From an optimization exercise on the open Yosys and OpenROAD flow, aimed at small area; shortcuts taken in it are not production practice.
Where RTL was checked, it was by simulation tests only, not by an equivalence proof against the original.
Some runs may be left out. An edit can pass the tests and still lose a function that they never use.
No functional check of the RTL was part of runs 2 to 6 and 9.

$ cat flow/design.v
`timescale 1ns/1ps
module divdiv (dividend, divisor, div_state, clk, rstn, enable, result);
input  [31:0] dividend;
input  [31:0] divisor;
input  clk;
input  rstn;
input  enable;
output reg div_state;
output reg [13:0] result;
reg [31:0] temp;
reg [13:0] counter;
reg [13:0] result_pre;
wire [32:0] diff = {1'b0, temp} - {1'b0, divisor};
wire lt = diff[32];
wire gt = ~lt & (|diff[31:0]);
always @(posedge clk or negedge rstn)
    if (!rstn)
        temp <= 32'd0;
    else if (!enable)
        temp <= dividend;
    else if (gt)
        temp <= diff[31:0];
always @(posedge clk or negedge rstn)
    if (!rstn)
        counter <= 14'd0;
    else if (!enable)
        counter <= 14'd0;
    else if (gt)
        counter <= counter + 14'd1;
always @(posedge clk or negedge rstn)
    if (!rstn)
        result_pre <= 14'd0;
    else if (enable)
        result_pre <= counter;
always @(posedge clk or negedge rstn)
    if (!rstn)
        div_state <= 1'b0;
    else
        div_state <= lt;
always @(posedge clk or negedge rstn)
    if (!rstn)
        result <= 14'd0;
    else if (div_state)
        result <= result_pre;
endmodule
`timescale 1ns/1ps
module adaptive_filter (clk, rstn, x, flag_n, wv, mac_first, mac_ring, capture, flag_16, flag_17,
                        e_load, upd_w0, upd_ring, reff_31, w0, d);
input clk, rstn;
input [13:0] x;           
input flag_n, wv;
input mac_first, mac_ring, capture, flag_16, flag_17;
input e_load, upd_w0, upd_ring;
input [13:0] reff_31;
output reg [31:0] w0;
output [13:0] d;
reg [13:0] e;
reg [31:0] d_sum, n, sq;
wire [31:0] w_tap;
wire [31:0] w_ring = wv ? w_tap : 32'd0;
wire sq_mode  = flag_16 | flag_17;
wire upd_mode = upd_w0 | upd_ring;
wire [31:0] a = mac_first ? w0 :
                upd_mode  ? {18'd0, e} :
                sq_mode   ? {18'd0, x} : w_ring;
wire [36:0] p = a * x;
wire [31:0] w_new = (upd_w0 ? w0 : w_ring) + {7'd0, p[24:0]};
ram_weight ram_weight_1 (.clk(clk), .wr_en(upd_ring), .wr_data(w_new), .tap(w_tap));
always @(posedge clk or negedge rstn)
    if (rstn == 0)
        w0 <= 32'd0;
    else if (upd_w0)
        w0 <= w_new;
always @(posedge clk or negedge rstn)
    if (rstn == 0)
        d_sum <= 32'd0;
    else if (flag_n & (mac_first | mac_ring))
        d_sum <= (mac_first ? 32'd0 : d_sum) + p[36:5];
always @(posedge clk or negedge rstn)
    if (rstn == 0)
        sq <= 32'd0;
    else if (flag_16)
        sq <= sq + {4'd0, p[27:0]};
    else if (flag_17)
        sq <= sq - {4'd0, p[27:0]};
always @(posedge clk or negedge rstn)
    if (rstn == 0)
        n <= 32'd0;
    else if (capture & flag_n)
        n <= sq;
wire div_state;
divdiv divdiv_1 (.dividend(d_sum), .divisor(n), .div_state(div_state), .clk(clk), .rstn(rstn),
                 .enable(~flag_16 & flag_n), .result(d));
always @(posedge clk or negedge rstn)
    if (rstn == 0)
        e <= 14'd0;
    else if (div_state & e_load)
        e <= d[13] ? reff_31 + d : reff_31 - d;
endmodule
`timescale 1ns/1ps
module ram_weight (clk, wr_en, wr_data, tap);
input clk, wr_en;
input [31:0] wr_data;
output [31:0] tap;
reg [31*32-1:0] ring;
assign tap = ring[31:0];
always @(posedge clk)
    ring <= {wr_en ? wr_data : ring[31:0], ring[31*32-1:32]};
endmodule
`timescale 1ns/1ps
module ram_data (clk, rstn, shift, in, j, sel, q_sel, q_tap);
input clk, rstn, shift;
input [13:0] in;
input [5:0] j;
input [5:0] sel;
output [13:0] q_sel;
output [13:0] q_tap;
reg [13:0] in_q;
always @(posedge clk or negedge rstn)
    if (rstn == 0)
        in_q <= 14'd0;
    else if (shift)
        in_q <= in;
reg [33*14-1:0] ring;
assign q_tap = ring[13:0];
always @(posedge clk)
    ring <= {(j == 6'd0) ? in_q : ring[13:0], ring[33*14-1:14]};
assign q_sel = ring[sel*14 +: 14];
endmodule
`timescale 1ns/1ps
module alog_top (rstn, clk, buffer_2, buffer_3, reff, head_flag, dout, weight_2_in_0);
input rstn, clk, head_flag;
input [13:0] buffer_2, buffer_3, reff;
output [31:0] weight_2_in_0;
output reg [13:0] dout;
wire [13:0] d_2, d_3;
reg [11:0] counter, counter_pre;
reg [5:0] curr_state, next_state;
reg stop_state, stb_state, adap_filter_state, weight_cal_state, shift_data_state;
always @(posedge clk or negedge rstn)
    if (rstn == 0)
        {stb_state, shift_data_state, weight_cal_state, adap_filter_state, stop_state} <= 5'd0;
    else
        {stb_state, shift_data_state, weight_cal_state, adap_filter_state, stop_state} <= curr_state[4:0];
always @(posedge clk or negedge rstn)
    if (rstn == 0)
        counter_pre <= 12'd0;
    else if (counter_pre == 12'd2128)
        counter_pre <= 12'd0;
    else if (stop_state | stb_state)
        counter_pre <= 12'd0;
    else
        counter_pre <= counter_pre + 12'd1;
always @(posedge clk or negedge rstn)
    if (rstn == 0)
        counter <= 12'd0;
    else
        counter <= counter_pre;
always @(posedge clk or negedge rstn)
    if (rstn == 0)
        curr_state <= 6'd1;
    else
        curr_state <= next_state;
always @(*)
    case (curr_state)
    6'd1    : next_state = head_flag ? 6'd2 : 6'd1;
    6'd2    : next_state = (counter == 12'd2078) ? 6'd4 : 6'd2;
    6'd4    : next_state = (counter == 12'd2113) ? 6'd8 : 6'd4;
    6'd8    : next_state = (counter == 12'd2114) ? 6'd16 : 6'd8;
    6'd16   : next_state = (~head_flag) ? 6'd1 : 6'd16;
    default : next_state = 6'd1;
    endcase
always @(posedge clk or negedge rstn)
    if (rstn == 0)
        dout <= 14'd0;
    else
        dout <= d_2 + d_3;
reg [5:0] fcnt;
reg af_dly, flag_16, flag_17;
always @(posedge clk or negedge rstn)
    if (rstn == 0)
        fcnt <= 6'd0;
    else if (adap_filter_state == 1'b0)
        fcnt <= 6'd0;
    else if (fcnt != 6'd34)
        fcnt <= fcnt + 6'd1;
always @(posedge clk or negedge rstn)
    if (rstn == 0) begin
        af_dly <= 1'b0;
        flag_16 <= 1'b0;
        flag_17 <= 1'b0;
    end else begin
        af_dly <= adap_filter_state;
        flag_16 <= (fcnt == 6'd33);
        flag_17 <= flag_16;
    end
wire mac_first = adap_filter_state & (fcnt == 6'd1);                      
wire mac_ring  = adap_filter_state & (fcnt >= 6'd2) & (fcnt <= 6'd32);   
wire capture   = (fcnt == 6'd33);
wire e_load    = af_dly & (fcnt == 6'd34);
wire upd_w0    = (counter == 12'd2082);
wire upd_ring  = (counter >= 12'd2083) & (counter <= 12'd2113);
wire upd_last  = (counter == 12'd2113);
wire shift     = shift_data_state;
reg [4:0] k;
always @(posedge clk or negedge rstn)
    if (rstn == 0)
        k <= 5'd1;
    else
        k <= (k == 5'd31) ? 5'd1 : k + 5'd1;
reg [5:0] j;
wire [5:0] j1 = (j == 6'd32) ? 6'd0 : j + 6'd1;
always @(posedge clk or negedge rstn)
    if (rstn == 0)
        j <= 6'd0;
    else if (shift)
        j <= (j1 == 6'd32) ? 6'd0 : j1 + 6'd1;
    else
        j <= j1;
reg [5:0] v;
always @(posedge clk or negedge rstn)
    if (rstn == 0)
        v <= 6'd0;
    else if (shift && v != 6'd33)
        v <= v + 6'd1;
reg [5:0] lbl;
always @(*)
    if (mac_first | upd_w0)
        lbl = 6'd1;
    else if (flag_16)
        lbl = 6'd0;
    else if (flag_17)
        lbl = 6'd32;
    else if (shift)
        lbl = 6'd31;
    else
        lbl = {1'b0, k} + 6'd1;
wire [6:0] ldiff = {1'b0, lbl} - {1'b0, j};
wire [5:0] sel = ldiff[6] ? ldiff[5:0] + 6'd33 : ldiff[5:0];
wire lvalid = (v > lbl);
wire [13:0] x2_sel, x3_sel, r_tap;
ram_data ram_data_2 (.clk(clk), .rstn(rstn), .shift(shift), .in(buffer_2), .j(j), .sel(sel), .q_sel(x2_sel), .q_tap());
ram_data ram_data_3 (.clk(clk), .rstn(rstn), .shift(shift), .in(buffer_3), .j(j), .sel(sel), .q_sel(x3_sel), .q_tap());
ram_data ram_data_r (.clk(clk), .rstn(rstn), .shift(shift), .in(reff), .j(j), .sel(6'd0), .q_sel(), .q_tap(r_tap));
reg [13:0] reff_31;
always @(posedge clk or negedge rstn)
    if (rstn == 0)
        reff_31 <= 14'd0;
    else if (j == 6'd31)
        reff_31 <= (v >= 6'd32) ? r_tap : 14'd0;
reg flag_n2, flag_n3;
always @(posedge clk or negedge rstn)
    if (rstn == 0) begin
        flag_n2 <= 1'b0;
        flag_n3 <= 1'b0;
    end else if (shift) begin
        flag_n2 <= lvalid & (|x2_sel);
        flag_n3 <= lvalid & (|x3_sel);
    end
reg wv;
always @(posedge clk or negedge rstn)
    if (rstn == 0)
        wv <= 1'b0;
    else if (upd_last)
        wv <= 1'b1;
adaptive_filter adaptive_filter_2 (.clk(clk), .rstn(rstn), .x(lvalid ? x2_sel : 14'd0), .flag_n(flag_n2),
    .wv(wv), .mac_first(mac_first), .mac_ring(mac_ring), .capture(capture), .flag_16(flag_16), .flag_17(flag_17),
    .e_load(e_load), .upd_w0(upd_w0), .upd_ring(upd_ring), .reff_31(reff_31), .w0(weight_2_in_0), .d(d_2));
adaptive_filter adaptive_filter_3 (.clk(clk), .rstn(rstn), .x(lvalid ? x3_sel : 14'd0), .flag_n(flag_n3),
    .wv(wv), .mac_first(mac_first), .mac_ring(mac_ring), .capture(capture), .flag_16(flag_16), .flag_17(flag_17),
    .e_load(e_load), .upd_w0(upd_w0), .upd_ring(upd_ring), .reff_31(reff_31), .w0(), .d(d_3));
endmodule
$ cat flow/run.sh
#!/bin/bash
# synth_recipe.tcl (not shown) runs the flow's synth.tcl, then flattens the netlist and writes it again
# the make line also repeats each setting of config.mk as NAME=value (left out here)
make -C /OpenROAD-flow-scripts/flow DESIGN_CONFIG=/design/flow/config.mk WORK_HOME=/design/flow/orfs CLKGATE_MAP_FILE= SYNTH_SCRIPT=/design/flow/synth_recipe.tcl finish
$ cat flow/config.mk
export PLATFORM = sky130hd
export DESIGN_NAME = alog_top
export DESIGN_NICKNAME = alog_top
export VERILOG_FILES = /design/flow/design.v
export SDC_FILE = /design/flow/constraint.sdc
export NUM_CORES = 4
export LEC_CHECK = 0
export CAP_MARGIN = 20
export CORE_MARGIN = 2
export CORE_UTILIZATION = 25
export PLACE_DENSITY = 0.35
export SLEW_MARGIN = 20
$ cat flow/constraint.sdc
create_clock -name core_clock -period 12.0 [get_ports {clk}]
set_input_delay 2.4000 -clock core_clock [delete_from_list [all_inputs] [get_ports {clk}]]
set_output_delay 2.4000 -clock core_clock [all_outputs]
set_load 0.01 [all_outputs]
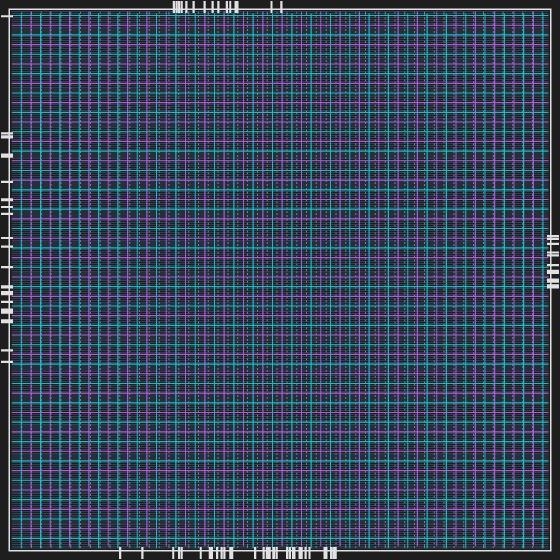
run_1/power_grid.png
Pins as bars on the die edge. Tap cells in gray.
- VSS: cyan
- VDD: purple
- met1 rails: 278
- met4 straps: 55
Placeable Area: 568000 sq um
horizontal extent of the die: 758.5 um

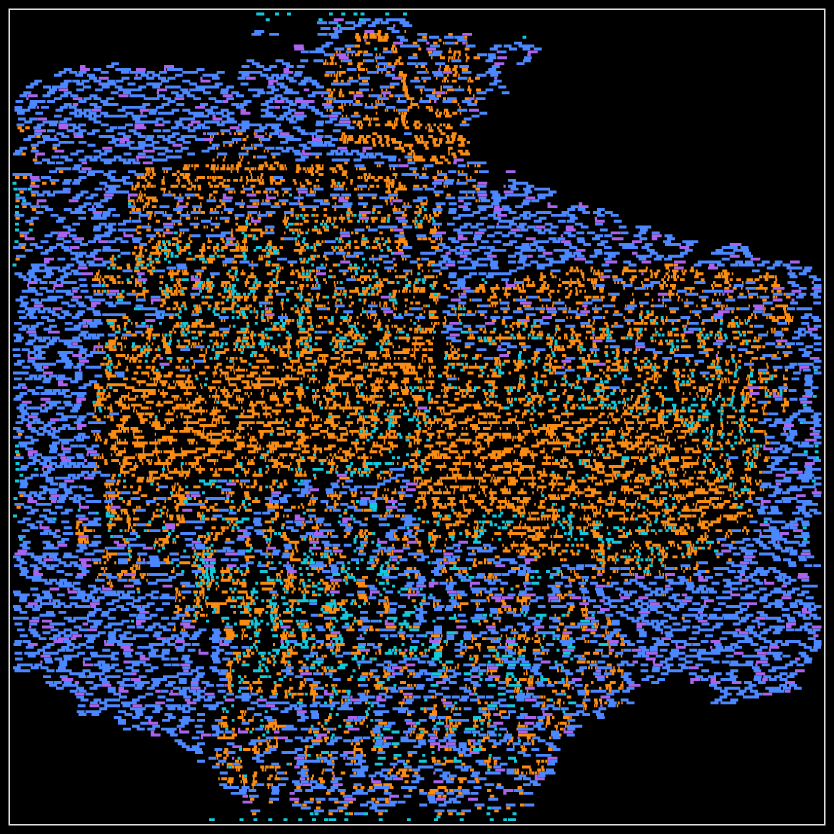
run_1/placement_by_type.png
- clock drivers and dummy loads: purple (cells 779; share of their area 8.4%)
- sequential cells: blue (cells 3936; share of their area 47%)
- remaining buffers and delay cells: cyan (cells 1841; share of their area 9.1%)
- combinational and other logic: orange (cells 8207; share of their area 36%)
post-route cell area: 184400 sq um
site row count: 277
end-of-flow core utilization: 32.46%
sequential share of cell area: 44.27%

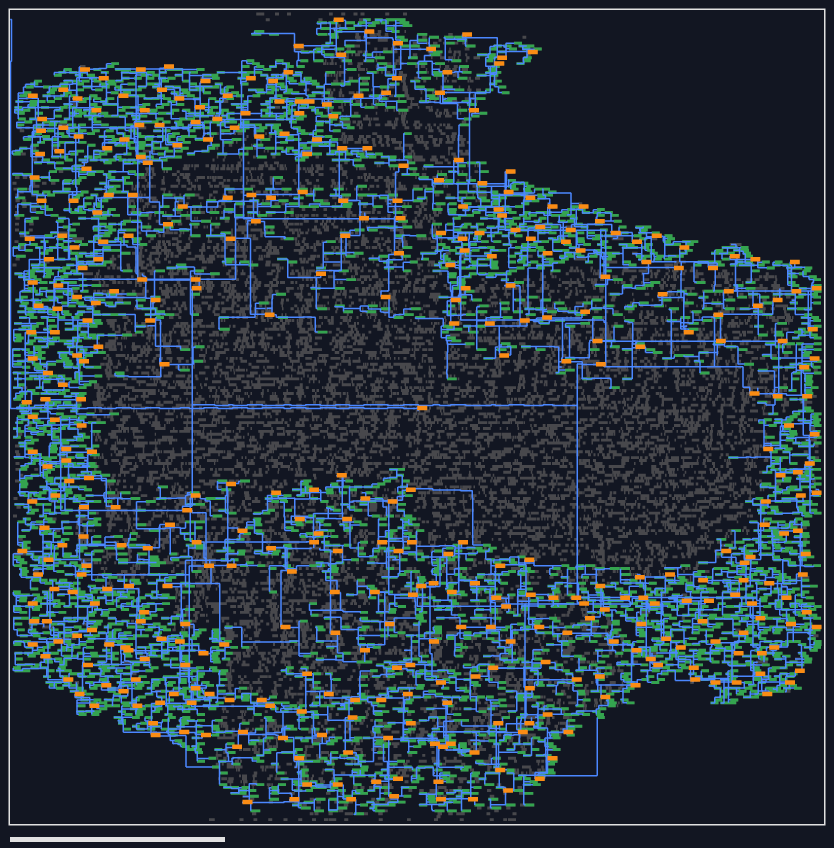
run_1/clk_routes.png
Scale bar: 200 um.
- flip-flops: green (count 3936)
- clock drivers: orange (count 418)
- clock wires: blue (length 51.0 mm)
- routed clock nets: 419
final worst clock skew: 112.3 ps
latest clock arrival within the worst-skew pair: 1040 ps

==> notes.md, run 1 <==
- The flow ran to the end, but the layout failed its checks.
- In this run the layout check failures are negative setup slack.
- In the final layout, flip-flops and latches occupy around 82000 sq um.
- The number of vias per cell is between 4 and 5.
- The final hold violation count is 0.
- The slew at the pin closest to its max-slew limit is approximately 1100 ps.
- By count the netlist is led by 3370 x sky130_fd_sc_hd__dfxtp_1, 1609 x sky130_fd_sc_hd__nand2_1, 843 x sky130_fd_sc_hd__inv_1.
- The number of search-and-repair iterations in the first detailed-routing pass is 5.
- The total number of multi-input combinational cells is 7364.
- Based on the critical path, the design can be clocked at up to between 70 and 80 MHz.
- The number of signal-net inverters in the final layout is between 800 and 900.
- The number of global-route vias before repair was around 100k.
- The critical path is of the reg2reg type.
- The post-layout net count is between 15k and 20k.
- After Yosys synthesis, and, or, nand and nor cells account for roughly 11% of the synthesized area.
- The cell taking the most area after synthesis is sky130_fd_sc_hd__dfxtp_1.
- The number of violations reported at the end of detailed-routing iteration 0 is 5213.
- The area growth from synthesis to layout is 29.57%.
- The post-route worst hold slack is ~280 ps.
- Clock-pin slew was measured on the worst setup and hold paths at about 60 ps.
- The most common cell after layout, fill and taps aside is sky130_fd_sc_hd__dfxtp_1.
- The portion of synthesized area spent on multiplexers is between 2 and 3%.
- Wires add up to roughly 450000 um.
- The total via count in the routed design is 94.46k.
- By instance count, the cell type seen most on the critical path is sky130_fd_sc_hd__fa_1.
- No sink is reached through more buffers than the 4 on the longest clock path.
- The slowest stage cell on the critical path is sky130_fd_sc_hd__or4_4.
- The number of flip-flops and latches is 3936.
- between 90 and 100 I/O pins were placed.
- The smallest setup slack after layout is -1578 ps.
- After detailed routing, the met2 layer carries a little over 200000 um of wire.
- The clock tree root buffer cell is sky130_fd_sc_hd__clkbuf_16.
- Counting I/O delays and the setup requirement, the final critical path takes approximately 14000 ps.
- For this run, the leading register cell type out of synthesis is sky130_fd_sc_hd__dfxtp_1.
- For this run, the number of Yosys warnings is 5.
- The number of post-CTS setup repair buffers is 139.
- Setup repair after global routing could not meet its margin everywhere.
- Sequential cells were found to cover between 50% and 60% of the synthesized design area.
- The total number of tap cells is around 7.5k.
- Yosys mapped the design onto between 100 and 150 distinct sky130hd cell types.
- Global routing used between 10% and 20% of the available tracks.
- Multi-input logic gates represent a cell area share of about a third.
- The number of register bits inferred by synthesis is between 3k and 4k.
- The peak fanout along the critical path is 4.
- Counting every net in the synthesized netlist gives around 14k.
- The post-synthesis area per instance is 11.24 sq um.
- Port buffering added 90 buffers.
- The number of buffers and inverters on the critical path is 16.
- The number of setup violations in the final report is around 140.
- The deepest level of the CTS H-tree is 5.
- The synthesized netlist devotes under 10% of its cell area to compound gates.
- The highest-utilization routing layer at the global route stage is met2.
- The largest cell class by area is registers.
- The number of hold buffers added after cts is 0.
- Synthesis produced a netlist whose cell count is 12.66k.
==> run 1: state kept, by name (all words and copies together) (netlist names), 462 cells and up <==
signal	count
ram_data_3.ring	462
adaptive_filter_2.ram_weight_1.ring	992
adaptive_filter_3.ram_weight_1.ring	992
ram_data_2.ring	462
ram_data_r.ring	462
==> run 1: path summary, 6_finish.rpt <==
| kind | cells after the start | slack (ps) | end | startpoint |
|---|---|---|---|---|
| hold / removal | 0 | 280 | adaptive_filter_2.ram_weight_1.ring[369] | adaptive_filter_2.ram_weight_1.ring[401] |
| setup reg to reg | 67 | -1580 | adaptive_filter_3.sq[31] | counter[9] |
| hold reg to reg | 0 | 280 | adaptive_filter_2.ram_weight_1.ring[369] | adaptive_filter_2.ram_weight_1.ring[401] |
| min in group asynchronous | 1 | 1460 | adaptive_filter_2.w0[30] | rstn |
| setup / recovery | 67 | -1580 | adaptive_filter_3.sq[31] | counter[9] |
| max in group asynchronous | 3 | 8390 | adaptive_filter_2.divdiv_1.result[7] | rstn |
--- run 2 (changed files replaced; the others as in run 1) ---
==> flow/design.v <==
`timescale 1ns/1ps
module divdiv (dividend, divisor, div_state, clk, rstn, enable, result);
input  [31:0] dividend;
input  [31:0] divisor;
input  clk;
input  rstn;
input  enable;
output reg div_state;
output reg [13:0] result;
reg [31:0] temp;
reg [13:0] counter;
reg [13:0] result_pre;
wire [32:0] diff = {1'b0, temp} - {1'b0, divisor};
wire lt = diff[32];
wire gt = ~lt & (|diff[31:0]);
always @(posedge clk or negedge rstn)
    if (!rstn)
        temp <= 32'd0;
    else if (!enable)
        temp <= dividend;
    else if (gt)
        temp <= diff[31:0];
always @(posedge clk or negedge rstn)
    if (!rstn)
        counter <= 14'd0;
    else if (!enable)
        counter <= 14'd0;
    else if (gt)
        counter <= counter + 14'd1;
always @(posedge clk or negedge rstn)
    if (!rstn)
        result_pre <= 14'd0;
    else if (enable)
        result_pre <= counter;
always @(posedge clk or negedge rstn)
    if (!rstn)
        div_state <= 1'b0;
    else
        div_state <= lt;
always @(posedge clk or negedge rstn)
    if (!rstn)
        result <= 14'd0;
    else if (div_state)
        result <= result_pre;
endmodule
`timescale 1ns/1ps
module adaptive_filter (clk, rstn, shift, j, v, x_t0, x_t1, x_in, wv, mac, mac_first, mac_ok,
                        capture, flag_16, e_load, upd_w0, upd, upd_ok, sq_add, sq_sub, byp,
                        reff_31, w0, d);
parameter CH2 = 1;
input clk, rstn, shift;
input [5:0] j, v;
input [13:0] x_t0, x_t1, x_in;
input wv, mac, mac_first, mac_ok, capture, flag_16, e_load, upd_w0, upd, upd_ok, sq_add, sq_sub, byp;
input [13:0] reff_31;
output [31:0] w0;
output [13:0] d;
reg [13:0] e;
reg [31:0] d_sum, n, sq;
reg flag_n, nz31;
wire [31:0] w_tap;
wire [31:0] w_ring = wv ? w_tap : 32'd0;
reg [13:0] x1;
reg [31:0] w0_r;
generate if (CH2) begin : g_w0
    always @(posedge clk or negedge rstn)
        if (rstn == 0)
            x1 <= 14'd0;
        else if (shift)
            x1 <= x_in;
end endgenerate
wire is_w0 = CH2 && (j == 6'd1);
wire [13:0] b = mac      ? (mac_ok ? x_t0 : 14'd0) :
                upd      ? (upd_ok ? x_t1 : 14'd0) :
                upd_w0   ? x1 :
                sq_add   ? x_in :
                sq_sub   ? ((v == 6'd33) ? x_t0 : 14'd0) : 14'd0;
wire [31:0] a = mac ? (is_w0 ? w0_r : w_ring) :
                {18'd0, (upd | upd_w0) ? e : b};
wire [36:0] p = a * b;
wire [31:0] w_new = (upd_w0 ? w0_r : w_ring) + {7'd0, p[24:0]};
wire wr_ring = upd & (j != 6'd32) & !(CH2 && j == 6'd0);
ram_weight ram_weight_1 (.clk(clk), .wr_en(wr_ring), .wr_data(w_new), .byp(byp), .tap(w_tap));
generate if (CH2) begin : g_w0r
    always @(posedge clk or negedge rstn)
        if (rstn == 0)
            w0_r <= 32'd0;
        else if (upd_w0)
            w0_r <= w_new;
end endgenerate
assign w0 = w0_r;
always @(posedge clk or negedge rstn)
    if (rstn == 0)
        d_sum <= 32'd0;
    else if (flag_n & mac)
        d_sum <= (mac_first ? 32'd0 : d_sum) + p[36:5];
always @(posedge clk or negedge rstn)
    if (rstn == 0)
        sq <= 32'd0;
    else if (sq_add)
        sq <= sq + {4'd0, p[27:0]};
    else if (sq_sub)
        sq <= sq - {4'd0, p[27:0]};
always @(posedge clk or negedge rstn)
    if (rstn == 0)
        n <= 32'd0;
    else if (capture & flag_n)
        n <= sq;
always @(posedge clk or negedge rstn)
    if (rstn == 0) begin
        nz31 <= 1'b0;
        flag_n <= 1'b0;
    end else begin
        if (j == 6'd31)
            nz31 <= (v >= 6'd32) & (|x_t0);
        if (shift)
            flag_n <= nz31;
    end
wire div_state;
divdiv divdiv_1 (.dividend(d_sum), .divisor(n), .div_state(div_state), .clk(clk), .rstn(rstn),
                 .enable(~flag_16 & flag_n), .result(d));
always @(posedge clk or negedge rstn)
    if (rstn == 0)
        e <= 14'd0;
    else if (div_state & e_load)
        e <= d[13] ? reff_31 + d : reff_31 - d;
endmodule
`timescale 1ns/1ps
module ram_weight (clk, wr_en, wr_data, byp, tap);
input clk, wr_en, byp;
input [31:0] wr_data;
output [31:0] tap;
reg [33*32-1:0] ring;
assign tap = ring[31:0];
wire [31:0] back = wr_en ? wr_data : ring[31:0];
always @(posedge clk)
    ring <= {back, byp ? ring[31:0] : ring[32*32 +: 32], ring[32*32-1:32]};
endmodule
`timescale 1ns/1ps
module ram_data (clk, rstn, shift, in, wr, in_q, tap0, tap1);
input clk, rstn, shift, wr;
input [13:0] in;
output reg [13:0] in_q;
output [13:0] tap0, tap1;
always @(posedge clk or negedge rstn)
    if (rstn == 0)
        in_q <= 14'd0;
    else if (shift)
        in_q <= in;
reg [33*14-1:0] ring;
assign tap0 = ring[13:0];
assign tap1 = ring[27:14];
always @(posedge clk)
    ring <= {wr ? in_q : ring[13:0], ring[33*14-1:14]};
endmodule
`timescale 1ns/1ps
module alog_top (rstn, clk, buffer_2, buffer_3, reff, head_flag, dout, weight_2_in_0);
input rstn, clk, head_flag;
input [13:0] buffer_2, buffer_3, reff;
output [31:0] weight_2_in_0;
output reg [13:0] dout;
wire [13:0] d_2, d_3;
reg [11:0] counter, counter_pre;
reg [5:0] curr_state, next_state;
reg stop_state, stb_state, adap_filter_state, weight_cal_state, shift_data_state;
always @(posedge clk or negedge rstn)
    if (rstn == 0)
        {stb_state, shift_data_state, weight_cal_state, adap_filter_state, stop_state} <= 5'd0;
    else
        {stb_state, shift_data_state, weight_cal_state, adap_filter_state, stop_state} <= curr_state[4:0];
always @(posedge clk or negedge rstn)
    if (rstn == 0)
        counter_pre <= 12'd0;
    else if (counter_pre == 12'd2128)
        counter_pre <= 12'd0;
    else if (stop_state | stb_state)
        counter_pre <= 12'd0;
    else
        counter_pre <= counter_pre + 12'd1;
always @(posedge clk or negedge rstn)
    if (rstn == 0)
        counter <= 12'd0;
    else
        counter <= counter_pre;
always @(posedge clk or negedge rstn)
    if (rstn == 0)
        curr_state <= 6'd1;
    else
        curr_state <= next_state;
always @(*)
    case (curr_state)
    6'd1    : next_state = head_flag ? 6'd2 : 6'd1;
    6'd2    : next_state = (counter == 12'd2078) ? 6'd4 : 6'd2;
    6'd4    : next_state = (counter == 12'd2113) ? 6'd8 : 6'd4;
    6'd8    : next_state = (counter == 12'd2114) ? 6'd16 : 6'd8;
    6'd16   : next_state = (~head_flag) ? 6'd1 : 6'd16;
    default : next_state = 6'd1;
    endcase
always @(posedge clk or negedge rstn)
    if (rstn == 0)
        dout <= 14'd0;
    else
        dout <= d_2 + d_3;
reg [5:0] fcnt;
reg af_dly, flag_16;
always @(posedge clk or negedge rstn)
    if (rstn == 0)
        fcnt <= 6'd0;
    else if (adap_filter_state == 1'b0)
        fcnt <= 6'd0;
    else if (fcnt != 6'd34)
        fcnt <= fcnt + 6'd1;
always @(posedge clk or negedge rstn)
    if (rstn == 0) begin
        af_dly <= 1'b0;
        flag_16 <= 1'b0;
    end else begin
        af_dly <= adap_filter_state;
        flag_16 <= (fcnt == 6'd33);
    end
wire shift = shift_data_state;
reg [5:0] j;
wire [5:0] j1 = (j == 6'd32) ? 6'd0 : j + 6'd1;
wire [5:0] j2 = (j1 == 6'd32) ? 6'd0 : j1 + 6'd1;
always @(posedge clk or negedge rstn)
    if (rstn == 0)
        j <= 6'd0;
    else
        j <= shift ? j2 : j1;
reg [5:0] v;
always @(posedge clk or negedge rstn)
    if (rstn == 0)
        v <= 6'd0;
    else if (shift && v != 6'd33)
        v <= v + 6'd1;
wire mac     = adap_filter_state & (fcnt != 6'd0) & (fcnt != 6'd34);
wire mac_ok  = (j != 6'd0) & (v > j);
wire capture = (fcnt == 6'd33);
wire e_load  = af_dly & (fcnt == 6'd34);
wire upd_w0  = (counter == 12'd2082);
wire upd     = (counter >= 12'd2083) & (counter <= 12'd2115);
wire upd_end = (counter == 12'd2115);
wire upd_ok  = (v > j1);             
reg sq_pend;
always @(posedge clk or negedge rstn)
    if (rstn == 0)
        sq_pend <= 1'b0;
    else if (flag_16)
        sq_pend <= 1'b1;
    else if (j == 6'd32)
        sq_pend <= 1'b0;
wire sq_add = flag_16;
wire sq_sub = sq_pend & (j == 6'd32);
reg byp_pend;
reg [5:0] byp_cnt;
wire byp_start = byp_pend & (j == 6'd1);
always @(posedge clk or negedge rstn)
    if (rstn == 0) begin
        byp_pend <= 1'b0;
        byp_cnt <= 6'd0;
    end else begin
        if (flag_16)
            byp_pend <= 1'b1;
        else if (byp_start)
            byp_pend <= 1'b0;
        if (byp_start)
            byp_cnt <= 6'd32;
        else if (byp_cnt != 6'd0)
            byp_cnt <= byp_cnt - 6'd1;
    end
wire byp = byp_start | (byp_cnt > 6'd1);
reg wv;
always @(posedge clk or negedge rstn)
    if (rstn == 0)
        wv <= 1'b0;
    else if (upd_end)
        wv <= 1'b1;
wire [13:0] x2_t0, x2_t1, x2_in, x3_t0, x3_t1, x3_in, r_t0;
ram_data ram_data_2 (.clk(clk), .rstn(rstn), .shift(shift), .in(buffer_2), .wr(j == 6'd0), .in_q(x2_in), .tap0(x2_t0), .tap1(x2_t1));
ram_data ram_data_3 (.clk(clk), .rstn(rstn), .shift(shift), .in(buffer_3), .wr(j == 6'd0), .in_q(x3_in), .tap0(x3_t0), .tap1(x3_t1));
ram_data ram_data_r (.clk(clk), .rstn(rstn), .shift(shift), .in(reff), .wr(j == 6'd0), .in_q(), .tap0(r_t0), .tap1());
reg [13:0] reff_31;
always @(posedge clk or negedge rstn)
    if (rstn == 0)
        reff_31 <= 14'd0;
    else if (j == 6'd31)
        reff_31 <= (v >= 6'd32) ? r_t0 : 14'd0;
adaptive_filter #(.CH2(1)) adaptive_filter_2 (.clk(clk), .rstn(rstn), .shift(shift), .j(j), .v(v),
    .x_t0(x2_t0), .x_t1(x2_t1), .x_in(x2_in), .wv(wv), .mac(mac), .mac_first(fcnt == 6'd1), .mac_ok(mac_ok),
    .capture(capture), .flag_16(flag_16), .e_load(e_load), .upd_w0(upd_w0), .upd(upd), .upd_ok(upd_ok),
    .sq_add(sq_add), .sq_sub(sq_sub), .byp(byp), .reff_31(reff_31), .w0(weight_2_in_0), .d(d_2));
adaptive_filter #(.CH2(0)) adaptive_filter_3 (.clk(clk), .rstn(rstn), .shift(shift), .j(j), .v(v),
    .x_t0(x3_t0), .x_t1(x3_t1), .x_in(x3_in), .wv(wv), .mac(mac), .mac_first(fcnt == 6'd1), .mac_ok(mac_ok),
    .capture(capture), .flag_16(flag_16), .e_load(e_load), .upd_w0(upd_w0), .upd(upd), .upd_ok(upd_ok),
    .sq_add(sq_add), .sq_sub(sq_sub), .byp(byp), .reff_31(reff_31), .w0(), .d(d_3));
endmodule
==> flow/config.mk <==
export PLATFORM = sky130hd
export DESIGN_NAME = alog_top
export DESIGN_NICKNAME = alog_top
export VERILOG_FILES = /design/flow/design.v
export SDC_FILE = /design/flow/constraint.sdc
export NUM_CORES = 4
export LEC_CHECK = 0
export CAP_MARGIN = 20
export CORE_MARGIN = 2
export CORE_UTILIZATION = 45
export PLACE_DENSITY = 0.55
export SLEW_MARGIN = 20
==> run 2 against run 1 <==
Flip-flop and latch count increased by 114. Critical path type unchanged. Worst setup slack improved by 2100 ps. Synthesized cell count decreased by 11%. Critical endpoint is now adaptive_filter_2.sq[31]. Maximum frequency increased by 18%. The run now finishes clean.
==> notes.md, run 2 <==
- The flow ran to the end and the layout has no timing, DRC or antenna violations.
- In the final layout, the registers with the most flip-flops are adaptive_filter_2.ram_weight_1.ring: 1056 flops, adaptive_filter_3.ram_weight_1.ring: 1056 flops.
- The slew at the pin closest to its max-slew limit was 1133 ps (-15.62 ps).
- The number of hold buffers added after cts was 0 (unchanged).
- The total via count in the routed design is 80.24k (-15%).
- The number of search-and-repair iterations in the first detailed-routing pass is 6 (+1).
- Setup repair after global routing could not meet its margin everywhere.
- The count of mapped cells out of synthesis is 11.23k (-11%).
- After detailed routing, the number of remaining DRC violations is 0.
- The deepest level of the CTS H-tree is 5 (unchanged).
- The number of post-CTS setup repair buffers is 3 (-98%).
- The smallest setup slack after layout is 498.1 ps (+2076 ps).
- STA classifies the critical path startpoint as a register.
- The clock period minus final worst setup slack is 11500 ps (-2076 ps).
- The die covers slightly above 300000 sq um.
- The number of register bits inferred by synthesis is 4050 (+2.9%).
- The highest attainable clock frequency is 86.94 MHz (+18%).
- The number of buffer and inverter stages on the critical path was 11 (-5).
- The slowest stage of the critical path is the sky130_fd_sc_hd__fa_1 cell.
- The Yosys warning count is 52 (+47).
- The final hold violation count is 0 (unchanged).
- In the final layout, the share of cells above drive strength 1 is between 10% and 20%.
- The detailed placement HPWL is roughly 240000 um.
- The number of distinct library cells after synthesis was 101 (-11%).
- The overall track demand over capacity in global routing came to 21.03% (+5.8 points).
- The library cell used most frequently in the layout, excluding fill and tap cells, is sky130_fd_sc_hd__dfxtp_1.
- The proportion of synthesized chip area in sequential cells is 61.86% (+4.5 points).
- The post-synthesis area per instance is 12.07 sq um (+7.3%).
- The fraction of the mapped netlist area in compound gates is 6.505% (-2.4 points).
- The die width is 552.8 um (-27%).
- The peak fanout along the critical path came to 5 (+1).
- In this run the clock root is driven by a sky130_fd_sc_hd__clkbuf_16.
- The share of synthesized area spent on multiplexers is 2.601% (+0.063 points).
- The number of setup violations in the final report came to 0 (-100%).
- The area growth from synthesis to layout is 19.53%.
- The most common flop cell mapped by yosys is sky130_fd_sc_hd__dfxtp_1.
- The I/O pin count is 91 (unchanged).
- On the worst path, the slowest cell contributes a delay of about 560 ps.
- The routed wire length is 321100 um (-28%).
- By instance count, the cell type seen most on the critical path is sky130_fd_sc_hd__fa_1.
- The number of vias per cell was 4.836 (+14%).
- By startpoint and endpoint, the worst setup path is classified as reg2reg.
- The worst-case clock buffer depth is 4 (unchanged).
- The synthesized netlist net count is 12.39k (-10%).
- The end-of-flow core utilization was 54.04% (+22 points).
- The clock-pin slew of the registers on the worst-case setup and hold paths is 70 ps (about the same).
- The largest total area in the synthesized netlist belongs to sky130_fd_sc_hd__dfxtp_1.
- After synthesis, the most frequently instantiated cells are 3498 x sky130_fd_sc_hd__dfxtp_1, 1160 x sky130_fd_sc_hd__nand2_1, 843 x sky130_fd_sc_hd__inv_1.
- The worst-case clock skew came to 67.96 ps (-44.32 ps).
- The basic-gate share of the synthesized area counting and, or, nand and nor cells was 9.026% (-2.1 points).
- The count of port buffers added during placement is 90 (unchanged).
- The post-layout net count came to 13.47k (-13%).
## run 2: final cells by class
type                            instances  area [sq um]
Sequential cell                      4050         83850
Fill cell                           25722        137800
Multi-Input combinational cell       6028         48500
Antenna cell                            5         12.51
Clock inverter                        163          2313
Inverter                              843          3164
Timing Repair Buffer                 1007          8035
Tap cell                             3958          4952
Clock buffer                          537         11150
## run 2: final timing paths
kind                                                                from                                  endpoint  slack (ps)  depth (start not counted)
min in group asynchronous                                           rstn                        ram_data_3.in_q[7]        1560                          1
worst max register to register                                      j[0]                  adaptive_filter_2.sq[31]         500                         52
worst min register to register  adaptive_filter_2.ram_weight_1.ring[534]  adaptive_filter_2.ram_weight_1.ring[502]         280                          0
worst min-delay path            adaptive_filter_2.ram_weight_1.ring[534]  adaptive_filter_2.ram_weight_1.ring[502]         280                          0
max in group asynchronous                                           rstn        adaptive_filter_3.divdiv_1.temp[3]        8010                          3
worst max-delay path                                                j[0]                  adaptive_filter_2.sq[31]         500                         52
## run 2: per-layer routing
metal,track usage [%],part of all wire [%]
met1,28.60,46
met2,34.01,46
met3,3.066,4.5
met4,7.935,3.9
met5,0,0.0040
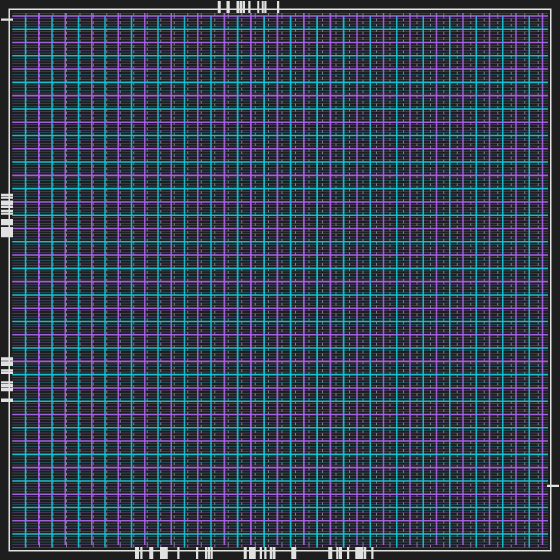
run_2/power_grid.png
Pins as bars on the die edge. Tap cells in gray.
- VDD: purple
- VSS: cyan
- rows: 201
- signal pins: 91
- met4 straps: 40
- met5 straps: 40
- tap cells: 3958

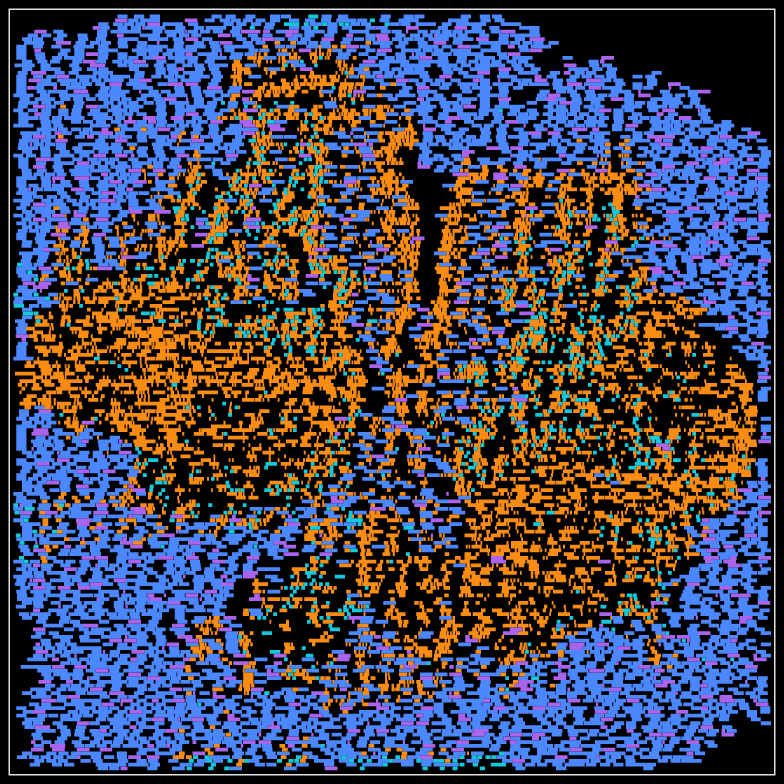
run_2/placement_by_type.png
- sequential cells: blue (cells 4050; share of their area 53%)
- combinational and other logic: orange (cells 6871; share of their area 33%)
- remaining buffers and delay cells: cyan (cells 1007; share of their area 5.1%)
- clock drivers and dummy loads: purple (cells 700; share of their area 8.6%)
post-route cell area: 162000 sq um
sequential share of cell area: 51.76%
site row count: 201
Placeable Area: 299800 sq um

==> run 2 -> run 3 <==
--- a/flow/config.mk
+++ b/flow/config.mk
@@ -9,4 +9,5 @@
 export CORE_MARGIN = 2
 export CORE_UTILIZATION = 45
+export CTS_BUF_LIST = sky130_fd_sc_hd__clkbuf_4 sky130_fd_sc_hd__clkbuf_8
 export PLACE_DENSITY = 0.55
 export SLEW_MARGIN = 20
==> run 3 against run 2 <==
Final area is essentially flat. Non-clock buffer count shrank 3. Maximum frequency shrank 0.16%. Synthesized cell count is the same. Critical endpoint is now adaptive_filter_3.sq[31]. Highest routed layer unchanged.
==> notes.md, run 3 <==
- The highest attainable clock frequency is 86.80 MHz (-0.16%).
- The share of the final layout cell area in multi-input gates is 29.89% (-0.054 points).
- Leaving out fill and tap cells, the most frequent cell in the layout is sky130_fd_sc_hd__dfxtp_1.
- The total via count in the routed design is 81.40k (+1.4%).
- The deepest level of the CTS H-tree is 6 (+1).
- The area growth from synthesis to layout is 19.62% (about the same).
- Setup repair after global routing could not meet its margin everywhere.
- The total number of tap cells is 3958 (unchanged).
- The number of antenna repair diodes was 3 (-2).
- The cell row count was 201 (unchanged).
- The slew at the pin closest to its max-slew limit is 1127 ps (-5.882 ps).
- The fraction of the mapped netlist area in compound gates was 6.505% (unchanged).
- Sorting the synthesized cells by how often they occur yields 3498 x sky130_fd_sc_hd__dfxtp_1, 1160 x sky130_fd_sc_hd__nand2_1, 843 x sky130_fd_sc_hd__inv_1.
- The count of plain and timing-repair buffers was 1004 (-0.30%).
- The number of setup violations in the final report came to 0 (unchanged).
- The most numerous cell on the critical path is sky130_fd_sc_hd__fa_1.
- The stage delay of the slowest cell on the critical path is 560 ps (about the same).
- The die width is 552.8 um (unchanged).
- The count of mapped cells out of synthesis came to 11.23k (unchanged).
- The clock tree buffer count of the final layout is 914 (+70%).
- The proportion of cell area occupied by registers is 51.73% (about the same).
- The area of all placed cells without fillers is 162100 sq um (about the same).
- The highest-utilization routing layer at the global route stage is met2.
- The number of signal-net inverters in the final layout came to 843 (unchanged).
- The number of distinct library cells after synthesis is 101 (unchanged).
- The slowest stage of the critical path is the sky130_fd_sc_hd__fa_1 cell.
- The most common flop cell mapped by yosys is sky130_fd_sc_hd__dfxtp_1.
- The worst-case clock buffer depth was 4 (unchanged).
- The Yosys warning count is 52 (unchanged).
- The met1 wire length is 148700 um (+0.92%).
- The final-layout clock-cell area share is 8.444% (+0.13 points).
- The largest cell class by area is registers.
- The detailed route wirelength on metal3 is 14140 um (-1.8%).
- The total number of multi-input combinational cells was 6028 (unchanged).
- The area of the multi-input gates is 48450 sq um (-0.11%).
- The post-layout net count is 13.70k (+1.7%).
- The count of port buffers added during placement is 90 (unchanged).
- The biggest area contributor in the post-synthesis netlist is sky130_fd_sc_hd__dfxtp_1.
- The routed wire length is 323100 um (+0.62%).
- The I/O pin count was 91 (unchanged).
- The sequential cell area is 83850 sq um (unchanged).
- The synthesized netlist net count was 12.39k (unchanged).
- The fraction of met1 tracks used by global routing is 28.61% (about the same).
- The critical path is of the reg2reg type.
- The peak fanout along the critical path is 5 (unchanged).
- The run finished with no timing, DRC or antenna violations.
- The met2 layer usage reported by global route came to 34.03% (about the same).
- The number of vias per cell is 4.801 (-0.74%).
- The final hold violation count came to 0 (unchanged).
- The core area came to 299800 sq um (unchanged).
- The share of final layout cell area taken by non-clock buffers is 4.930% (-0.030 points).
- The number of buffer and inverter stages on the critical path was 14 (+3).
- The full die area was 305600 sq um (unchanged).
- The highest metal layer used by the detailed router is met5.
- The proportion of synthesized chip area in sequential cells is 61.86% (unchanged).
- The remaining routing DRC violations is 0 (unchanged).
- The root buffer cell chosen for the clock tree is sky130_fd_sc_hd__clkbuf_8.
- STA classifies the critical path startpoint as a register.
- The detailed placement HPWL came to 236600 um (unchanged).
- The smallest setup slack after layout is 479.6 ps (-18.48 ps).
- The number of register bits inferred by synthesis is 4050 (unchanged).
- The post-synthesis area per instance is 12.07 sq um (unchanged).
- The met2 wire length is 147400 um (+0.29%).
- The share of synthesized area spent on multiplexers came to 2.601% (unchanged).
==> run 3: worst paths after layout <==
check | from | endpoint | slack, ps | cells after the start
worst min register to register | ram_data_r.ring[69] | ram_data_r.ring[55] | 280 | 0
min in group asynchronous | rstn | ram_data_3.in_q[5] | 1340 | 1
max in group asynchronous | rstn | adaptive_filter_3.divdiv_1.temp[0] | 8260 | 3
worst min-delay path | ram_data_r.ring[69] | ram_data_r.ring[55] | 280 | 0
worst max register to register | j[0] | adaptive_filter_3.sq[31] | 480 | 57
worst max-delay path | j[0] | adaptive_filter_3.sq[31] | 480 | 57
==> run 3: repair_timing <==
action / in CTS / in global routing
pin swaps: 7 / 112
hold buffers: 0 / 0
gates cloned: 0 / 1
endpoints found under the setup margin: 25 / 48
gates resized for setup: 29 / 222
setup buffers: 3 / 35
==> run 3: stage by stage <==
stage               hold WS, ps  util [%]
finish                    275.1     54.08
global route              271.6     54.07
CTS                       261.4     53.66
detailed placement        312.1     49.04
global placement          309.6     49.04
floorplan                 309.6         -
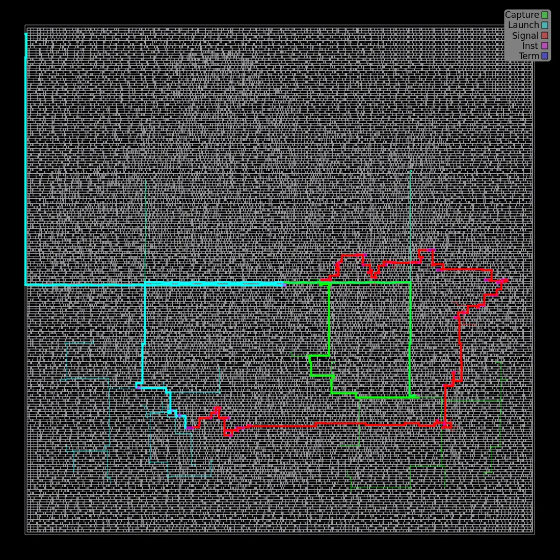
run_3/worst_path.png
post-route setup TNS: 0 ps
Layout Cells excl Fill: 16.96k

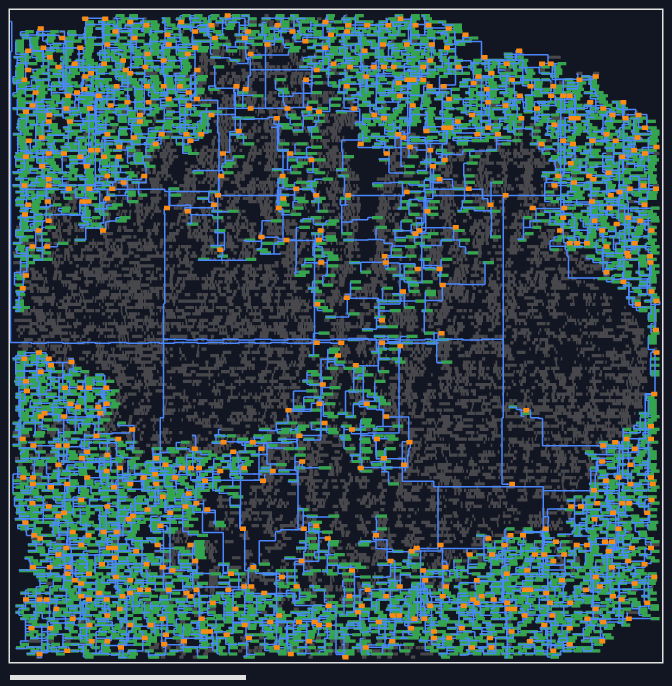
run_3/clk_routes.png
Scale bar: 200 um.
- clock drivers: orange (count 611)
- flip-flops: green (count 4050)
- clock wires: blue (length 45.3 mm)
- flops lie: spread over the die
latest clock arrival within the worst-skew pair: 1180 ps
final worst clock skew: 81.00 ps

==> run 3 -> run 4 <==
--- a/flow/config.mk
+++ b/flow/config.mk
@@ -8,6 +8,5 @@
 export CAP_MARGIN = 20
 export CORE_MARGIN = 2
-export CORE_UTILIZATION = 45
-export CTS_BUF_LIST = sky130_fd_sc_hd__clkbuf_4 sky130_fd_sc_hd__clkbuf_8
-export PLACE_DENSITY = 0.55
+export CORE_UTILIZATION = 60
+export PLACE_DENSITY = 0.7
 export SLEW_MARGIN = 20
==> run 4 against run 3 <==
Final area fell by 2.8%. Maximum frequency decreased by 0.65%. Largest cell class unchanged. Non-clock buffer count decreased by 217. Flip-flop and latch count stayed put.
==> notes.md, run 4 <==
- The highest metal layer used by the detailed router is met5.
- The slew at the pin closest to its max-slew limit is 1132 ps (+5.044 ps).
- The number of distinct library cells after synthesis is 101 (unchanged).
- The area of all placed cells without fillers is 157500 sq um (-2.8%).
- Prior to clock tree synthesis, the placed netlist has a worst setup slack of -369.4 ps.
- The count of port buffers added during placement is 90 (unchanged).
- The deepest level of the CTS H-tree is 5 (-1).
- The post-layout net count is 13.24k (-3.4%).
- STA classifies the critical path startpoint as a register.
- In this run the vertical extent of the chip is between 400 and 500 um.
- Sorting the synthesized cells by how often they occur yields 3498 x sky130_fd_sc_hd__dfxtp_1, 1160 x sky130_fd_sc_hd__nand2_1, 843 x sky130_fd_sc_hd__inv_1.
- The number of register bits inferred by synthesis came to 4050 (unchanged).
- Setup repair after global routing could not meet its margin everywhere.
- The synthesized netlist devotes between 10 and 15% of its cell area to adder and majority cells.
- The met2 layer usage reported by global route was 48.02% (+14 points).
- The number of cells on the worst hold path is 0 (unchanged).
- In the final design, more cell area goes to registers than to any other class.
- The number of search-and-repair iterations in the first detailed-routing pass is 6.
- The first global-routing pass estimated between 500000 and 600000 um of wire.
- The highest-utilization routing layer at the global route stage is met2.
- The final hold violation count is 0 (unchanged).
- The met2 wire length is 155900 um (+5.7%).
- The count of plain and timing-repair buffers was 787 (-22%).
- The number of setup violations in the final report is 0 (unchanged).
- The die width is 479.3 um (-13%).
- The initial cell density of the core is about 60%.
- The sequential cell area is 83850 sq um (about the same).
- The endpoint identified for the worst register-to-register timing path is adaptive_filter_3.sq[31].
- The clock tree buffer count of the final layout is 506 (-45%).
- After synthesis, the cell types taking the most area are sky130_fd_sc_hd__dfxtp_1 52%, sky130_fd_sc_hd__dfrtp_1 10%, sky130_fd_sc_hd__fa_1 9.7%.
- Including well taps, the total number of placed cells is about 15k.
- In the layout the commonest cells are 3498 x sky130_fd_sc_hd__dfxtp_1, 1158 x sky130_fd_sc_hd__nand2_1, 834 x sky130_fd_sc_hd__inv_1, 728 x sky130_fd_sc_hd__nor2_1, 680 x sky130_fd_sc_hd__buf_4.
- The number of hold buffers added after cts is 0 (unchanged).
- The share of synthesized area spent on multiplexers is 2.601% (unchanged).
- The fraction of layout instances using a drive strength above 1 is ~14%.
- The depth of the worst register-to-register path is 55 (-3.5%).
- The fraction of the mapped netlist area in compound gates is 6.505% (unchanged).
- The synthesized area is 135500 sq um.
- The smallest setup slack after layout is 403.8 ps (-75.75 ps).
- Among all flip-flop cells after synthesis, the most frequent one is sky130_fd_sc_hd__dfxtp_1.
- In the final layout, the registers with the most flip-flops are adaptive_filter_2.ram_weight_1.ring: 1056 flops, adaptive_filter_3.ram_weight_1.ring: 1056 flops.
- The largest total area in the synthesized netlist belongs to sky130_fd_sc_hd__dfxtp_1.
- The slowest stage cell on the critical path is sky130_fd_sc_hd__fa_1.
- In this run the clock root is driven by a sky130_fd_sc_hd__clkbuf_16.
- The flow ran to the end and the layout has no timing, DRC or antenna violations.
- The Yosys warning count is 52 (unchanged).
- The most common cell after layout, fill and taps aside is sky130_fd_sc_hd__dfxtp_1.
- Once detail routing completed, the nets flagged for antenna violations numbered 0.
- The remaining routing DRC violations is 0 (unchanged).
- The beginning of the critical path is j[1].
- The fraction of met1 tracks used by global routing was 37.09% (+8.5 points).
- The congestion estimate from routability-driven global placement came to ~0.96.
- The number of signal-net inverters in the final layout is 843 (unchanged).
- The clock period minus final worst setup slack is 11600 ps.
- The number of vias per cell is 5.283 (+10%).
- After clock tree synthesis, the clock-pin slew on the worst setup and hold paths is 60 ps.
- The largest family of logic cells by synthesized area is adder cells.
- The post-route clock period utilization is 96.63%.
- The routed wire length is 326000 um (+0.88%).
- The clock latency at the later pin of the worst-skew pair was 980 ps (-200 ps).
- Relative to the synthesized area, the layout overhead comes to 16.21%.
- The detailed route wirelength on metal3 is 15670 um (+11%).
- The met1 wire length was 137700 um (-7.4%).
- The cell row count is 174 (-13%).
- The overall track demand over capacity in global routing is between 20% and 30%.
- The I/O pin count came to 91 (unchanged).
- The required time reported for the critical path endpoint is approximately 13000 ps.
- The highest attainable clock frequency is 86.24 MHz (-0.65%).
- The full die area is 229700 sq um (-25%).
- The number of antenna repair diodes came to 8 (+5).
- The detailed placement HPWL came to 224200 um (-5.2%).
- The routed length per placed instance is 21.23 um.
- The core area is 224700 sq um (-25%).
- The count of mapped cells out of synthesis is 11.23k (unchanged).
- The initial antenna violation count is 15.
- The total number of multi-input combinational cells is 6028 (unchanged).
- In this run the critical register-to-register path is launched from j[1].
- The sum of negative setup slack was 0 ps (unchanged).
- The category of the most critical setup path is reg2reg.
- Of all flip-flops after synthesis, the portion carrying an async set or reset was between 10% and 20%.
- The total via count in the routed design is 81.13k (-0.34%).
- The post-synthesis area per instance is 12.07 sq um (unchanged).
- The post-route worst hold slack is 246.7 ps (-28.42 ps).
- The share of final layout cell area taken by non-clock buffers is 4.025% (-0.91 points).
- The synthesized netlist net count is 12.39k (unchanged).
- In this run the most critical hold path is launched from adaptive_filter_2.ram_weight_1.ring[268].
- The tree built by TritonCTS fans out to ~4k sinks.
- The final-layout clock-cell area share is 7.772% (-0.67 points).
- The worst-case clock buffer depth is 4 (unchanged).
- The area of the multi-input gates was 48140 sq um (-0.65%).
- The stage delay of the slowest cell on the critical path came to 560 ps (about the same).
- In this run the worst setup path terminates at adaptive_filter_3.sq[31].
- The share of the final layout cell area in multi-input gates is 30.56% (+0.68 points).
- The proportion of synthesized chip area in sequential cells was 61.86% (unchanged).
- The peak fanout along the critical path is 5 (unchanged).
- The worst-case clock skew came to 123.0 ps (+42.02 ps).
- The number of global-route vias before repair was ~86k.
- Summing the areas of all xor and xnor instances in the mapped netlist gives under 10% of the synthesized area.
- The largest net degree at the start of global routing is approximately 180.
[run 4: cell counts after synthesis]
Identical to the previous run, type by type.
[run 4: worst min-delay path by stage]
stage | to | slack [ps]
floorplan | adaptive_filter_2.ram_weight_1.ring[0] | 310
global placement | adaptive_filter_2.ram_weight_1.ring[643] | 310
detailed placement | adaptive_filter_2.ram_weight_1.ring[161] | 310
CTS | adaptive_filter_2.ram_weight_1.ring[236] | 250
global route | adaptive_filter_2.ram_weight_1.ring[236] | 270
finish | adaptive_filter_2.ram_weight_1.ring[236] | 250
[run 4: worst max-delay path, delay by kind of cell, from the launching register on]
kind | cells | cell delay [ps]
fa+ha+maj | 9 | 3840
simple gates | 15 | 2670
compound gates | 14 | 2450
buf+inv | 14 | 1540
xor+xnor | 3 | 570
flops | 1 | 390
[run 4: timing repair]
action	CTS	global route
setup endpoints to repair	8	46
buffers inserted	1	32
gates resized for setup	6	178
gates cloned	0	1
pin swaps	1	87
hold endpoints to repair	0	0
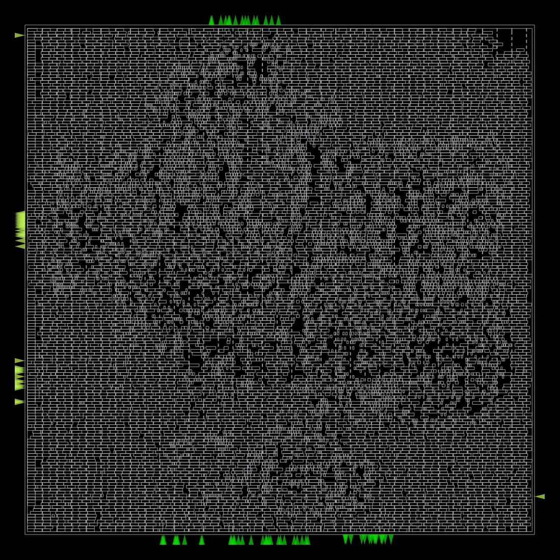
run_4/placement.png
sequential share of cell area: 53.24%
end-of-flow core utilization: 70.10%
Layout Cells excl Fill: 15.36k
count of inserted tapcells: 2992
Fill cells: 15.64k

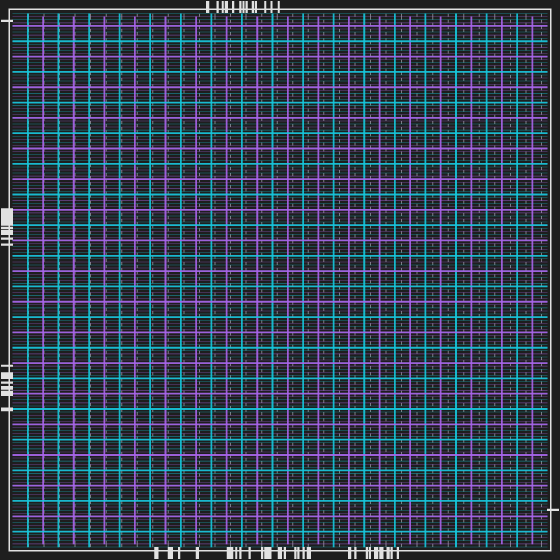
run_4/power_grid.png
Pins as bars on the die edge. Tap cells in gray.
- VSS: cyan
- VDD: purple
- rows: 174
- met4 straps: 34
- met1 rails: 175
- signal pins: 91

==> run 5: a larger rewrite; changed files in full <==
==> flow/design.v <==
`timescale 1ns/1ps
module divdiv (dividend, divisor, div_state, clk, rstn, enable, result);
input  [31:0] dividend;
input  [31:0] divisor;
input  clk;
input  rstn;
input  enable;
output reg div_state;
output reg [13:0] result;
reg [31:0] temp;
reg [13:0] counter;
reg [13:0] result_pre;
wire [32:0] diff = {1'b0, temp} - {1'b0, divisor};
wire lt = diff[32];
wire gt = ~lt & (|diff[31:0]);
always @(posedge clk or negedge rstn)
    if (!rstn)
        temp <= 32'd0;
    else if (!enable)
        temp <= dividend;
    else if (gt)
        temp <= diff[31:0];
always @(posedge clk or negedge rstn)
    if (!rstn)
        counter <= 14'd0;
    else if (!enable)
        counter <= 14'd0;
    else if (gt)
        counter <= counter + 14'd1;
always @(posedge clk or negedge rstn)
    if (!rstn)
        result_pre <= 14'd0;
    else if (enable)
        result_pre <= counter;
always @(posedge clk or negedge rstn)
    if (!rstn)
        div_state <= 1'b0;
    else
        div_state <= lt;
always @(posedge clk or negedge rstn)
    if (!rstn)
        result <= 14'd0;
    else if (div_state)
        result <= result_pre;
endmodule
`timescale 1ns/1ps
module adaptive_filter (clk, rstn, shift, x_t0, x_t1, x_in, b_t0, b_t1, b_x1, b_in,
                        a_e, a_ring, a_w0, wv, mac, mac_first, capture, flag_16, e_load, upd_w0, wr_ring,
                        sq_add, sq_sub, nz_load, v32, byp, reff_31, w0, d);
parameter CH2 = 1;
input clk, rstn, shift;
input [13:0] x_t0, x_t1, x_in;
input b_t0, b_t1, b_x1, b_in, a_e, a_ring, a_w0;
input wv, mac, mac_first, capture, flag_16, e_load, upd_w0, wr_ring, sq_add, sq_sub, nz_load, v32, byp;
input [13:0] reff_31;
output [31:0] w0;
output [13:0] d;
reg [13:0] e;
reg [31:0] d_sum, n, sq;
reg flag_n, nz31;
reg [13:0] x1;
reg [31:0] w0_r;
wire [31:0] w_tap;
generate if (CH2) begin : g_x1
    always @(posedge clk or negedge rstn)
        if (rstn == 0)
            x1 <= 14'd0;
        else if (shift)
            x1 <= x_in;
end endgenerate
wire [13:0] b = ({14{b_t0}} & x_t0) | ({14{b_t1}} & x_t1) | ({14{b_in}} & x_in) |
                ((CH2 != 0) ? ({14{b_x1}} & x1) : 14'd0);
wire [31:0] a = ({32{a_ring}} & w_tap) | ((CH2 != 0) ? ({32{a_w0}} & w0_r) : 32'd0) |
                {18'd0, ({14{a_e}} & e) | ({14{sq_add | sq_sub}} & b)};
wire [36:0] p;
mul32x14 mul (.a(a), .b(b), .p(p));
wire [31:0] w_old = ((CH2 != 0) && upd_w0) ? w0_r : (wv ? w_tap : 32'd0);
wire [31:0] w_new = w_old + {7'd0, p[24:0]};
ram_weight ram_weight_1 (.clk(clk), .wr_en(wr_ring), .wr_data(w_new), .byp(byp), .tap(w_tap));
generate if (CH2) begin : g_w0
    always @(posedge clk or negedge rstn)
        if (rstn == 0)
            w0_r <= 32'd0;
        else if (upd_w0)
            w0_r <= w_new;
end endgenerate
assign w0 = w0_r;
always @(posedge clk or negedge rstn)
    if (rstn == 0)
        d_sum <= 32'd0;
    else if (flag_n & mac)
        d_sum <= (mac_first ? 32'd0 : d_sum) + p[36:5];
always @(posedge clk or negedge rstn)
    if (rstn == 0)
        sq <= 32'd0;
    else if (sq_add)
        sq <= sq + {4'd0, p[27:0]};
    else if (sq_sub)
        sq <= sq - {4'd0, p[27:0]};
always @(posedge clk or negedge rstn)
    if (rstn == 0)
        n <= 32'd0;
    else if (capture & flag_n)
        n <= sq;
always @(posedge clk or negedge rstn)
    if (rstn == 0) begin
        nz31 <= 1'b0;
        flag_n <= 1'b0;
    end else begin
        if (nz_load)
            nz31 <= v32 & (|x_t0);
        if (shift)
            flag_n <= nz31;
    end
wire div_state;
divdiv divdiv_1 (.dividend(d_sum), .divisor(n), .div_state(div_state), .clk(clk), .rstn(rstn),
                 .enable(~flag_16 & flag_n), .result(d));
always @(posedge clk or negedge rstn)
    if (rstn == 0)
        e <= 14'd0;
    else if (div_state & e_load)
        e <= d[13] ? reff_31 + d : reff_31 - d;
endmodule
module mul32x14 (a, b, p);
input [31:0] a;
input [13:0] b;
output [36:0] p;
wire [16:0] bb = {2'b00, b, 1'b0};
wire [33:0] a2 = {1'b0, a, 1'b0};
wire [33:0] a1 = {2'b00, a};
reg [36:0] rows [0:7];
reg [6:0] neg;
reg b0, b1, bm, s1, s2, ng;
reg [33:0] r;
integer i;
always @(*) begin
    for (i = 0; i < 7; i = i + 1) begin
        bm = bb[2*i]; b0 = bb[2*i+1]; b1 = bb[2*i+2];
        s1 = b0 ^ bm;                                 
        s2 = (b1 & ~b0 & ~bm) | (~b1 & b0 & bm);     
        ng = b1 & ~(b0 & bm);                        
        r = (({34{s1}} & a1) | ({34{s2}} & a2)) ^ {34{ng}};
        neg[i] = ng;
        rows[i] = {3'b000, r[32:0]} << (2*i);
    end
    rows[7] = ({37{b[13]}} & {5'd0, a}) << 14;       
end
wire [36:0] negs = {23'd0, neg[6], 1'b0, neg[5], 1'b0, neg[4], 1'b0, neg[3], 1'b0, neg[2], 1'b0, neg[1], 1'b0, neg[0]};
wire [36:0] corr = {neg[0], neg[0], neg[0], neg[0], 33'd0} + {neg[1], neg[1], 35'd0};
assign p = rows[0] + rows[1] + rows[2] + rows[3] + rows[4] + rows[5] + rows[6] + rows[7] + negs + corr;
endmodule
`timescale 1ns/1ps
module ram_weight (clk, wr_en, wr_data, byp, tap);
input clk, wr_en, byp;
input [31:0] wr_data;
output [31:0] tap;
reg [33*32-1:0] ring;
assign tap = ring[31:0];
wire [31:0] back = wr_en ? wr_data : ring[31:0];
always @(posedge clk)
    ring <= {back, byp ? ring[31:0] : ring[32*32 +: 32], ring[32*32-1:32]};
endmodule
`timescale 1ns/1ps
module ram_data (clk, rstn, shift, in, wr, in_q, tap0, tap1);
input clk, rstn, shift, wr;
input [13:0] in;
output reg [13:0] in_q;
output [13:0] tap0, tap1;
always @(posedge clk or negedge rstn)
    if (rstn == 0)
        in_q <= 14'd0;
    else if (shift)
        in_q <= in;
reg [33*14-1:0] ring;
assign tap0 = ring[13:0];
assign tap1 = ring[27:14];
always @(posedge clk)
    ring <= {wr ? in_q : ring[13:0], ring[33*14-1:14]};
endmodule
`timescale 1ns/1ps
module alog_top (rstn, clk, buffer_2, buffer_3, reff, head_flag, dout, weight_2_in_0);
input rstn, clk, head_flag;
input [13:0] buffer_2, buffer_3, reff;
output [31:0] weight_2_in_0;
output reg [13:0] dout;
wire [13:0] d_2, d_3;
reg [11:0] counter, counter_pre;
reg [5:0] curr_state, next_state;
reg stop_state, stb_state, adap_filter_state, weight_cal_state, shift_data_state;
always @(posedge clk or negedge rstn)
    if (rstn == 0)
        {stb_state, shift_data_state, weight_cal_state, adap_filter_state, stop_state} <= 5'd0;
    else
        {stb_state, shift_data_state, weight_cal_state, adap_filter_state, stop_state} <= curr_state[4:0];
always @(posedge clk or negedge rstn)
    if (rstn == 0)
        counter_pre <= 12'd0;
    else if (counter_pre == 12'd2128)
        counter_pre <= 12'd0;
    else if (stop_state | stb_state)
        counter_pre <= 12'd0;
    else
        counter_pre <= counter_pre + 12'd1;
always @(posedge clk or negedge rstn)
    if (rstn == 0)
        counter <= 12'd0;
    else
        counter <= counter_pre;
always @(posedge clk or negedge rstn)
    if (rstn == 0)
        curr_state <= 6'd1;
    else
        curr_state <= next_state;
always @(*)
    case (curr_state)
    6'd1    : next_state = head_flag ? 6'd2 : 6'd1;
    6'd2    : next_state = (counter == 12'd2078) ? 6'd4 : 6'd2;
    6'd4    : next_state = (counter == 12'd2113) ? 6'd8 : 6'd4;
    6'd8    : next_state = (counter == 12'd2114) ? 6'd16 : 6'd8;
    6'd16   : next_state = (~head_flag) ? 6'd1 : 6'd16;
    default : next_state = 6'd1;
    endcase
always @(posedge clk or negedge rstn)
    if (rstn == 0)
        dout <= 14'd0;
    else
        dout <= d_2 + d_3;
reg [5:0] fcnt;
reg af_dly, flag_16;
always @(posedge clk or negedge rstn)
    if (rstn == 0)
        fcnt <= 6'd0;
    else if (adap_filter_state == 1'b0)
        fcnt <= 6'd0;
    else if (fcnt != 6'd34)
        fcnt <= fcnt + 6'd1;
always @(posedge clk or negedge rstn)
    if (rstn == 0) begin
        af_dly <= 1'b0;
        flag_16 <= 1'b0;
    end else begin
        af_dly <= adap_filter_state;
        flag_16 <= (fcnt == 6'd33);
    end
wire shift = shift_data_state;
reg [5:0] j;
wire [5:0] j1 = (j == 6'd32) ? 6'd0 : j + 6'd1;
wire [5:0] j2 = (j1 == 6'd32) ? 6'd0 : j1 + 6'd1;
always @(posedge clk or negedge rstn)
    if (rstn == 0)
        j <= 6'd0;
    else
        j <= shift ? j2 : j1;
reg [5:0] v;
always @(posedge clk or negedge rstn)
    if (rstn == 0)
        v <= 6'd0;
    else if (shift && v != 6'd33)
        v <= v + 6'd1;
wire [5:0] j_n = shift ? j2 : j1;
wire [5:0] j_n1 = (j_n == 6'd32) ? 6'd0 : j_n + 6'd1;
wire [5:0] v_n = (shift && v != 6'd33) ? v + 6'd1 : v;
reg jeq0, jeq1, jeq31, jeq32;       
reg v32, v33;                      
reg mac, mac_first, capture;       
reg upd_w0, upd, upd_end;          
reg sq_pend, sq_sub;               
reg b_t0, b_t1, b_x1, b_in;        
reg a_e, a_ring2, a_ring3, a_w0;   
reg wv;                            
wire sq_pend_n = flag_16 | (sq_pend & ~jeq32);
wire wv_n = wv | upd_end;
wire mac_n = adap_filter_state & (fcnt <= 6'd32);
wire upd_n = (counter_pre >= 12'd2083) & (counter_pre <= 12'd2115);
wire upd_w0_n = (counter_pre == 12'd2082);
wire sq_sub_n = sq_pend_n & (j_n == 6'd32);
wire sq_add_n = adap_filter_state & (fcnt == 6'd33);      
always @(posedge clk or negedge rstn)
    if (rstn == 0) begin
        {jeq0, jeq1, jeq31, jeq32, v32, v33} <= 6'd0;
        {mac, mac_first, capture, upd_w0, upd, upd_end, sq_pend, sq_sub} <= 8'd0;
        {b_t0, b_t1, b_x1, b_in, a_e, a_ring2, a_ring3, a_w0, wv} <= 9'd0;
    end else begin
        jeq0 <= (j_n == 6'd0);
        jeq1 <= (j_n == 6'd1);
        jeq31 <= (j_n == 6'd31);
        jeq32 <= (j_n == 6'd32);
        v32 <= (v_n >= 6'd32);
        v33 <= (v_n == 6'd33);
        mac <= mac_n;
        mac_first <= adap_filter_state & (fcnt == 6'd0);
        capture <= adap_filter_state & (fcnt == 6'd32);
        upd_w0 <= upd_w0_n;
        upd <= upd_n;
        upd_end <= (counter_pre == 12'd2115);
        sq_pend <= sq_pend_n;
        sq_sub <= sq_sub_n;
        b_t0 <= (mac_n & (j_n != 6'd0) & (v_n > j_n)) | (sq_sub_n & (v_n == 6'd33));
        b_t1 <= upd_n & (v_n > j_n1);
        b_x1 <= upd_w0_n;
        b_in <= sq_add_n;
        a_e <= upd_n | upd_w0_n;
        a_ring2 <= mac_n & wv_n & (j_n != 6'd1);
        a_ring3 <= mac_n & wv_n;
        a_w0 <= mac_n & (j_n == 6'd1);
        wv <= wv_n;
    end
wire e_load = af_dly & (fcnt == 6'd34);
wire sq_add = flag_16;
reg byp_pend;
reg [5:0] byp_cnt;
wire byp_start = byp_pend & jeq1;
always @(posedge clk or negedge rstn)
    if (rstn == 0) begin
        byp_pend <= 1'b0;
        byp_cnt <= 6'd0;
    end else begin
        if (flag_16)
            byp_pend <= 1'b1;
        else if (byp_start)
            byp_pend <= 1'b0;
        if (byp_start)
            byp_cnt <= 6'd32;
        else if (byp_cnt != 6'd0)
            byp_cnt <= byp_cnt - 6'd1;
    end
wire byp = byp_start | (byp_cnt > 6'd1);
wire [13:0] x2_t0, x2_t1, x2_in, x3_t0, x3_t1, x3_in, r_t0;
ram_data ram_data_2 (.clk(clk), .rstn(rstn), .shift(shift), .in(buffer_2), .wr(jeq0), .in_q(x2_in), .tap0(x2_t0), .tap1(x2_t1));
ram_data ram_data_3 (.clk(clk), .rstn(rstn), .shift(shift), .in(buffer_3), .wr(jeq0), .in_q(x3_in), .tap0(x3_t0), .tap1(x3_t1));
ram_data ram_data_r (.clk(clk), .rstn(rstn), .shift(shift), .in(reff), .wr(jeq0), .in_q(), .tap0(r_t0), .tap1());
reg [13:0] reff_31;
always @(posedge clk or negedge rstn)
    if (rstn == 0)
        reff_31 <= 14'd0;
    else if (jeq31)
        reff_31 <= v32 ? r_t0 : 14'd0;
adaptive_filter #(.CH2(1)) adaptive_filter_2 (.clk(clk), .rstn(rstn), .shift(shift),
    .x_t0(x2_t0), .x_t1(x2_t1), .x_in(x2_in), .b_t0(b_t0), .b_t1(b_t1), .b_x1(b_x1), .b_in(b_in),
    .a_e(a_e), .a_ring(a_ring2), .a_w0(a_w0), .wv(wv), .mac(mac), .mac_first(mac_first), .capture(capture),
    .flag_16(flag_16), .e_load(e_load), .upd_w0(upd_w0), .wr_ring(upd & ~jeq32 & ~jeq0), .sq_add(sq_add), .sq_sub(sq_sub),
    .nz_load(jeq31), .v32(v32), .byp(byp), .reff_31(reff_31), .w0(weight_2_in_0), .d(d_2));
adaptive_filter #(.CH2(0)) adaptive_filter_3 (.clk(clk), .rstn(rstn), .shift(shift),
    .x_t0(x3_t0), .x_t1(x3_t1), .x_in(x3_in), .b_t0(b_t0), .b_t1(b_t1), .b_x1(1'b0), .b_in(b_in),
    .a_e(a_e), .a_ring(a_ring3), .a_w0(1'b0), .wv(wv), .mac(mac), .mac_first(mac_first), .capture(capture),
    .flag_16(flag_16), .e_load(e_load), .upd_w0(1'b0), .wr_ring(upd & ~jeq32), .sq_add(sq_add), .sq_sub(sq_sub),
    .nz_load(jeq31), .v32(v32), .byp(byp), .reff_31(reff_31), .w0(), .d(d_3));
endmodule
==> run 5 against run 4 <==
Still clean. Synthesized area shrank 1.6%. Non-clock buffer count shrank 468. Sequential share of layout area grew 2.6 points. Flip-flop and latch count grew 19. Maximum frequency grew 3.3%. Final area shrank 4.1%. Via count shrank 2.6%. Die area shrank 1.6%.
==> notes.md, run 5 <==
- The run finished with no timing, DRC or antenna violations.
- The end-of-flow core utilization is 68.14% (-2.0 points).
- In the final layout, the registers with the most flip-flops are adaptive_filter_2.ram_weight_1.ring: 1056 flops, adaptive_filter_3.ram_weight_1.ring: 1056 flops.
- The highest layer touched by signal routing is met5.
- The synthesized netlist net count is 11.76k (-5.0%).
- The number of cells upsized or downsized after cts is 0 (-6).
- The cell row count came to 173 (-0.57%).
- The overall track demand over capacity in global routing came to 27.25% (-1.4 points).
- The fraction of the mapped netlist area in compound gates is 9.718% (+3.2 points).
- The count of port buffers added during placement is 90 (unchanged).
- Leaving out fill and tap cells, the most frequent cells in the layout are 3498 x sky130_fd_sc_hd__dfxtp_1, 661 x sky130_fd_sc_hd__nand2_1, 564 x sky130_fd_sc_hd__dfrtp_1, 543 x sky130_fd_sc_hd__inv_1, 543 x sky130_fd_sc_hd__ha_1.
- The post-synthesis area per instance is 12.25 sq um (+1.5%).
- The worst-case clock buffer depth is 4 (unchanged).
- The number of hold buffers added after cts was 0 (unchanged).
- The placed instance count was 13.78k (-6.0%).
- The worst-case clock skew is 104.7 ps (-18.33 ps).
- The height of the chip came to 475.5 um (-0.78%).
- The peak fanout along the critical path came to 21 (+16).
- The highest attainable clock frequency was 89.04 MHz (+3.3%).
- The remaining routing DRC violations came to 0 (unchanged).
- The fraction of synthesized cell area in xor and xnor cells was 5.673% (+2.8 points).
- The layer flagged by global routing as most heavily used is met2.
- The met2 wire length is 141100 um (-9.5%).
- The initial antenna violation count is 15 (unchanged).
- The I/O pin count came to 91 (unchanged).
- The post-placement setup slack was 275.6 ps (+645.0 ps).
- The detailed placement HPWL came to 206300 um (-8.0%).
- The routed length per placed instance came to 21.33 um (+0.48%).
- The area growth from synthesis to layout is 13.21%.
- The sort of element at the start of the critical path is a register.
- The deepest level of the CTS H-tree is 5 (unchanged).
- On the critical path, the stage with the largest delay is an instance of sky130_fd_sc_hd__fa_1.
- The clock period minus final worst setup slack came to 11230 ps (-365.7 ps).
- Setup repair after global routing left no endpoint under its margin.
- The post-route non-filler standard cell count was 14.45k (-5.9%).
- Sorting the synthesized cells by area gives the leading types as sky130_fd_sc_hd__dfxtp_1 52%, sky130_fd_sc_hd__dfrtp_1 11%, sky130_fd_sc_hd__ha_1 5.1%.
- The post-route worst hold slack was 254.6 ps (+7.923 ps).
- The last weighted congestion value of the routability-driven placer came to 0.9467 (-0.89%).
- The adder and majority gate portion of the synthesized area is 9.310% (-4.6 points).
- The routed wire length was 308200 um (-5.4%).
- The post-layout net count is 12.05k (-8.9%).
- The category of the most critical setup path is reg2reg.
- The final hold violation count came to 0 (unchanged).
- The number of global-route vias before repair is 80.11k (-7.0%).
- Clock tree synthesis selected as its root buffer the cell sky130_fd_sc_hd__clkbuf_16.
- The initial cell density of the core is 60.18% (-0.14 points).
- In the synthesized netlist, the cells that appear most often are 3498 x sky130_fd_sc_hd__dfxtp_1, 665 x sky130_fd_sc_hd__nand2_1, 570 x sky130_fd_sc_hd__dfrtp_1.
- The number of setup violations in the final report is 0 (unchanged).
- The most common flop cell mapped by yosys is sky130_fd_sc_hd__dfxtp_1.
- The synthesized design spends more area on one cell type than any other, namely sky130_fd_sc_hd__dfxtp_1.
- The most common cell after layout, fill and taps aside is sky130_fd_sc_hd__dfxtp_1.
- The Yosys warning count is 8 (-85%).
- In this run the critical register-to-register path is launched from b_t1.
- The number of register bits inferred by synthesis is 4069 (+0.47%).
- The fraction of met1 tracks used by global routing is 37.99% (+0.91 points).
- The cell family with the largest share of critical-path delay is compound AO/OA/AOI/OAI gates.
- The count of antenna-violating nets left after detailed routing is 0 (unchanged).
- The number of search-and-repair iterations in the first detailed-routing pass is 10 (+4).
- The largest net degree at the start of global routing is 132 (-25%).
- The area of all placed cells without fillers is 151000 sq um (-4.1%).
- The wire length of the first global-routing pass is 475000 um (-5.5%).
- The CTS sink count is 4069 (+0.47%).
- The slew at the pin closest to its max-slew limit is 1264 ps (+132.4 ps).
- The launch point of the worst hold path is adaptive_filter_3.ram_weight_1.ring[775].
- The total via count in the routed design was 78.98k (-2.6%).
- The number of buffer and inverter stages on the critical path is 5 (-9).
- The synthesized area is 133400 sq um (-1.6%).
- The fraction of registers with async set/reset is 14.03% (+0.40 points).
- The post-route clock period utilization is 93.59% (-3.0 points).
- The met2 layer usage reported by global route is 43.23% (-4.8 points).
- The smallest setup slack after layout is 769.5 ps (+365.7 ps).
- The count of mapped cells out of synthesis is 10.89k (-3.0%).
- The proportion of synthesized chip area in sequential cells came to 63.21% (+1.3 points).
- The largest family of logic cells by synthesized area is compound AO/OA/AOI/OAI gates.
- The clock-pin slew of the registers on the worst-case setup and hold paths was 70 ps (about the same).
- Tracing the worst setup path back leads to its startpoint at b_t1.
- The number of post-CTS setup repair buffers came to 0 (-1).
- The die width was 475.5 um (-0.78%).
run 5: cell types whose count changed after synthesis, sizes merged, moves of 85 or more:
cell / delta
nand2: -497
fa: -376
a22oi: +323
inv: -297
nor2: -290
xor2: +224
xnor2: +199
a22o: +114
clkbuf: +90
ha: +88
nor2b: +85
run 5: layout make-up:
type / count / area (sq um)
Sequential cell: 4069 / 84330
Fill cell: 15600 / 70630
Multi-Input combinational cell: 5873 / 45770
Clock buffer: 525 / 10790
Tap cell: 2975 / 3722
Timing Repair Buffer: 319 / 2695
Inverter: 548 / 2057
Clock inverter: 138 / 1650
Antenna cell: 4 / 10.01
run 5: worst paths after layout:
path | endpoint | slack [ps] | cells past startpoint
setup / recovery | adaptive_filter_3.d_sum[31] | 770 | 45
hold / removal | adaptive_filter_3.ram_weight_1.ring[743] | 250 | 0
setup reg to reg | adaptive_filter_3.d_sum[31] | 770 | 45
hold reg to reg | adaptive_filter_3.ram_weight_1.ring[743] | 250 | 0
max in group asynchronous | shift_data_state | 8110 | 3
min in group asynchronous | adaptive_filter_3.d_sum[19] | 1520 | 1
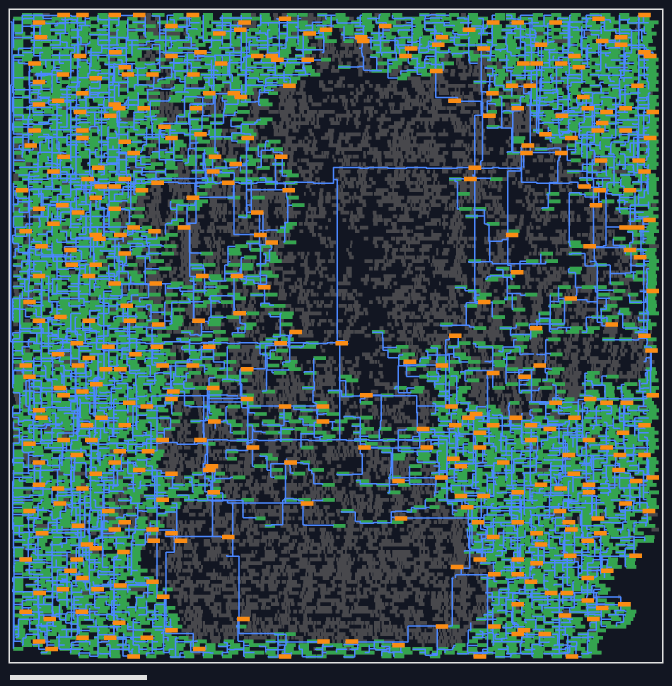
run_5/clk_routes.png
Scale bar: 100 um.
- flip-flops: green (count 4069)
- clock wires: blue (length 42.0 mm)
- clock drivers: orange (count 373)
- routed clock nets: 374
- flops lie: spread over the die
latest clock arrival within the worst-skew pair: 1010 ps

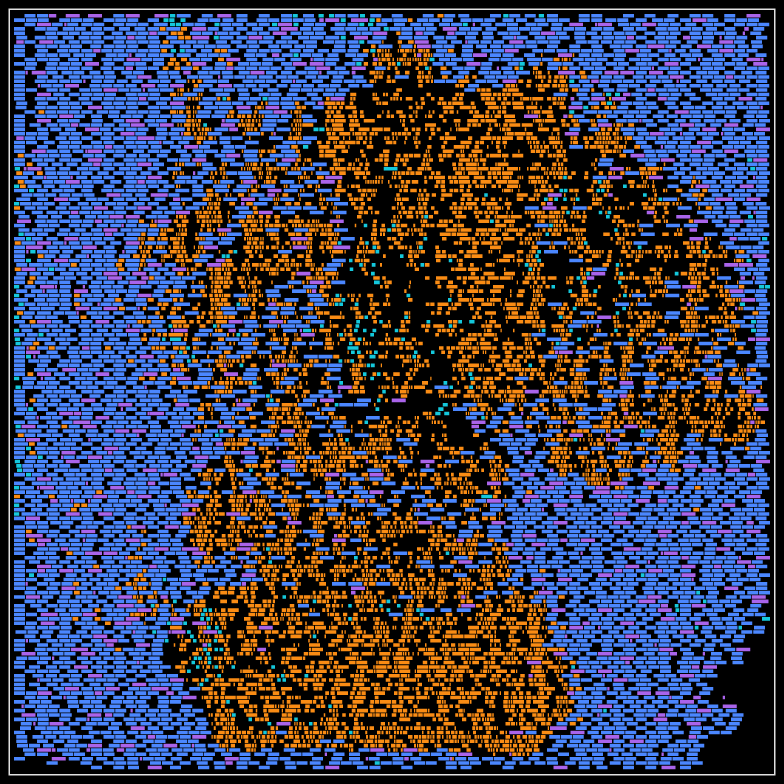
run_5/placement_by_type.png
- remaining buffers and delay cells: cyan (cells 319; share of their area 1.8%)
- combinational and other logic: orange (cells 6421; share of their area 32%)
- sequential cells: blue (cells 4069; share of their area 57%)
- clock drivers and dummy loads: purple (cells 663; share of their area 8.4%)

==> run 5 -> run 6 <==
--- a/flow/config.mk
+++ b/flow/config.mk
@@ -9,4 +9,6 @@
 export CORE_MARGIN = 2
 export CORE_UTILIZATION = 60
+export CTS_CLUSTER_DIAMETER = 80
+export CTS_CLUSTER_SIZE = 30
 export PLACE_DENSITY = 0.7
 export SLEW_MARGIN = 20
==> run 6 against run 5 <==
Die area unchanged. Worst hold slack better by 41 ps. Flip-flop and latch count unchanged. Still clean.
==> notes.md, run 6 <==
- The detailed placement HPWL is 206300 um (unchanged).
- The flow ran to the end and the layout has no timing, DRC or antenna violations.
- The clock latency at the later pin of the worst-skew pair is 910 ps (-100 ps).
- The post-layout net count is 11.85k (-1.7%).
- The share of final layout cell area taken by non-clock buffers was 1.851% (+0.067 points).
- The count of port buffers added during placement came to 90 (unchanged).
- The total number of cells along the worst setup path was 41 (-8.9%).
- The cell taking the most area after synthesis is sky130_fd_sc_hd__dfxtp_1.
- The most critical setup path has its startpoint at b_t0.
- The highest attainable clock frequency is 88.61 MHz (-0.49%).
- The largest cell class by area is registers.
- The largest net degree at the start of global routing is 132 (unchanged).
- The placed instance count is 13.78k (unchanged).
- The endpoint identified for the worst register-to-register timing path is adaptive_filter_2.sq[31].
- Leaving out fill and tap cells, the most frequent cell in the layout is sky130_fd_sc_hd__dfxtp_1.
- The share of the final layout cell area in multi-input gates came to 31.75% (+1.4 points).
- The end of the critical path is adaptive_filter_2.sq[31].
- The depth of the worst register-to-register path is 41 (-8.9%).
- The post-placement setup slack is 275.6 ps (unchanged).
- The number of antenna repair diodes came to 4 (unchanged).
- The CTS sink count is 4069 (unchanged).
- The synthesized area was 133400 sq um (unchanged).
- The number of search-and-repair iterations in the first detailed-routing pass was 8 (-2).
- The count of plain and timing-repair buffers was 317 (-0.63%).
- The clock period minus final worst setup slack is 11290 ps (+55.04 ps).
- STA classifies the critical path startpoint as a register.
- The commonest cells after synthesis are 3498 x sky130_fd_sc_hd__dfxtp_1, 665 x sky130_fd_sc_hd__nand2_1, 570 x sky130_fd_sc_hd__dfrtp_1.
- The critical path in this run is classified as reg2reg.
- In this design, the largest share of critical-path delay is due to compound AO/OA/AOI/OAI gates.
- The slowest stage cell on the critical path is sky130_fd_sc_hd__a221oi_1.
- Among all flip-flop cells after synthesis, the most frequent one is sky130_fd_sc_hd__dfxtp_1.
- In this run the critical register-to-register path is launched from b_t0.
- Sorting the synthesized cells by area gives the leading types as sky130_fd_sc_hd__dfxtp_1 52%, sky130_fd_sc_hd__dfrtp_1 11%, sky130_fd_sc_hd__ha_1 5.1%.
- Relative to the synthesized area, the layout overhead comes to 8.127%.
- Setup repair after global routing left no endpoint under its margin.
- The worst-case clock skew is 104.5 ps (-0.2080 ps).
- The peak fanout along the critical path is 27 (+29%).
- The post-synthesis area per instance is 12.25 sq um (unchanged).
- The overall track demand over capacity in global routing is 25.67% (-1.6 points).
- The sequential cell area came to 84330 sq um (unchanged).
- The Yosys warning count is 8 (unchanged).
- The total via count in the routed design is 76.78k (-2.8%).
- The initial cell density of the core is 60.18% (unchanged).
- The I/O pin count is 91 (unchanged).
- The synthesized netlist net count is 11.76k (unchanged).
- The post-route clock period utilization is 94.05% (+0.46 points).
- The wire length of the first global-routing pass was 448300 um (-5.6%).
- The total number of multi-input combinational cells is 5873 (unchanged).
- The area of the multi-input gates is 45800 sq um (about the same).
- The largest registers in the layout are adaptive_filter_2.ram_weight_1.ring: 1056 flops, adaptive_filter_3.ram_weight_1.ring: 1056 flops.
- The launch point of the worst hold path is adaptive_filter_3.ram_weight_1.ring[337].
- The smallest setup slack after layout is 714.5 ps (-55.04 ps).
- The slew at the pin closest to its max-slew limit was 1262 ps (-1.909 ps).
- The height of the chip is 475.5 um (unchanged).
- The number of setup violations in the final report came to 0 (unchanged).
- The number of cells on the worst hold path is 0 (unchanged).
- The proportion of synthesized chip area in sequential cells came to 63.21% (unchanged).
- The worst-case clock buffer depth came to 3 (-1).
## run 6: cell counts after synthesis
No cell type changed its count.
## run 6: repair_timing
item | in CTS | in global routing
resized for setup | 0 | 27
setup buffers | 0 | 1
endpoints found under the hold margin | 0 | 0
setup endpoints to repair | 0 | 14
hold buffers | 0 | 0
## run 6: logic make-up (layout without fill, tap and decap cells)
kind of cell               Yosys count  count (layout)  synth area share [%]
DFF                               4069            4069                 63.21
AOI/OAI and AO/OA                 1963            1963                 9.718
and+or+nand+nor                   1902            1902                 6.715
buffers and inverters              952            1136                 2.707
xor gates and xnor gates           864             864                 5.673
adders and majority gates          824             824                 9.310
muxes                              320             320                 2.671
other                                0               4                     0
## run 6: worst reg2reg max path: cells and delay by family (launching register included)
family	cells	cell delay (ps)
buffers and inverters	4	550
muxes	2	760
adders and majority gates	7	2890
and+or+nand+nor	8	2220
xor gates and xnor gates	2	340
DFF	1	400
AOI/OAI and AO/OA	18	3950
## run 6: routing by layer
layer / vias up / GRT usage (%) / routed length [um]
li1: 36695 / - / -
met1: 37552 / 37.11 / 135300
met2: 2084 / 40.12 / 130100
met3: 451 / 3.254 / 15120
met4: 0 / 8.638 / 9958
met5: - / 0 / 0
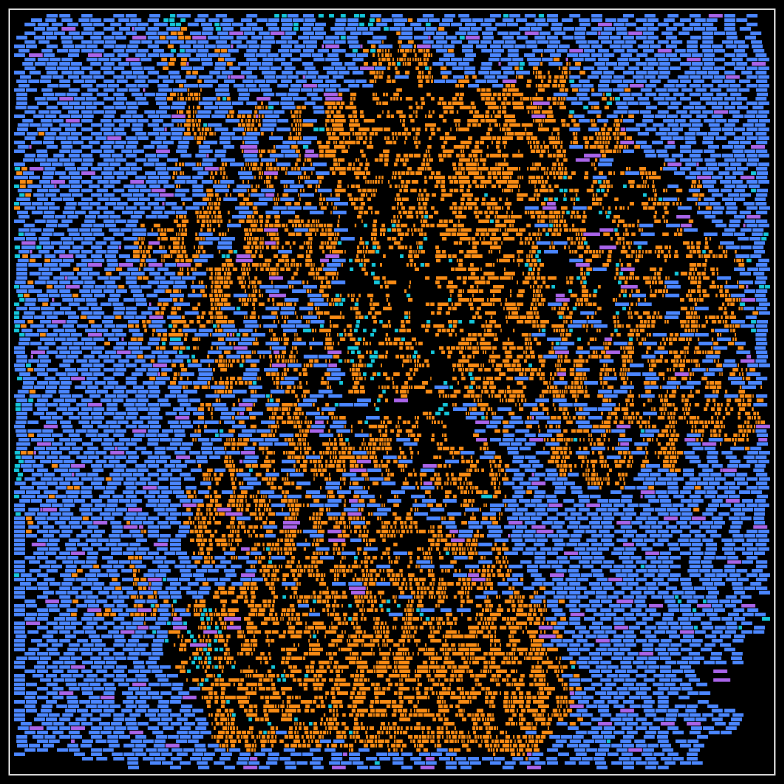
run_6/placement_by_type.png
- sequential cells: blue (cells 4069; share of their area 60%)
- clock drivers and dummy loads: purple (cells 271; share of their area 4.0%)
- combinational and other logic: orange (cells 6421; share of their area 34%)
- remaining buffers and delay cells: cyan (cells 317; share of their area 1.9%)
end-of-flow core utilization: 65.08%
site row count: 173
Placeable Area: 221700 sq um

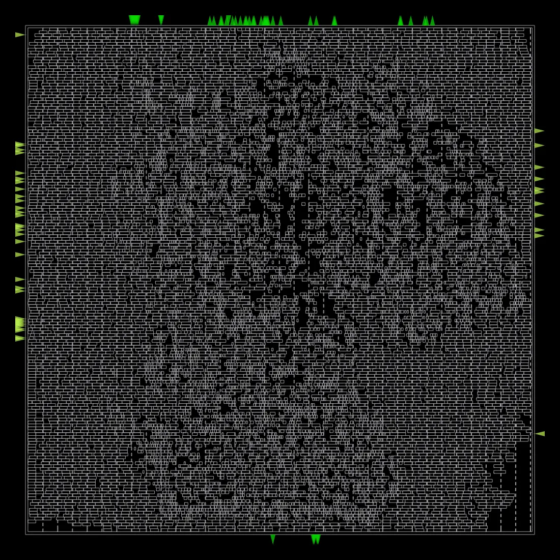
run_6/placement.png
number of sequential cells in the layout: 4069
count of inserted tapcells: 2975
Fill cells: 16.69k
sequential share of cell area: 58.46%
Layout Cells excl Fill: 14.06k

==> run 6 -> run 7 <==
--- a/flow/design.v
+++ b/flow/design.v
@@ -73,6 +73,9 @@
 wire [31:0] a = ({32{a_ring}} & w_tap) | ((CH2 != 0) ? ({32{a_w0}} & w0_r) : 32'd0) |
                 {18'd0, ({14{a_e}} & e) | ({14{sq_add | sq_sub}} & b)};
+wire sq_op = sq_add | sq_sub;
+wire [36:0] addend = mac ? {(mac_first ? 32'd0 : d_sum), 5'd0} :
+                     sq_op ? {5'd0, sq ^ {32{sq_sub}}} : 37'd0;
 wire [36:0] p;
-mul32x14 mul (.a(a), .b(b), .p(p));
+mul32x14 mul (.a(a), .b(b), .c(addend), .p(p));
 wire [31:0] w_old = ((CH2 != 0) && upd_w0) ? w0_r : (wv ? w_tap : 32'd0);
 wire [31:0] w_new = w_old + {7'd0, p[24:0]};
@@ -90,12 +93,10 @@
         d_sum <= 32'd0;
     else if (flag_n & mac)
-        d_sum <= (mac_first ? 32'd0 : d_sum) + p[36:5];
+        d_sum <= p[36:5];
 always @(posedge clk or negedge rstn)
     if (rstn == 0)
         sq <= 32'd0;
-    else if (sq_add)
-        sq <= sq + {4'd0, p[27:0]};
-    else if (sq_sub)
-        sq <= sq - {4'd0, p[27:0]};
+    else if (sq_op)
+        sq <= p[31:0] ^ {32{sq_sub}};
 always @(posedge clk or negedge rstn)
     if (rstn == 0)
@@ -122,7 +123,8 @@
         e <= d[13] ? reff_31 + d : reff_31 - d;
 endmodule
-module mul32x14 (a, b, p);
+module mul32x14 (a, b, c, p);
 input [31:0] a;
 input [13:0] b;
+input [36:0] c;
 output [36:0] p;
 wire [16:0] bb = {2'b00, b, 1'b0};
@@ -148,5 +150,5 @@
 wire [36:0] negs = {23'd0, neg[6], 1'b0, neg[5], 1'b0, neg[4], 1'b0, neg[3], 1'b0, neg[2], 1'b0, neg[1], 1'b0, neg[0]};
 wire [36:0] corr = {neg[0], neg[0], neg[0], neg[0], 33'd0} + {neg[1], neg[1], 35'd0};
-assign p = rows[0] + rows[1] + rows[2] + rows[3] + rows[4] + rows[5] + rows[6] + rows[7] + negs + corr;
+assign p = rows[0] + rows[1] + rows[2] + rows[3] + rows[4] + rows[5] + rows[6] + rows[7] + negs + corr + c;
 endmodule
 `timescale 1ns/1ps
--- a/flow/config.mk
+++ b/flow/config.mk
@@ -11,4 +11,5 @@
 export CTS_CLUSTER_DIAMETER = 80
 export CTS_CLUSTER_SIZE = 30
+export GPL_TIMING_DRIVEN = 0
 export PLACE_DENSITY = 0.7
 export SLEW_MARGIN = 20
==> run 7 against run 6 <==
Final area shrank 0.90%. Global-route usage grew 6.1 points. Flip-flop and latch count unchanged. Count of clock-buffer cells in the layout down 18. Critical path depth decreased by 3. Synthesized area is 0.92% lower. Worst hold slack worse by 0.79 ps. Worst setup slack worse by 460 ps. Critical endpoint is now adaptive_filter_2.ram_weight_1.ring[1055].
==> notes.md, run 7 <==
- The number of search-and-repair iterations in the first detailed-routing pass came to 10 (+2).
- The adder and majority gate portion of the synthesized area is 9.801% (+0.49 points).
- The overall track demand over capacity in global routing is 31.74% (+6.1 points).
- The worst-case clock skew was 74.63 ps (-29.85 ps).
- The placed instance count is 13.66k (-0.91%).
- The sequential cell area is 84320 sq um (about the same).
- The count of port buffers added during placement is 90 (unchanged).
- The core area came to 219300 sq um (-1.1%).
- The post-placement setup slack is -3092 ps (-3368 ps).
- The post-route clock period utilization is 97.89% (+3.8 points).
- The CTS sink count came to 4069 (unchanged).
- Sorting the synthesized cells by how often they occur yields 3498 x sky130_fd_sc_hd__dfxtp_1, 661 x sky130_fd_sc_hd__nand2_1, 596 x sky130_fd_sc_hd__inv_1.
- By startpoint and endpoint, the worst setup path is classified as reg2reg.
- The beginning of the critical path is a_w0.
- For this run, the leading register cell type out of synthesis is sky130_fd_sc_hd__dfxtp_1.
- The largest registers in the layout are adaptive_filter_2.ram_weight_1.ring: 1056 flops, adaptive_filter_3.ram_weight_1.ring: 1056 flops.
- The met2 wire length is 158000 um (+21%).
- The detailed placement HPWL is 261400 um (+27%).
- The number of antenna repair diodes is 17 (+13).
- The cell family contributing the most delay on the critical path is compound AO/OA/AOI/OAI gates.
- The proportion of synthesized chip area in sequential cells is 63.79% (+0.59 points).
- The number of cells on the worst hold path is 0 (unchanged).
- The I/O pin count is 91 (unchanged).
- The highest-utilization routing layer at the global route stage is met2.
- The worst-case clock buffer depth was 3 (unchanged).
- The Yosys warning count is 8 (unchanged).
- The cell row count was 172 (-0.58%).
- The run finished with no timing, DRC or antenna violations.
- The capture instance of the worst register-to-register path is adaptive_filter_2.ram_weight_1.ring[1055].
- The largest cell class by area is registers.
- The total number of cells along the worst setup path is 38 (-7.3%).
- The cell taking the most area after synthesis is sky130_fd_sc_hd__dfxtp_1.
- The number of hold buffers added after cts came to 0 (unchanged).
- The number of post-CTS setup repair buffers came to 7 (+7).
- The area growth from synthesis to layout is 8.145% (about the same).
- The number of cells upsized or downsized after cts came to 74 (+74).
- The total number of multi-input combinational cells is 5562 (-5.3%).
- The met2 layer usage reported by global route is 48.82% (+8.7 points).
- The basic-gate share of the synthesized area counting and, or, nand and nor cells is 6.428% (-0.29 points).
- The fraction of met1 tracks used by global routing is 44.47% (+7.4 points).
- The filler cell count was 15.82k (-5.2%).
- The share of the final layout cell area in multi-input gates was 30.98% (-0.78 points).
- The detailed route wirelength on metal3 is 28080 um (+86%).
- The worst hold path begins at ram_data_2.ring[40].
- Yosys attributes the largest share of cell area to sky130_fd_sc_hd__dfxtp_1 53%, sky130_fd_sc_hd__dfrtp_1 11%, sky130_fd_sc_hd__fa_1 5.3%.
- The clock latency at the later pin of the worst-skew pair is 890 ps (-20 ps).
- The fraction of synthesized cell area in xor and xnor cells is 4.576% (-1.1 points).
- The number of flip-flops and latches is 4069 (unchanged).
- The slowest stage cell on the critical path is sky130_fd_sc_hd__a222oi_1.
- Setup repair after global routing left no endpoint under its margin.
- The synthesized area is 132200 sq um (-0.92%).
- The depth of the worst register-to-register path was 38 (-7.3%).
- The share of final layout cell area taken by non-clock buffers came to 2.129% (+0.28 points).
- The number of setup violations in the final report came to 0 (unchanged).
- The met1 wire length is 156100 um (+15%).
- The met3 usage is 6.094% (+2.8 points).
- The slew at the pin closest to its max-slew limit is 1250 ps (-12.29 ps).
- The highest metal layer used by the detailed router is met5.
- The peak fanout along the critical path was 10 (-63%).
- The share of synthesized area spent on multiplexers is 3.456% (+0.78 points).
- The total number of tap cells was 2871 (-3.5%).
==> run 7: cell types whose count changed after synthesis, moves of 22 or more <==
| cell | before | now |
|---|---|---|
| sky130_fd_sc_hd__a211oi_1 | 28 | 87 |
| sky130_fd_sc_hd__a21o_1 | 147 | 83 |
| sky130_fd_sc_hd__a22o_1 | 122 | 100 |
| sky130_fd_sc_hd__clkbuf_1 | 348 | 390 |
| sky130_fd_sc_hd__fa_1 | 281 | 349 |
| sky130_fd_sc_hd__ha_1 | 543 | 477 |
| sky130_fd_sc_hd__inv_1 | 543 | 596 |
| sky130_fd_sc_hd__mux2_2 | 278 | 339 |
| sky130_fd_sc_hd__mux2i_1 | 41 | 75 |
| sky130_fd_sc_hd__nor2_1 | 449 | 423 |
| sky130_fd_sc_hd__nor2b_1 | 136 | 104 |
| sky130_fd_sc_hd__o21ai_0 | 406 | 353 |
| sky130_fd_sc_hd__o21bai_1 | 69 | 39 |
| sky130_fd_sc_hd__xor2_1 | 399 | 220 |
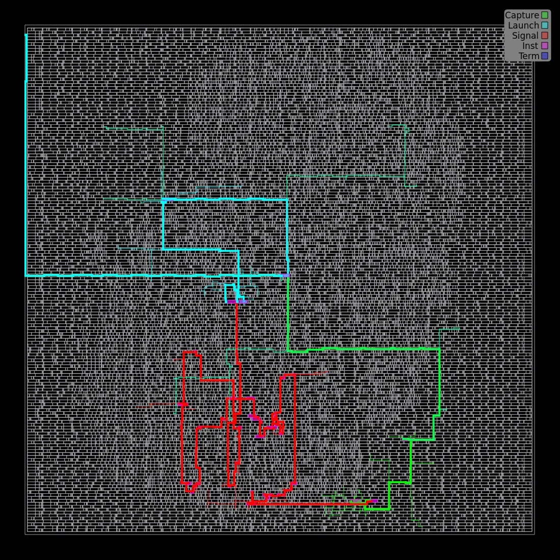
run_7/worst_path.png
Layout Cells excl Fill: 13.93k
Period minus WS final: 11750 ps
end-of-flow core utilization: 65.18%

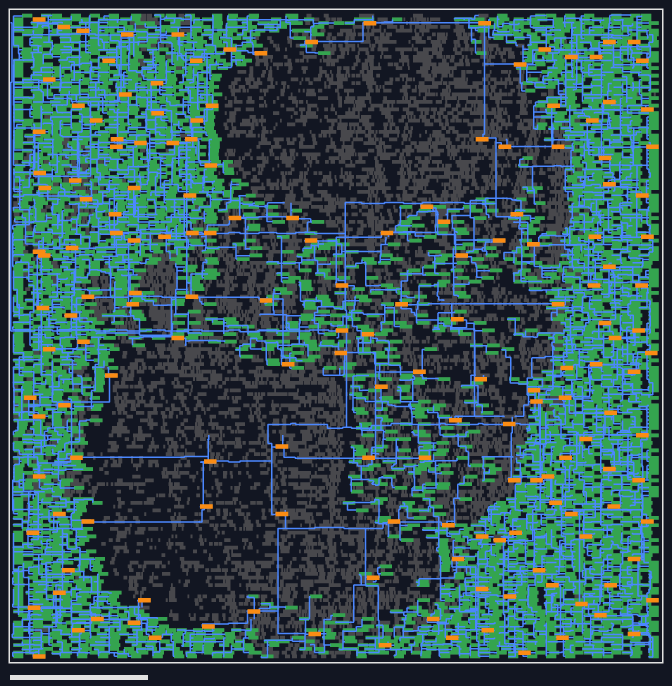
run_7/clk_routes.png
Scale bar: 100 um.
- flip-flops: green (count 4069)
- clock drivers: orange (count 172)
- clock wires: blue (length 36.6 mm)
- routed clock nets: 173

==> run 7 -> run 8 <==
--- a/flow/config.mk
+++ b/flow/config.mk
@@ -11,5 +11,4 @@
 export CTS_CLUSTER_DIAMETER = 80
 export CTS_CLUSTER_SIZE = 30
-export GPL_TIMING_DRIVEN = 0
 export PLACE_DENSITY = 0.7
 export SLEW_MARGIN = 20
==> run 8 against run 7 <==
Die area unchanged. Core utilization down 0.35 points. Worst setup slack better by 510 ps. Sequential share of layout area up 0.33 points. Clock skew down 7.4 ps. Non-clock buffer count down 313.
==> notes.md, run 8 <==
- By area, the class that comes first in the final layout consists of registers.
- The share of the final layout cell area in multi-input gates was 31.06% (+0.086 points).
- The placed instance count came to 13.35k (-2.2%).
- The CTS sink count was 4069 (unchanged).
- The largest registers in the layout are adaptive_filter_2.ram_weight_1.ring: 1056 flops, adaptive_filter_3.ram_weight_1.ring: 1056 flops.
- The Yosys warning count is 8 (unchanged).
- The initial cell density of the core is 60.27%.
- At the worst endpoint, the required time is 12720 ps.
- The clock latency at the later pin of the worst-skew pair is 900 ps (about the same).
- The number of cells upsized or downsized after cts is 0 (-100%).
- The top cell types in the final layout, fill and taps aside, are 3498 x sky130_fd_sc_hd__dfxtp_1, 657 x sky130_fd_sc_hd__nand2_1, 596 x sky130_fd_sc_hd__inv_1, 562 x sky130_fd_sc_hd__dfrtp_1, 477 x sky130_fd_sc_hd__ha_1.
- The cell taking the most area after synthesis is sky130_fd_sc_hd__dfxtp_1.
- The commonest cells after synthesis are 3498 x sky130_fd_sc_hd__dfxtp_1, 661 x sky130_fd_sc_hd__nand2_1, 596 x sky130_fd_sc_hd__inv_1.
- The cell row count is 172 (unchanged).
- The I/O pin count is 91 (unchanged).
- Counting flops and latches in the post-synthesis netlist gives approximately 4.1k.
- The core area is 219300 sq um (unchanged).
- The area growth from synthesis to layout is 7.558%.
- The post-route clock period utilization is 93.68% (-4.2 points).
- The count of port buffers added during placement is 90 (unchanged).
- The met2 wire length is 130000 um (-18%).
- The number of search-and-repair iterations in the first detailed-routing pass is 9 (-1).
- The share of final layout cell area taken by non-clock buffers is 1.482% (-0.65 points).
- The fraction of met1 tracks used by global routing is 40.90% (-3.6 points).
- The post-route non-filler standard cell count is 13.63k (-2.1%).
- The number of post-CTS setup repair buffers was 0 (-7).
- The highest metal layer used by the detailed router is met5.
- The multi-input combinational cells in the finished layout cover a total of approximately 44000 sq um.
- The overall track demand over capacity in global routing was 27.47% (-4.3 points).
- The filler cell count is 16.37k (+3.5%).
- The endpoint class of the critical path is a register.
- The slew at the pin closest to its max-slew limit is 1129 ps (-121.3 ps).
- The proportion of synthesized chip area in sequential cells is 63.79% (unchanged).
- The detailed route wirelength on metal3 was 23110 um (-18%).
- The number of flip-flops and latches is 4069 (unchanged).
- By area the synthesized netlist is led by sky130_fd_sc_hd__dfxtp_1 53%, sky130_fd_sc_hd__dfrtp_1 11%, sky130_fd_sc_hd__fa_1 5.3%.
- The synthesized area came to 132200 sq um (unchanged).
- The area of all placed cells without fillers is ~140000 sq um.
- The worst-case clock skew is 67.24 ps (-7.391 ps).
- The total number of multi-input combinational cells is 5562 (unchanged).
- The met1 wire length is 144400 um (-7.5%).
- The post-placement setup slack was 955.3 ps (+4047 ps).
- The flow ran to the end and the layout has no timing, DRC or antenna violations.
- The number of hold buffers added after cts was 0 (unchanged).
- The number of antenna repair diodes is 19 (+2).
- The number of setup violations in the final report is 0 (unchanged).
- For this design, the slowest cell found on the critical path is sky130_fd_sc_hd__a21oi_1.
- The detailed placement HPWL came to 220600 um (-16%).
- The met3 usage is 5.285% (-0.81 points).
==> run 8: cell counts after synthesis <==
Identical to the previous run, type by type.
==> run 8: final timing paths <==
path	startpoint	to	slack [ps]
min in group asynchronous	rstn	adaptive_filter_2.n[17]	1500
worst min-delay path	ram_data_2.ring[190]	ram_data_2.ring[176]	270
worst max-delay path	b_t1	adaptive_filter_2.ram_weight_1.ring[1050]	760
max in group asynchronous	rstn	dout[7]	8110
worst min register to register	ram_data_2.ring[190]	ram_data_2.ring[176]	270
worst max register to register	b_t1	adaptive_filter_2.ram_weight_1.ring[1050]	760
==> run 8: critical path: cells and delay by family, from the launching register on <==
kind            cells  cell delay [ps]
simple gates        6              790
flops               1              560
compound gates     17             4330
fa+ha+maj           9             3370
xor+xnor            3              820
buf+inv             6             1170
==> run 8: cells by family after synthesis <==
logic type	Yosys count	share of synthesized area (%)
xor+xnor	689	4.576
compound gates	1816	8.988
simple gates	1817	6.428
buf+inv	1040	2.957
mux	414	3.456
fa+ha+maj	826	9.801
flops	4069	63.79
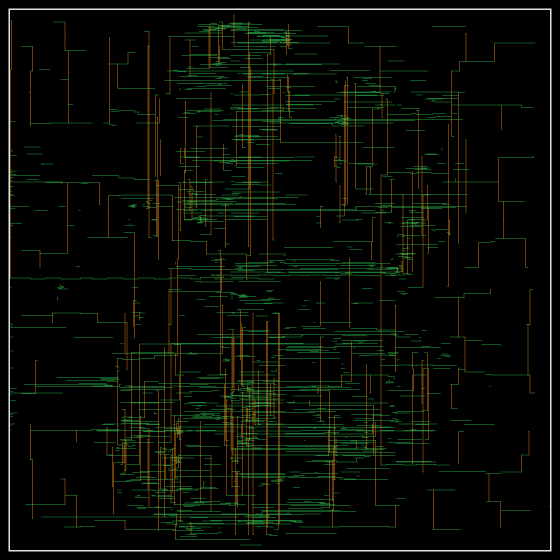
run_8/wires.png
Two of the layers only.
- metal 4: orange (wire length 11700 um)
- metal 3: green (wire length 23.1 mm)

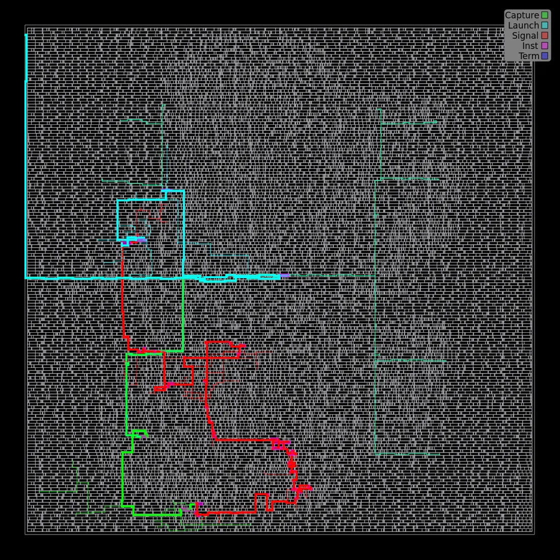
run_8/worst_path.png
PnR worst setup slack: 758.3 ps
end-of-flow core utilization: 64.83%
Period minus WS final: 11240 ps

## Run 9: large edit since run 8, in outline
flow/design.v: 350 -> 367 lines; modules unchanged: 2
  adaptive_filter: edited, 78 -> 50 lines
  ram_weight: edited, 10 -> 11 lines
  ram_data: edited, 16 -> 17 lines
  alog_top: edited, 168 -> 211 lines
==> module ram_data as of run 9 <==
module ram_data (clk, rstn, shift, in, wr, in_q, tap0, tap1, tap32);
input clk, rstn, shift, wr;
input [13:0] in;
output reg [13:0] in_q;
output [13:0] tap0, tap1, tap32;
always @(posedge clk or negedge rstn)
    if (rstn == 0)
        in_q <= 14'd0;
    else if (shift)
        in_q <= in;
reg [33*14-1:0] ring;
assign tap0 = ring[13:0];
assign tap1 = ring[27:14];
assign tap32 = ring[32*14 +: 14];
always @(posedge clk)
    ring <= {wr ? in_q : ring[13:0], ring[33*14-1:14]};
endmodule
==> module ram_weight as of run 9 <==
module ram_weight (clk, wr_en, wr_data, byp, tap, tap32);
input clk, wr_en, byp;
input [31:0] wr_data;
output [31:0] tap, tap32;
reg [33*32-1:0] ring;
assign tap = ring[31:0];
assign tap32 = ring[32*32 +: 32];
wire [31:0] back = wr_en ? wr_data : ring[31:0];
always @(posedge clk)
    ring <= {back, byp ? ring[31:0] : ring[32*32 +: 32], ring[32*32-1:32]};
endmodule
==> module adaptive_filter as of run 9 <==
module adaptive_filter (clk, rstn, shift, w_wr, w_data, byp, sq_ld, sq_d, ds_ld, ds_d, capture,
                        flag_16, e_load, nz_load, v32, x_t0, reff_31, w_t0, w_t32, sq, e, d, flag_n, d_sum_q);
input clk, rstn, shift;
input w_wr, byp, sq_ld, ds_ld, capture, flag_16, e_load, nz_load, v32;
input [31:0] w_data, sq_d, ds_d;
input [13:0] x_t0, reff_31;
output [31:0] w_t0, w_t32;
output reg [31:0] sq;
output reg [13:0] e;
output [13:0] d;
output reg flag_n;
output [31:0] d_sum_q;
reg [31:0] d_sum, n;
assign d_sum_q = d_sum;
reg nz31;
ram_weight ram_weight_1 (.clk(clk), .wr_en(w_wr), .wr_data(w_data), .byp(byp), .tap(w_t0), .tap32(w_t32));
always @(posedge clk or negedge rstn)
    if (rstn == 0)
        d_sum <= 32'd0;
    else if (ds_ld)
        d_sum <= ds_d;
always @(posedge clk or negedge rstn)
    if (rstn == 0)
        sq <= 32'd0;
    else if (sq_ld)
        sq <= sq_d;
always @(posedge clk or negedge rstn)
    if (rstn == 0)
        n <= 32'd0;
    else if (capture & flag_n)
        n <= sq;
always @(posedge clk or negedge rstn)
    if (rstn == 0) begin
        nz31 <= 1'b0;
        flag_n <= 1'b0;
    end else begin
        if (nz_load)
            nz31 <= v32 & (|x_t0);
        if (shift)
            flag_n <= nz31;
    end
wire div_state;
divdiv divdiv_1 (.dividend(d_sum), .divisor(n), .div_state(div_state), .clk(clk), .rstn(rstn),
                 .enable(~flag_16 & flag_n), .result(d));
always @(posedge clk or negedge rstn)
    if (rstn == 0)
        e <= 14'd0;
    else if (div_state & e_load)
        e <= d[13] ? reff_31 + d : reff_31 - d;
endmodule
==> run 9 against run 8 <==
Largest cell class unchanged. Now fails the layout checks on antenna violations. First-iteration DRC count is 24% lower.
==> notes.md, run 9 <==
- The fraction of met1 tracks used by global routing came to 37.48% (-3.4 points).
- The total number of cells along the worst setup path is 34 (-17%).
- The CTS sink count is 4114 (+1.1%).
- The fraction of the mapped netlist area in compound gates is 6.963% (-2.0 points).
- The largest cell class by area is registers.
- The count of port buffers added during placement came to 90 (unchanged).
- The number of setup violations in the final report is 0 (unchanged).
- The met1 wire length is 124500 um (-14%).
- The highest metal layer used by the detailed router is met5.
- The post-route non-filler standard cell count is 12.12k (-11%).
- The cell row count is 166 (-3.5%).
- The number of hold buffers added after cts came to 0 (unchanged).
- In the synthesized netlist the dominant register cell turns out to be sky130_fd_sc_hd__dfxtp_1.
- The detailed route wirelength on metal3 is 17780 um (-23%).
- The Yosys warning count was 7 (-1).
- The share of final layout cell area taken by non-clock buffers is 1.255% (-0.23 points).
- The share of the final layout cell area in multi-input gates is 26.46% (-4.6 points).
- The fraction of synthesized cell area in xor and xnor cells is 2.990% (-1.6 points).
- The core area was 205000 sq um (-6.5%).
- The number of post-CTS setup repair buffers is 0 (unchanged).
- The reasons given for failing layout checks are antenna violations.
- The number of cells upsized or downsized after cts is 0 (unchanged).
- The required time reported for the critical path endpoint is 12700 ps (-20 ps).
- In the synthesized netlist, the cells that appear most often are 3498 x sky130_fd_sc_hd__dfxtp_1, 583 x sky130_fd_sc_hd__dfrtp_1, 580 x sky130_fd_sc_hd__nand2_1.
- The cell family with the largest share of critical-path delay is adder cells.
- The cell taking the most area after synthesis is sky130_fd_sc_hd__dfxtp_1.
- The clock latency at the later pin of the worst-skew pair was 880 ps (-20 ps).
- The post-route clock period utilization is 90.10% (-3.6 points).
- The placed instance count was 11.85k (-11%).
- The synthesized area is 123900 sq um (-6.2%).
- The slew at the pin closest to its max-slew limit came to 1191 ps (+62.59 ps).
- The met3 usage was 5.061% (-0.22 points).
- The number of search-and-repair iterations in the first detailed-routing pass is 9 (unchanged).
- The share of synthesized area spent on multiplexers came to 4.082% (+0.63 points).
- The flow ran to the end, but the layout failed its checks.
- The I/O pin count is 91 (unchanged).
- The top cell types in the final layout, fill and taps aside, are 3498 x sky130_fd_sc_hd__dfxtp_1, 577 x sky130_fd_sc_hd__nand2_1, 577 x sky130_fd_sc_hd__dfrtp_1, 527 x sky130_fd_sc_hd__inv_1, 419 x sky130_fd_sc_hd__mux2_2.
- The worst-case clock skew is 90.14 ps (+22.91 ps).
- The slowest stage cell on the critical path is sky130_fd_sc_hd__a21boi_0.
- The endpoint class of the critical path is a register.
- The largest family of logic cells by synthesized area is adder cells.
- The largest registers in the layout are adaptive_filter_2.ram_weight_1.ring: 1056 flops, adaptive_filter_3.ram_weight_1.ring: 1056 flops.
- The basic-gate share of the synthesized area counting and, or, nand and nor cells is 5.671% (-0.76 points).
- The number of buffer and inverter stages on the critical path came to 4 (-2).
- The number of antenna repair diodes is 10 (-9).
- The total number of multi-input combinational cells is 4331 (-22%).
- Yosys attributes the largest share of cell area to sky130_fd_sc_hd__dfxtp_1 57%, sky130_fd_sc_hd__dfrtp_1 12%, sky130_fd_sc_hd__fa_1 5.5%.
- Setup repair after global routing left no endpoint under its margin.
- The count of antenna-violating nets left after detailed routing is 1.
- Compared with the post-synthesis result, the final layout area differs by 7.675%.
- The filler cell count was 14.86k (-9.2%).
- The overall track demand over capacity in global routing was 27.57% (+0.095 points).
- The area of the multi-input gates is 35300 sq um (-20%).
- The number of flip-flops and latches came to 4114 (+1.1%).
- The initial cell density of the core is 60.45% (+0.18 points).
run 9: cell types whose count changed after synthesis, sizes merged, moves of 80 or more:
cell    previous run  this run
o21ai            393       254
xnor2            468       244
mux2             339       419
clkbuf           390       259
nand2            661       581
a21oi            434       229
ha               477       312
a22oi            351       267
run 9: path summary, 6_finish.rpt:
check | startpoint | to | slack [ps]
setup reg to reg | sub2 | adaptive_filter_2.sq[29] | 1190
setup / recovery | sub2 | adaptive_filter_2.sq[29] | 1190
hold / removal | ram_data_2.ring[434] | ram_data_2.ring[420] | 300
max in group asynchronous | rstn | adaptive_filter_2.n[3] | 7980
min in group asynchronous | rstn | w0_r[1] | 1570
hold reg to reg | ram_data_2.ring[434] | ram_data_2.ring[420] | 300
run 9: through the flow:
| stage | worst slack (ps) | utilization [%] | area [sq um] | hold slack (ps) |
|---|---|---|---|---|
| 6_report | 1188 | 65.09 | 133400 | 298.5 |
| 5_1_grt | 595.0 | 65.08 | 133400 | 299.8 |
| 4_1_cts | 1299 | 65.07 | 133400 | 293.4 |
| 3_5_place_dp | 1362 | 62.41 | 127900 | 312.1 |
| 3_3_place_gp | 1510 | 62.41 | 127900 | 309.5 |
| 2_1_floorplan | 3177 | - | 123900 | 309.6 |
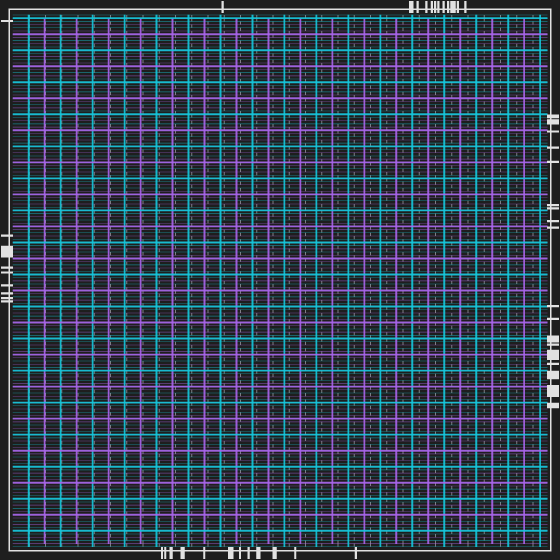
run_9/power_grid.png
Pins as bars on the die edge. Tap cells in gray.
- VDD: purple
- VSS: cyan
- rows: 166
- tap cells: 2688

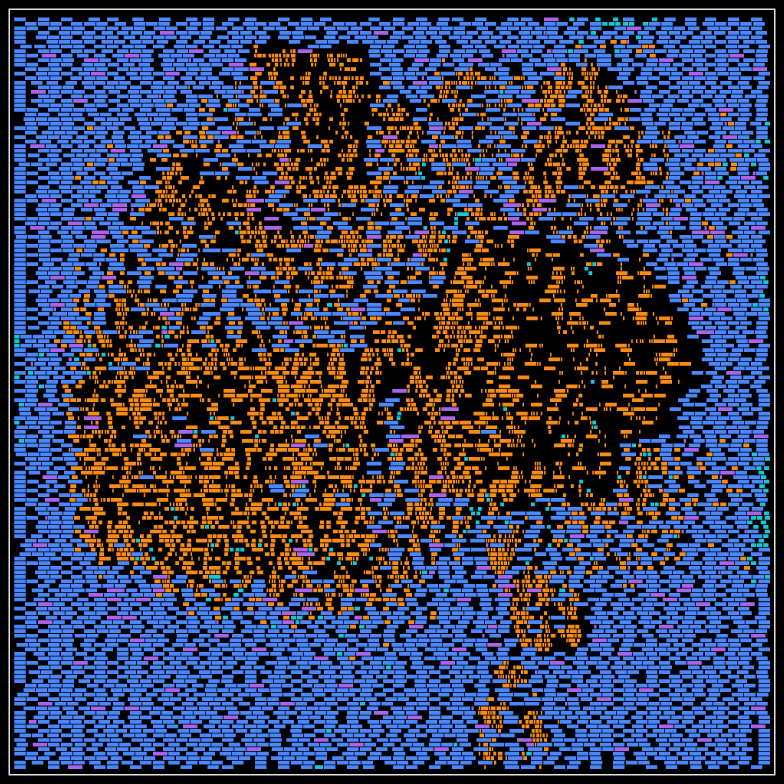
run_9/placement_by_type.png
- remaining buffers and delay cells: cyan (cells 188; share of their area 1.3%)
- sequential cells: blue (cells 4114; share of their area 66%)
- clock drivers and dummy loads: purple (cells 258; share of their area 4.2%)
- combinational and other logic: orange (cells 4861; share of their area 29%)


==> layout pictures side by side <==
Routed metal, one color a layer.
Two of the layers only.
panel A
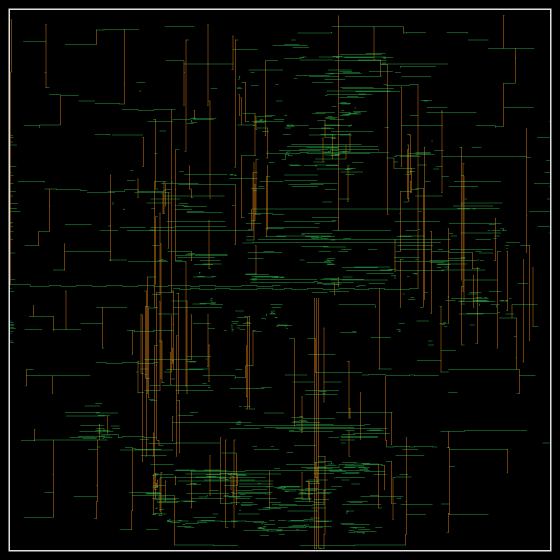
panel B
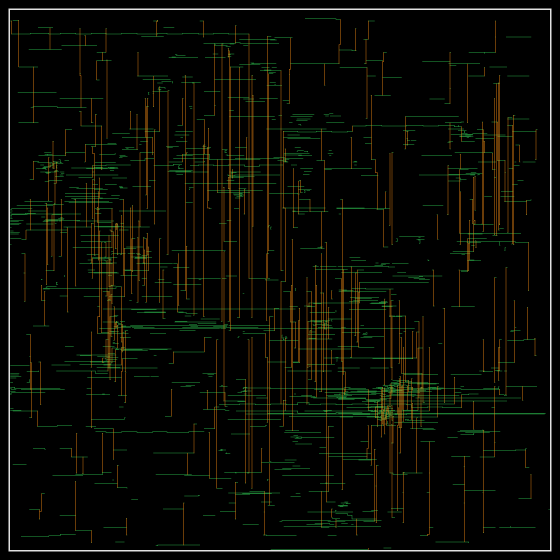
panel C
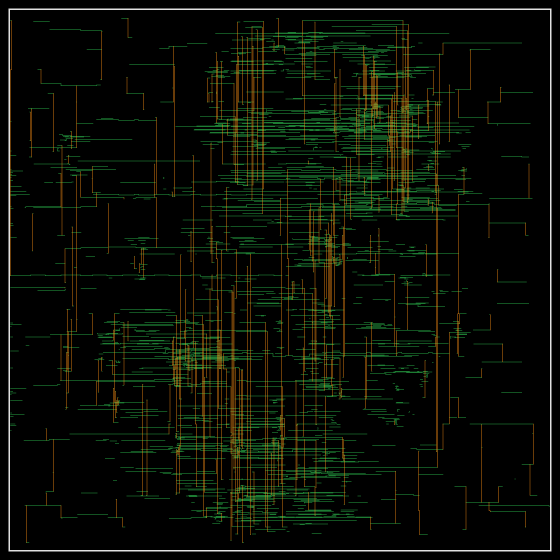
panel D
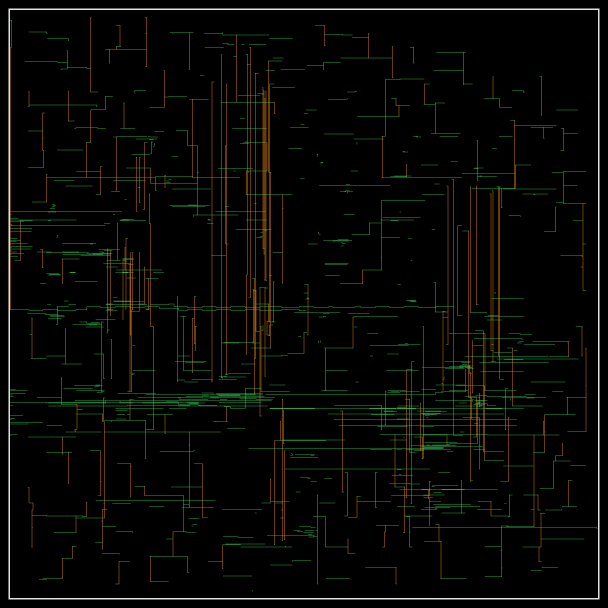
panel E
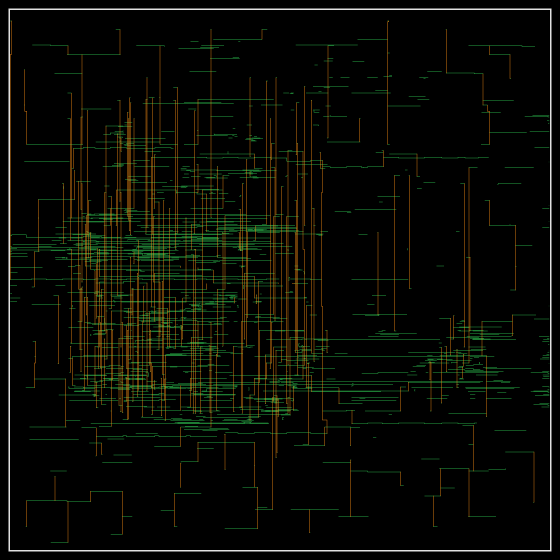
panel F
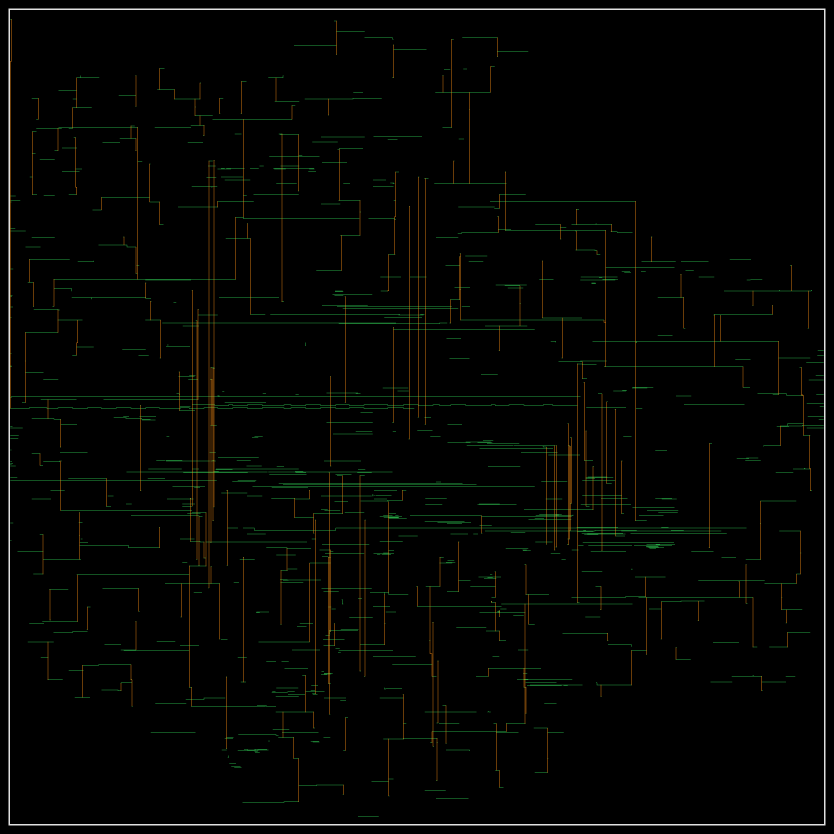
| picture | from |
|---|---|
| panel E | run 9 |
| panel C | run 7 |
| panel F | run 1 |
| panel D | run 2 |
| panel B | run 4 |
| panel A | run 6 |
The one with the most wire is panel F.

Key to panel A:
- metal 4: orange (wire length 9960 um)
- metal 3: green (wire length 15100 um)

[afterwards: timing with drivers on the ports]
In the flow no input, the clock included, has a driving cell. The finished layouts below were timed again as built, in two steps. Step 1 assumes that a clkbuf_16 drives the clock port and a buf_2 every other input. Step 2, shift: input delay + t, output delay - t, t = (earliest + latest rising clock arrival at the registers) / 2. This alone moves slack from input paths to output paths. Three values: ideal ports, drivers, drivers and shift; two values: the first two.
| run | t (ns) | setup WS [ns] | pins driven straight from the clock port |
|---|---|---|---|
| run 1 | 1.118 | -1.578 / -1.578 / -1.578 | 1 |
| run 2 | 1.013 | 0.498 / 0.498 / 0.498 | 1 |
| run 3 | 1.230 | 0.480 / 0.480 / 0.480 | 1 |
| run 4 | 1.035 | 0.404 / 0.404 / 0.404 | 1 |
| run 5 | 1.038 | 0.770 / 0.770 / 0.770 | 1 |
| run 6 | 0.950 | 0.714 / 0.714 / 0.714 | 1 |
| run 7 | 0.952 | 0.253 / 0.253 / 0.253 | 1 |
| run 8 | 0.958 | 0.758 / 0.758 / 0.758 | 1 |
| run 9 | 0.927 | 1.188 / 1.188 / 1.188 | 1 |
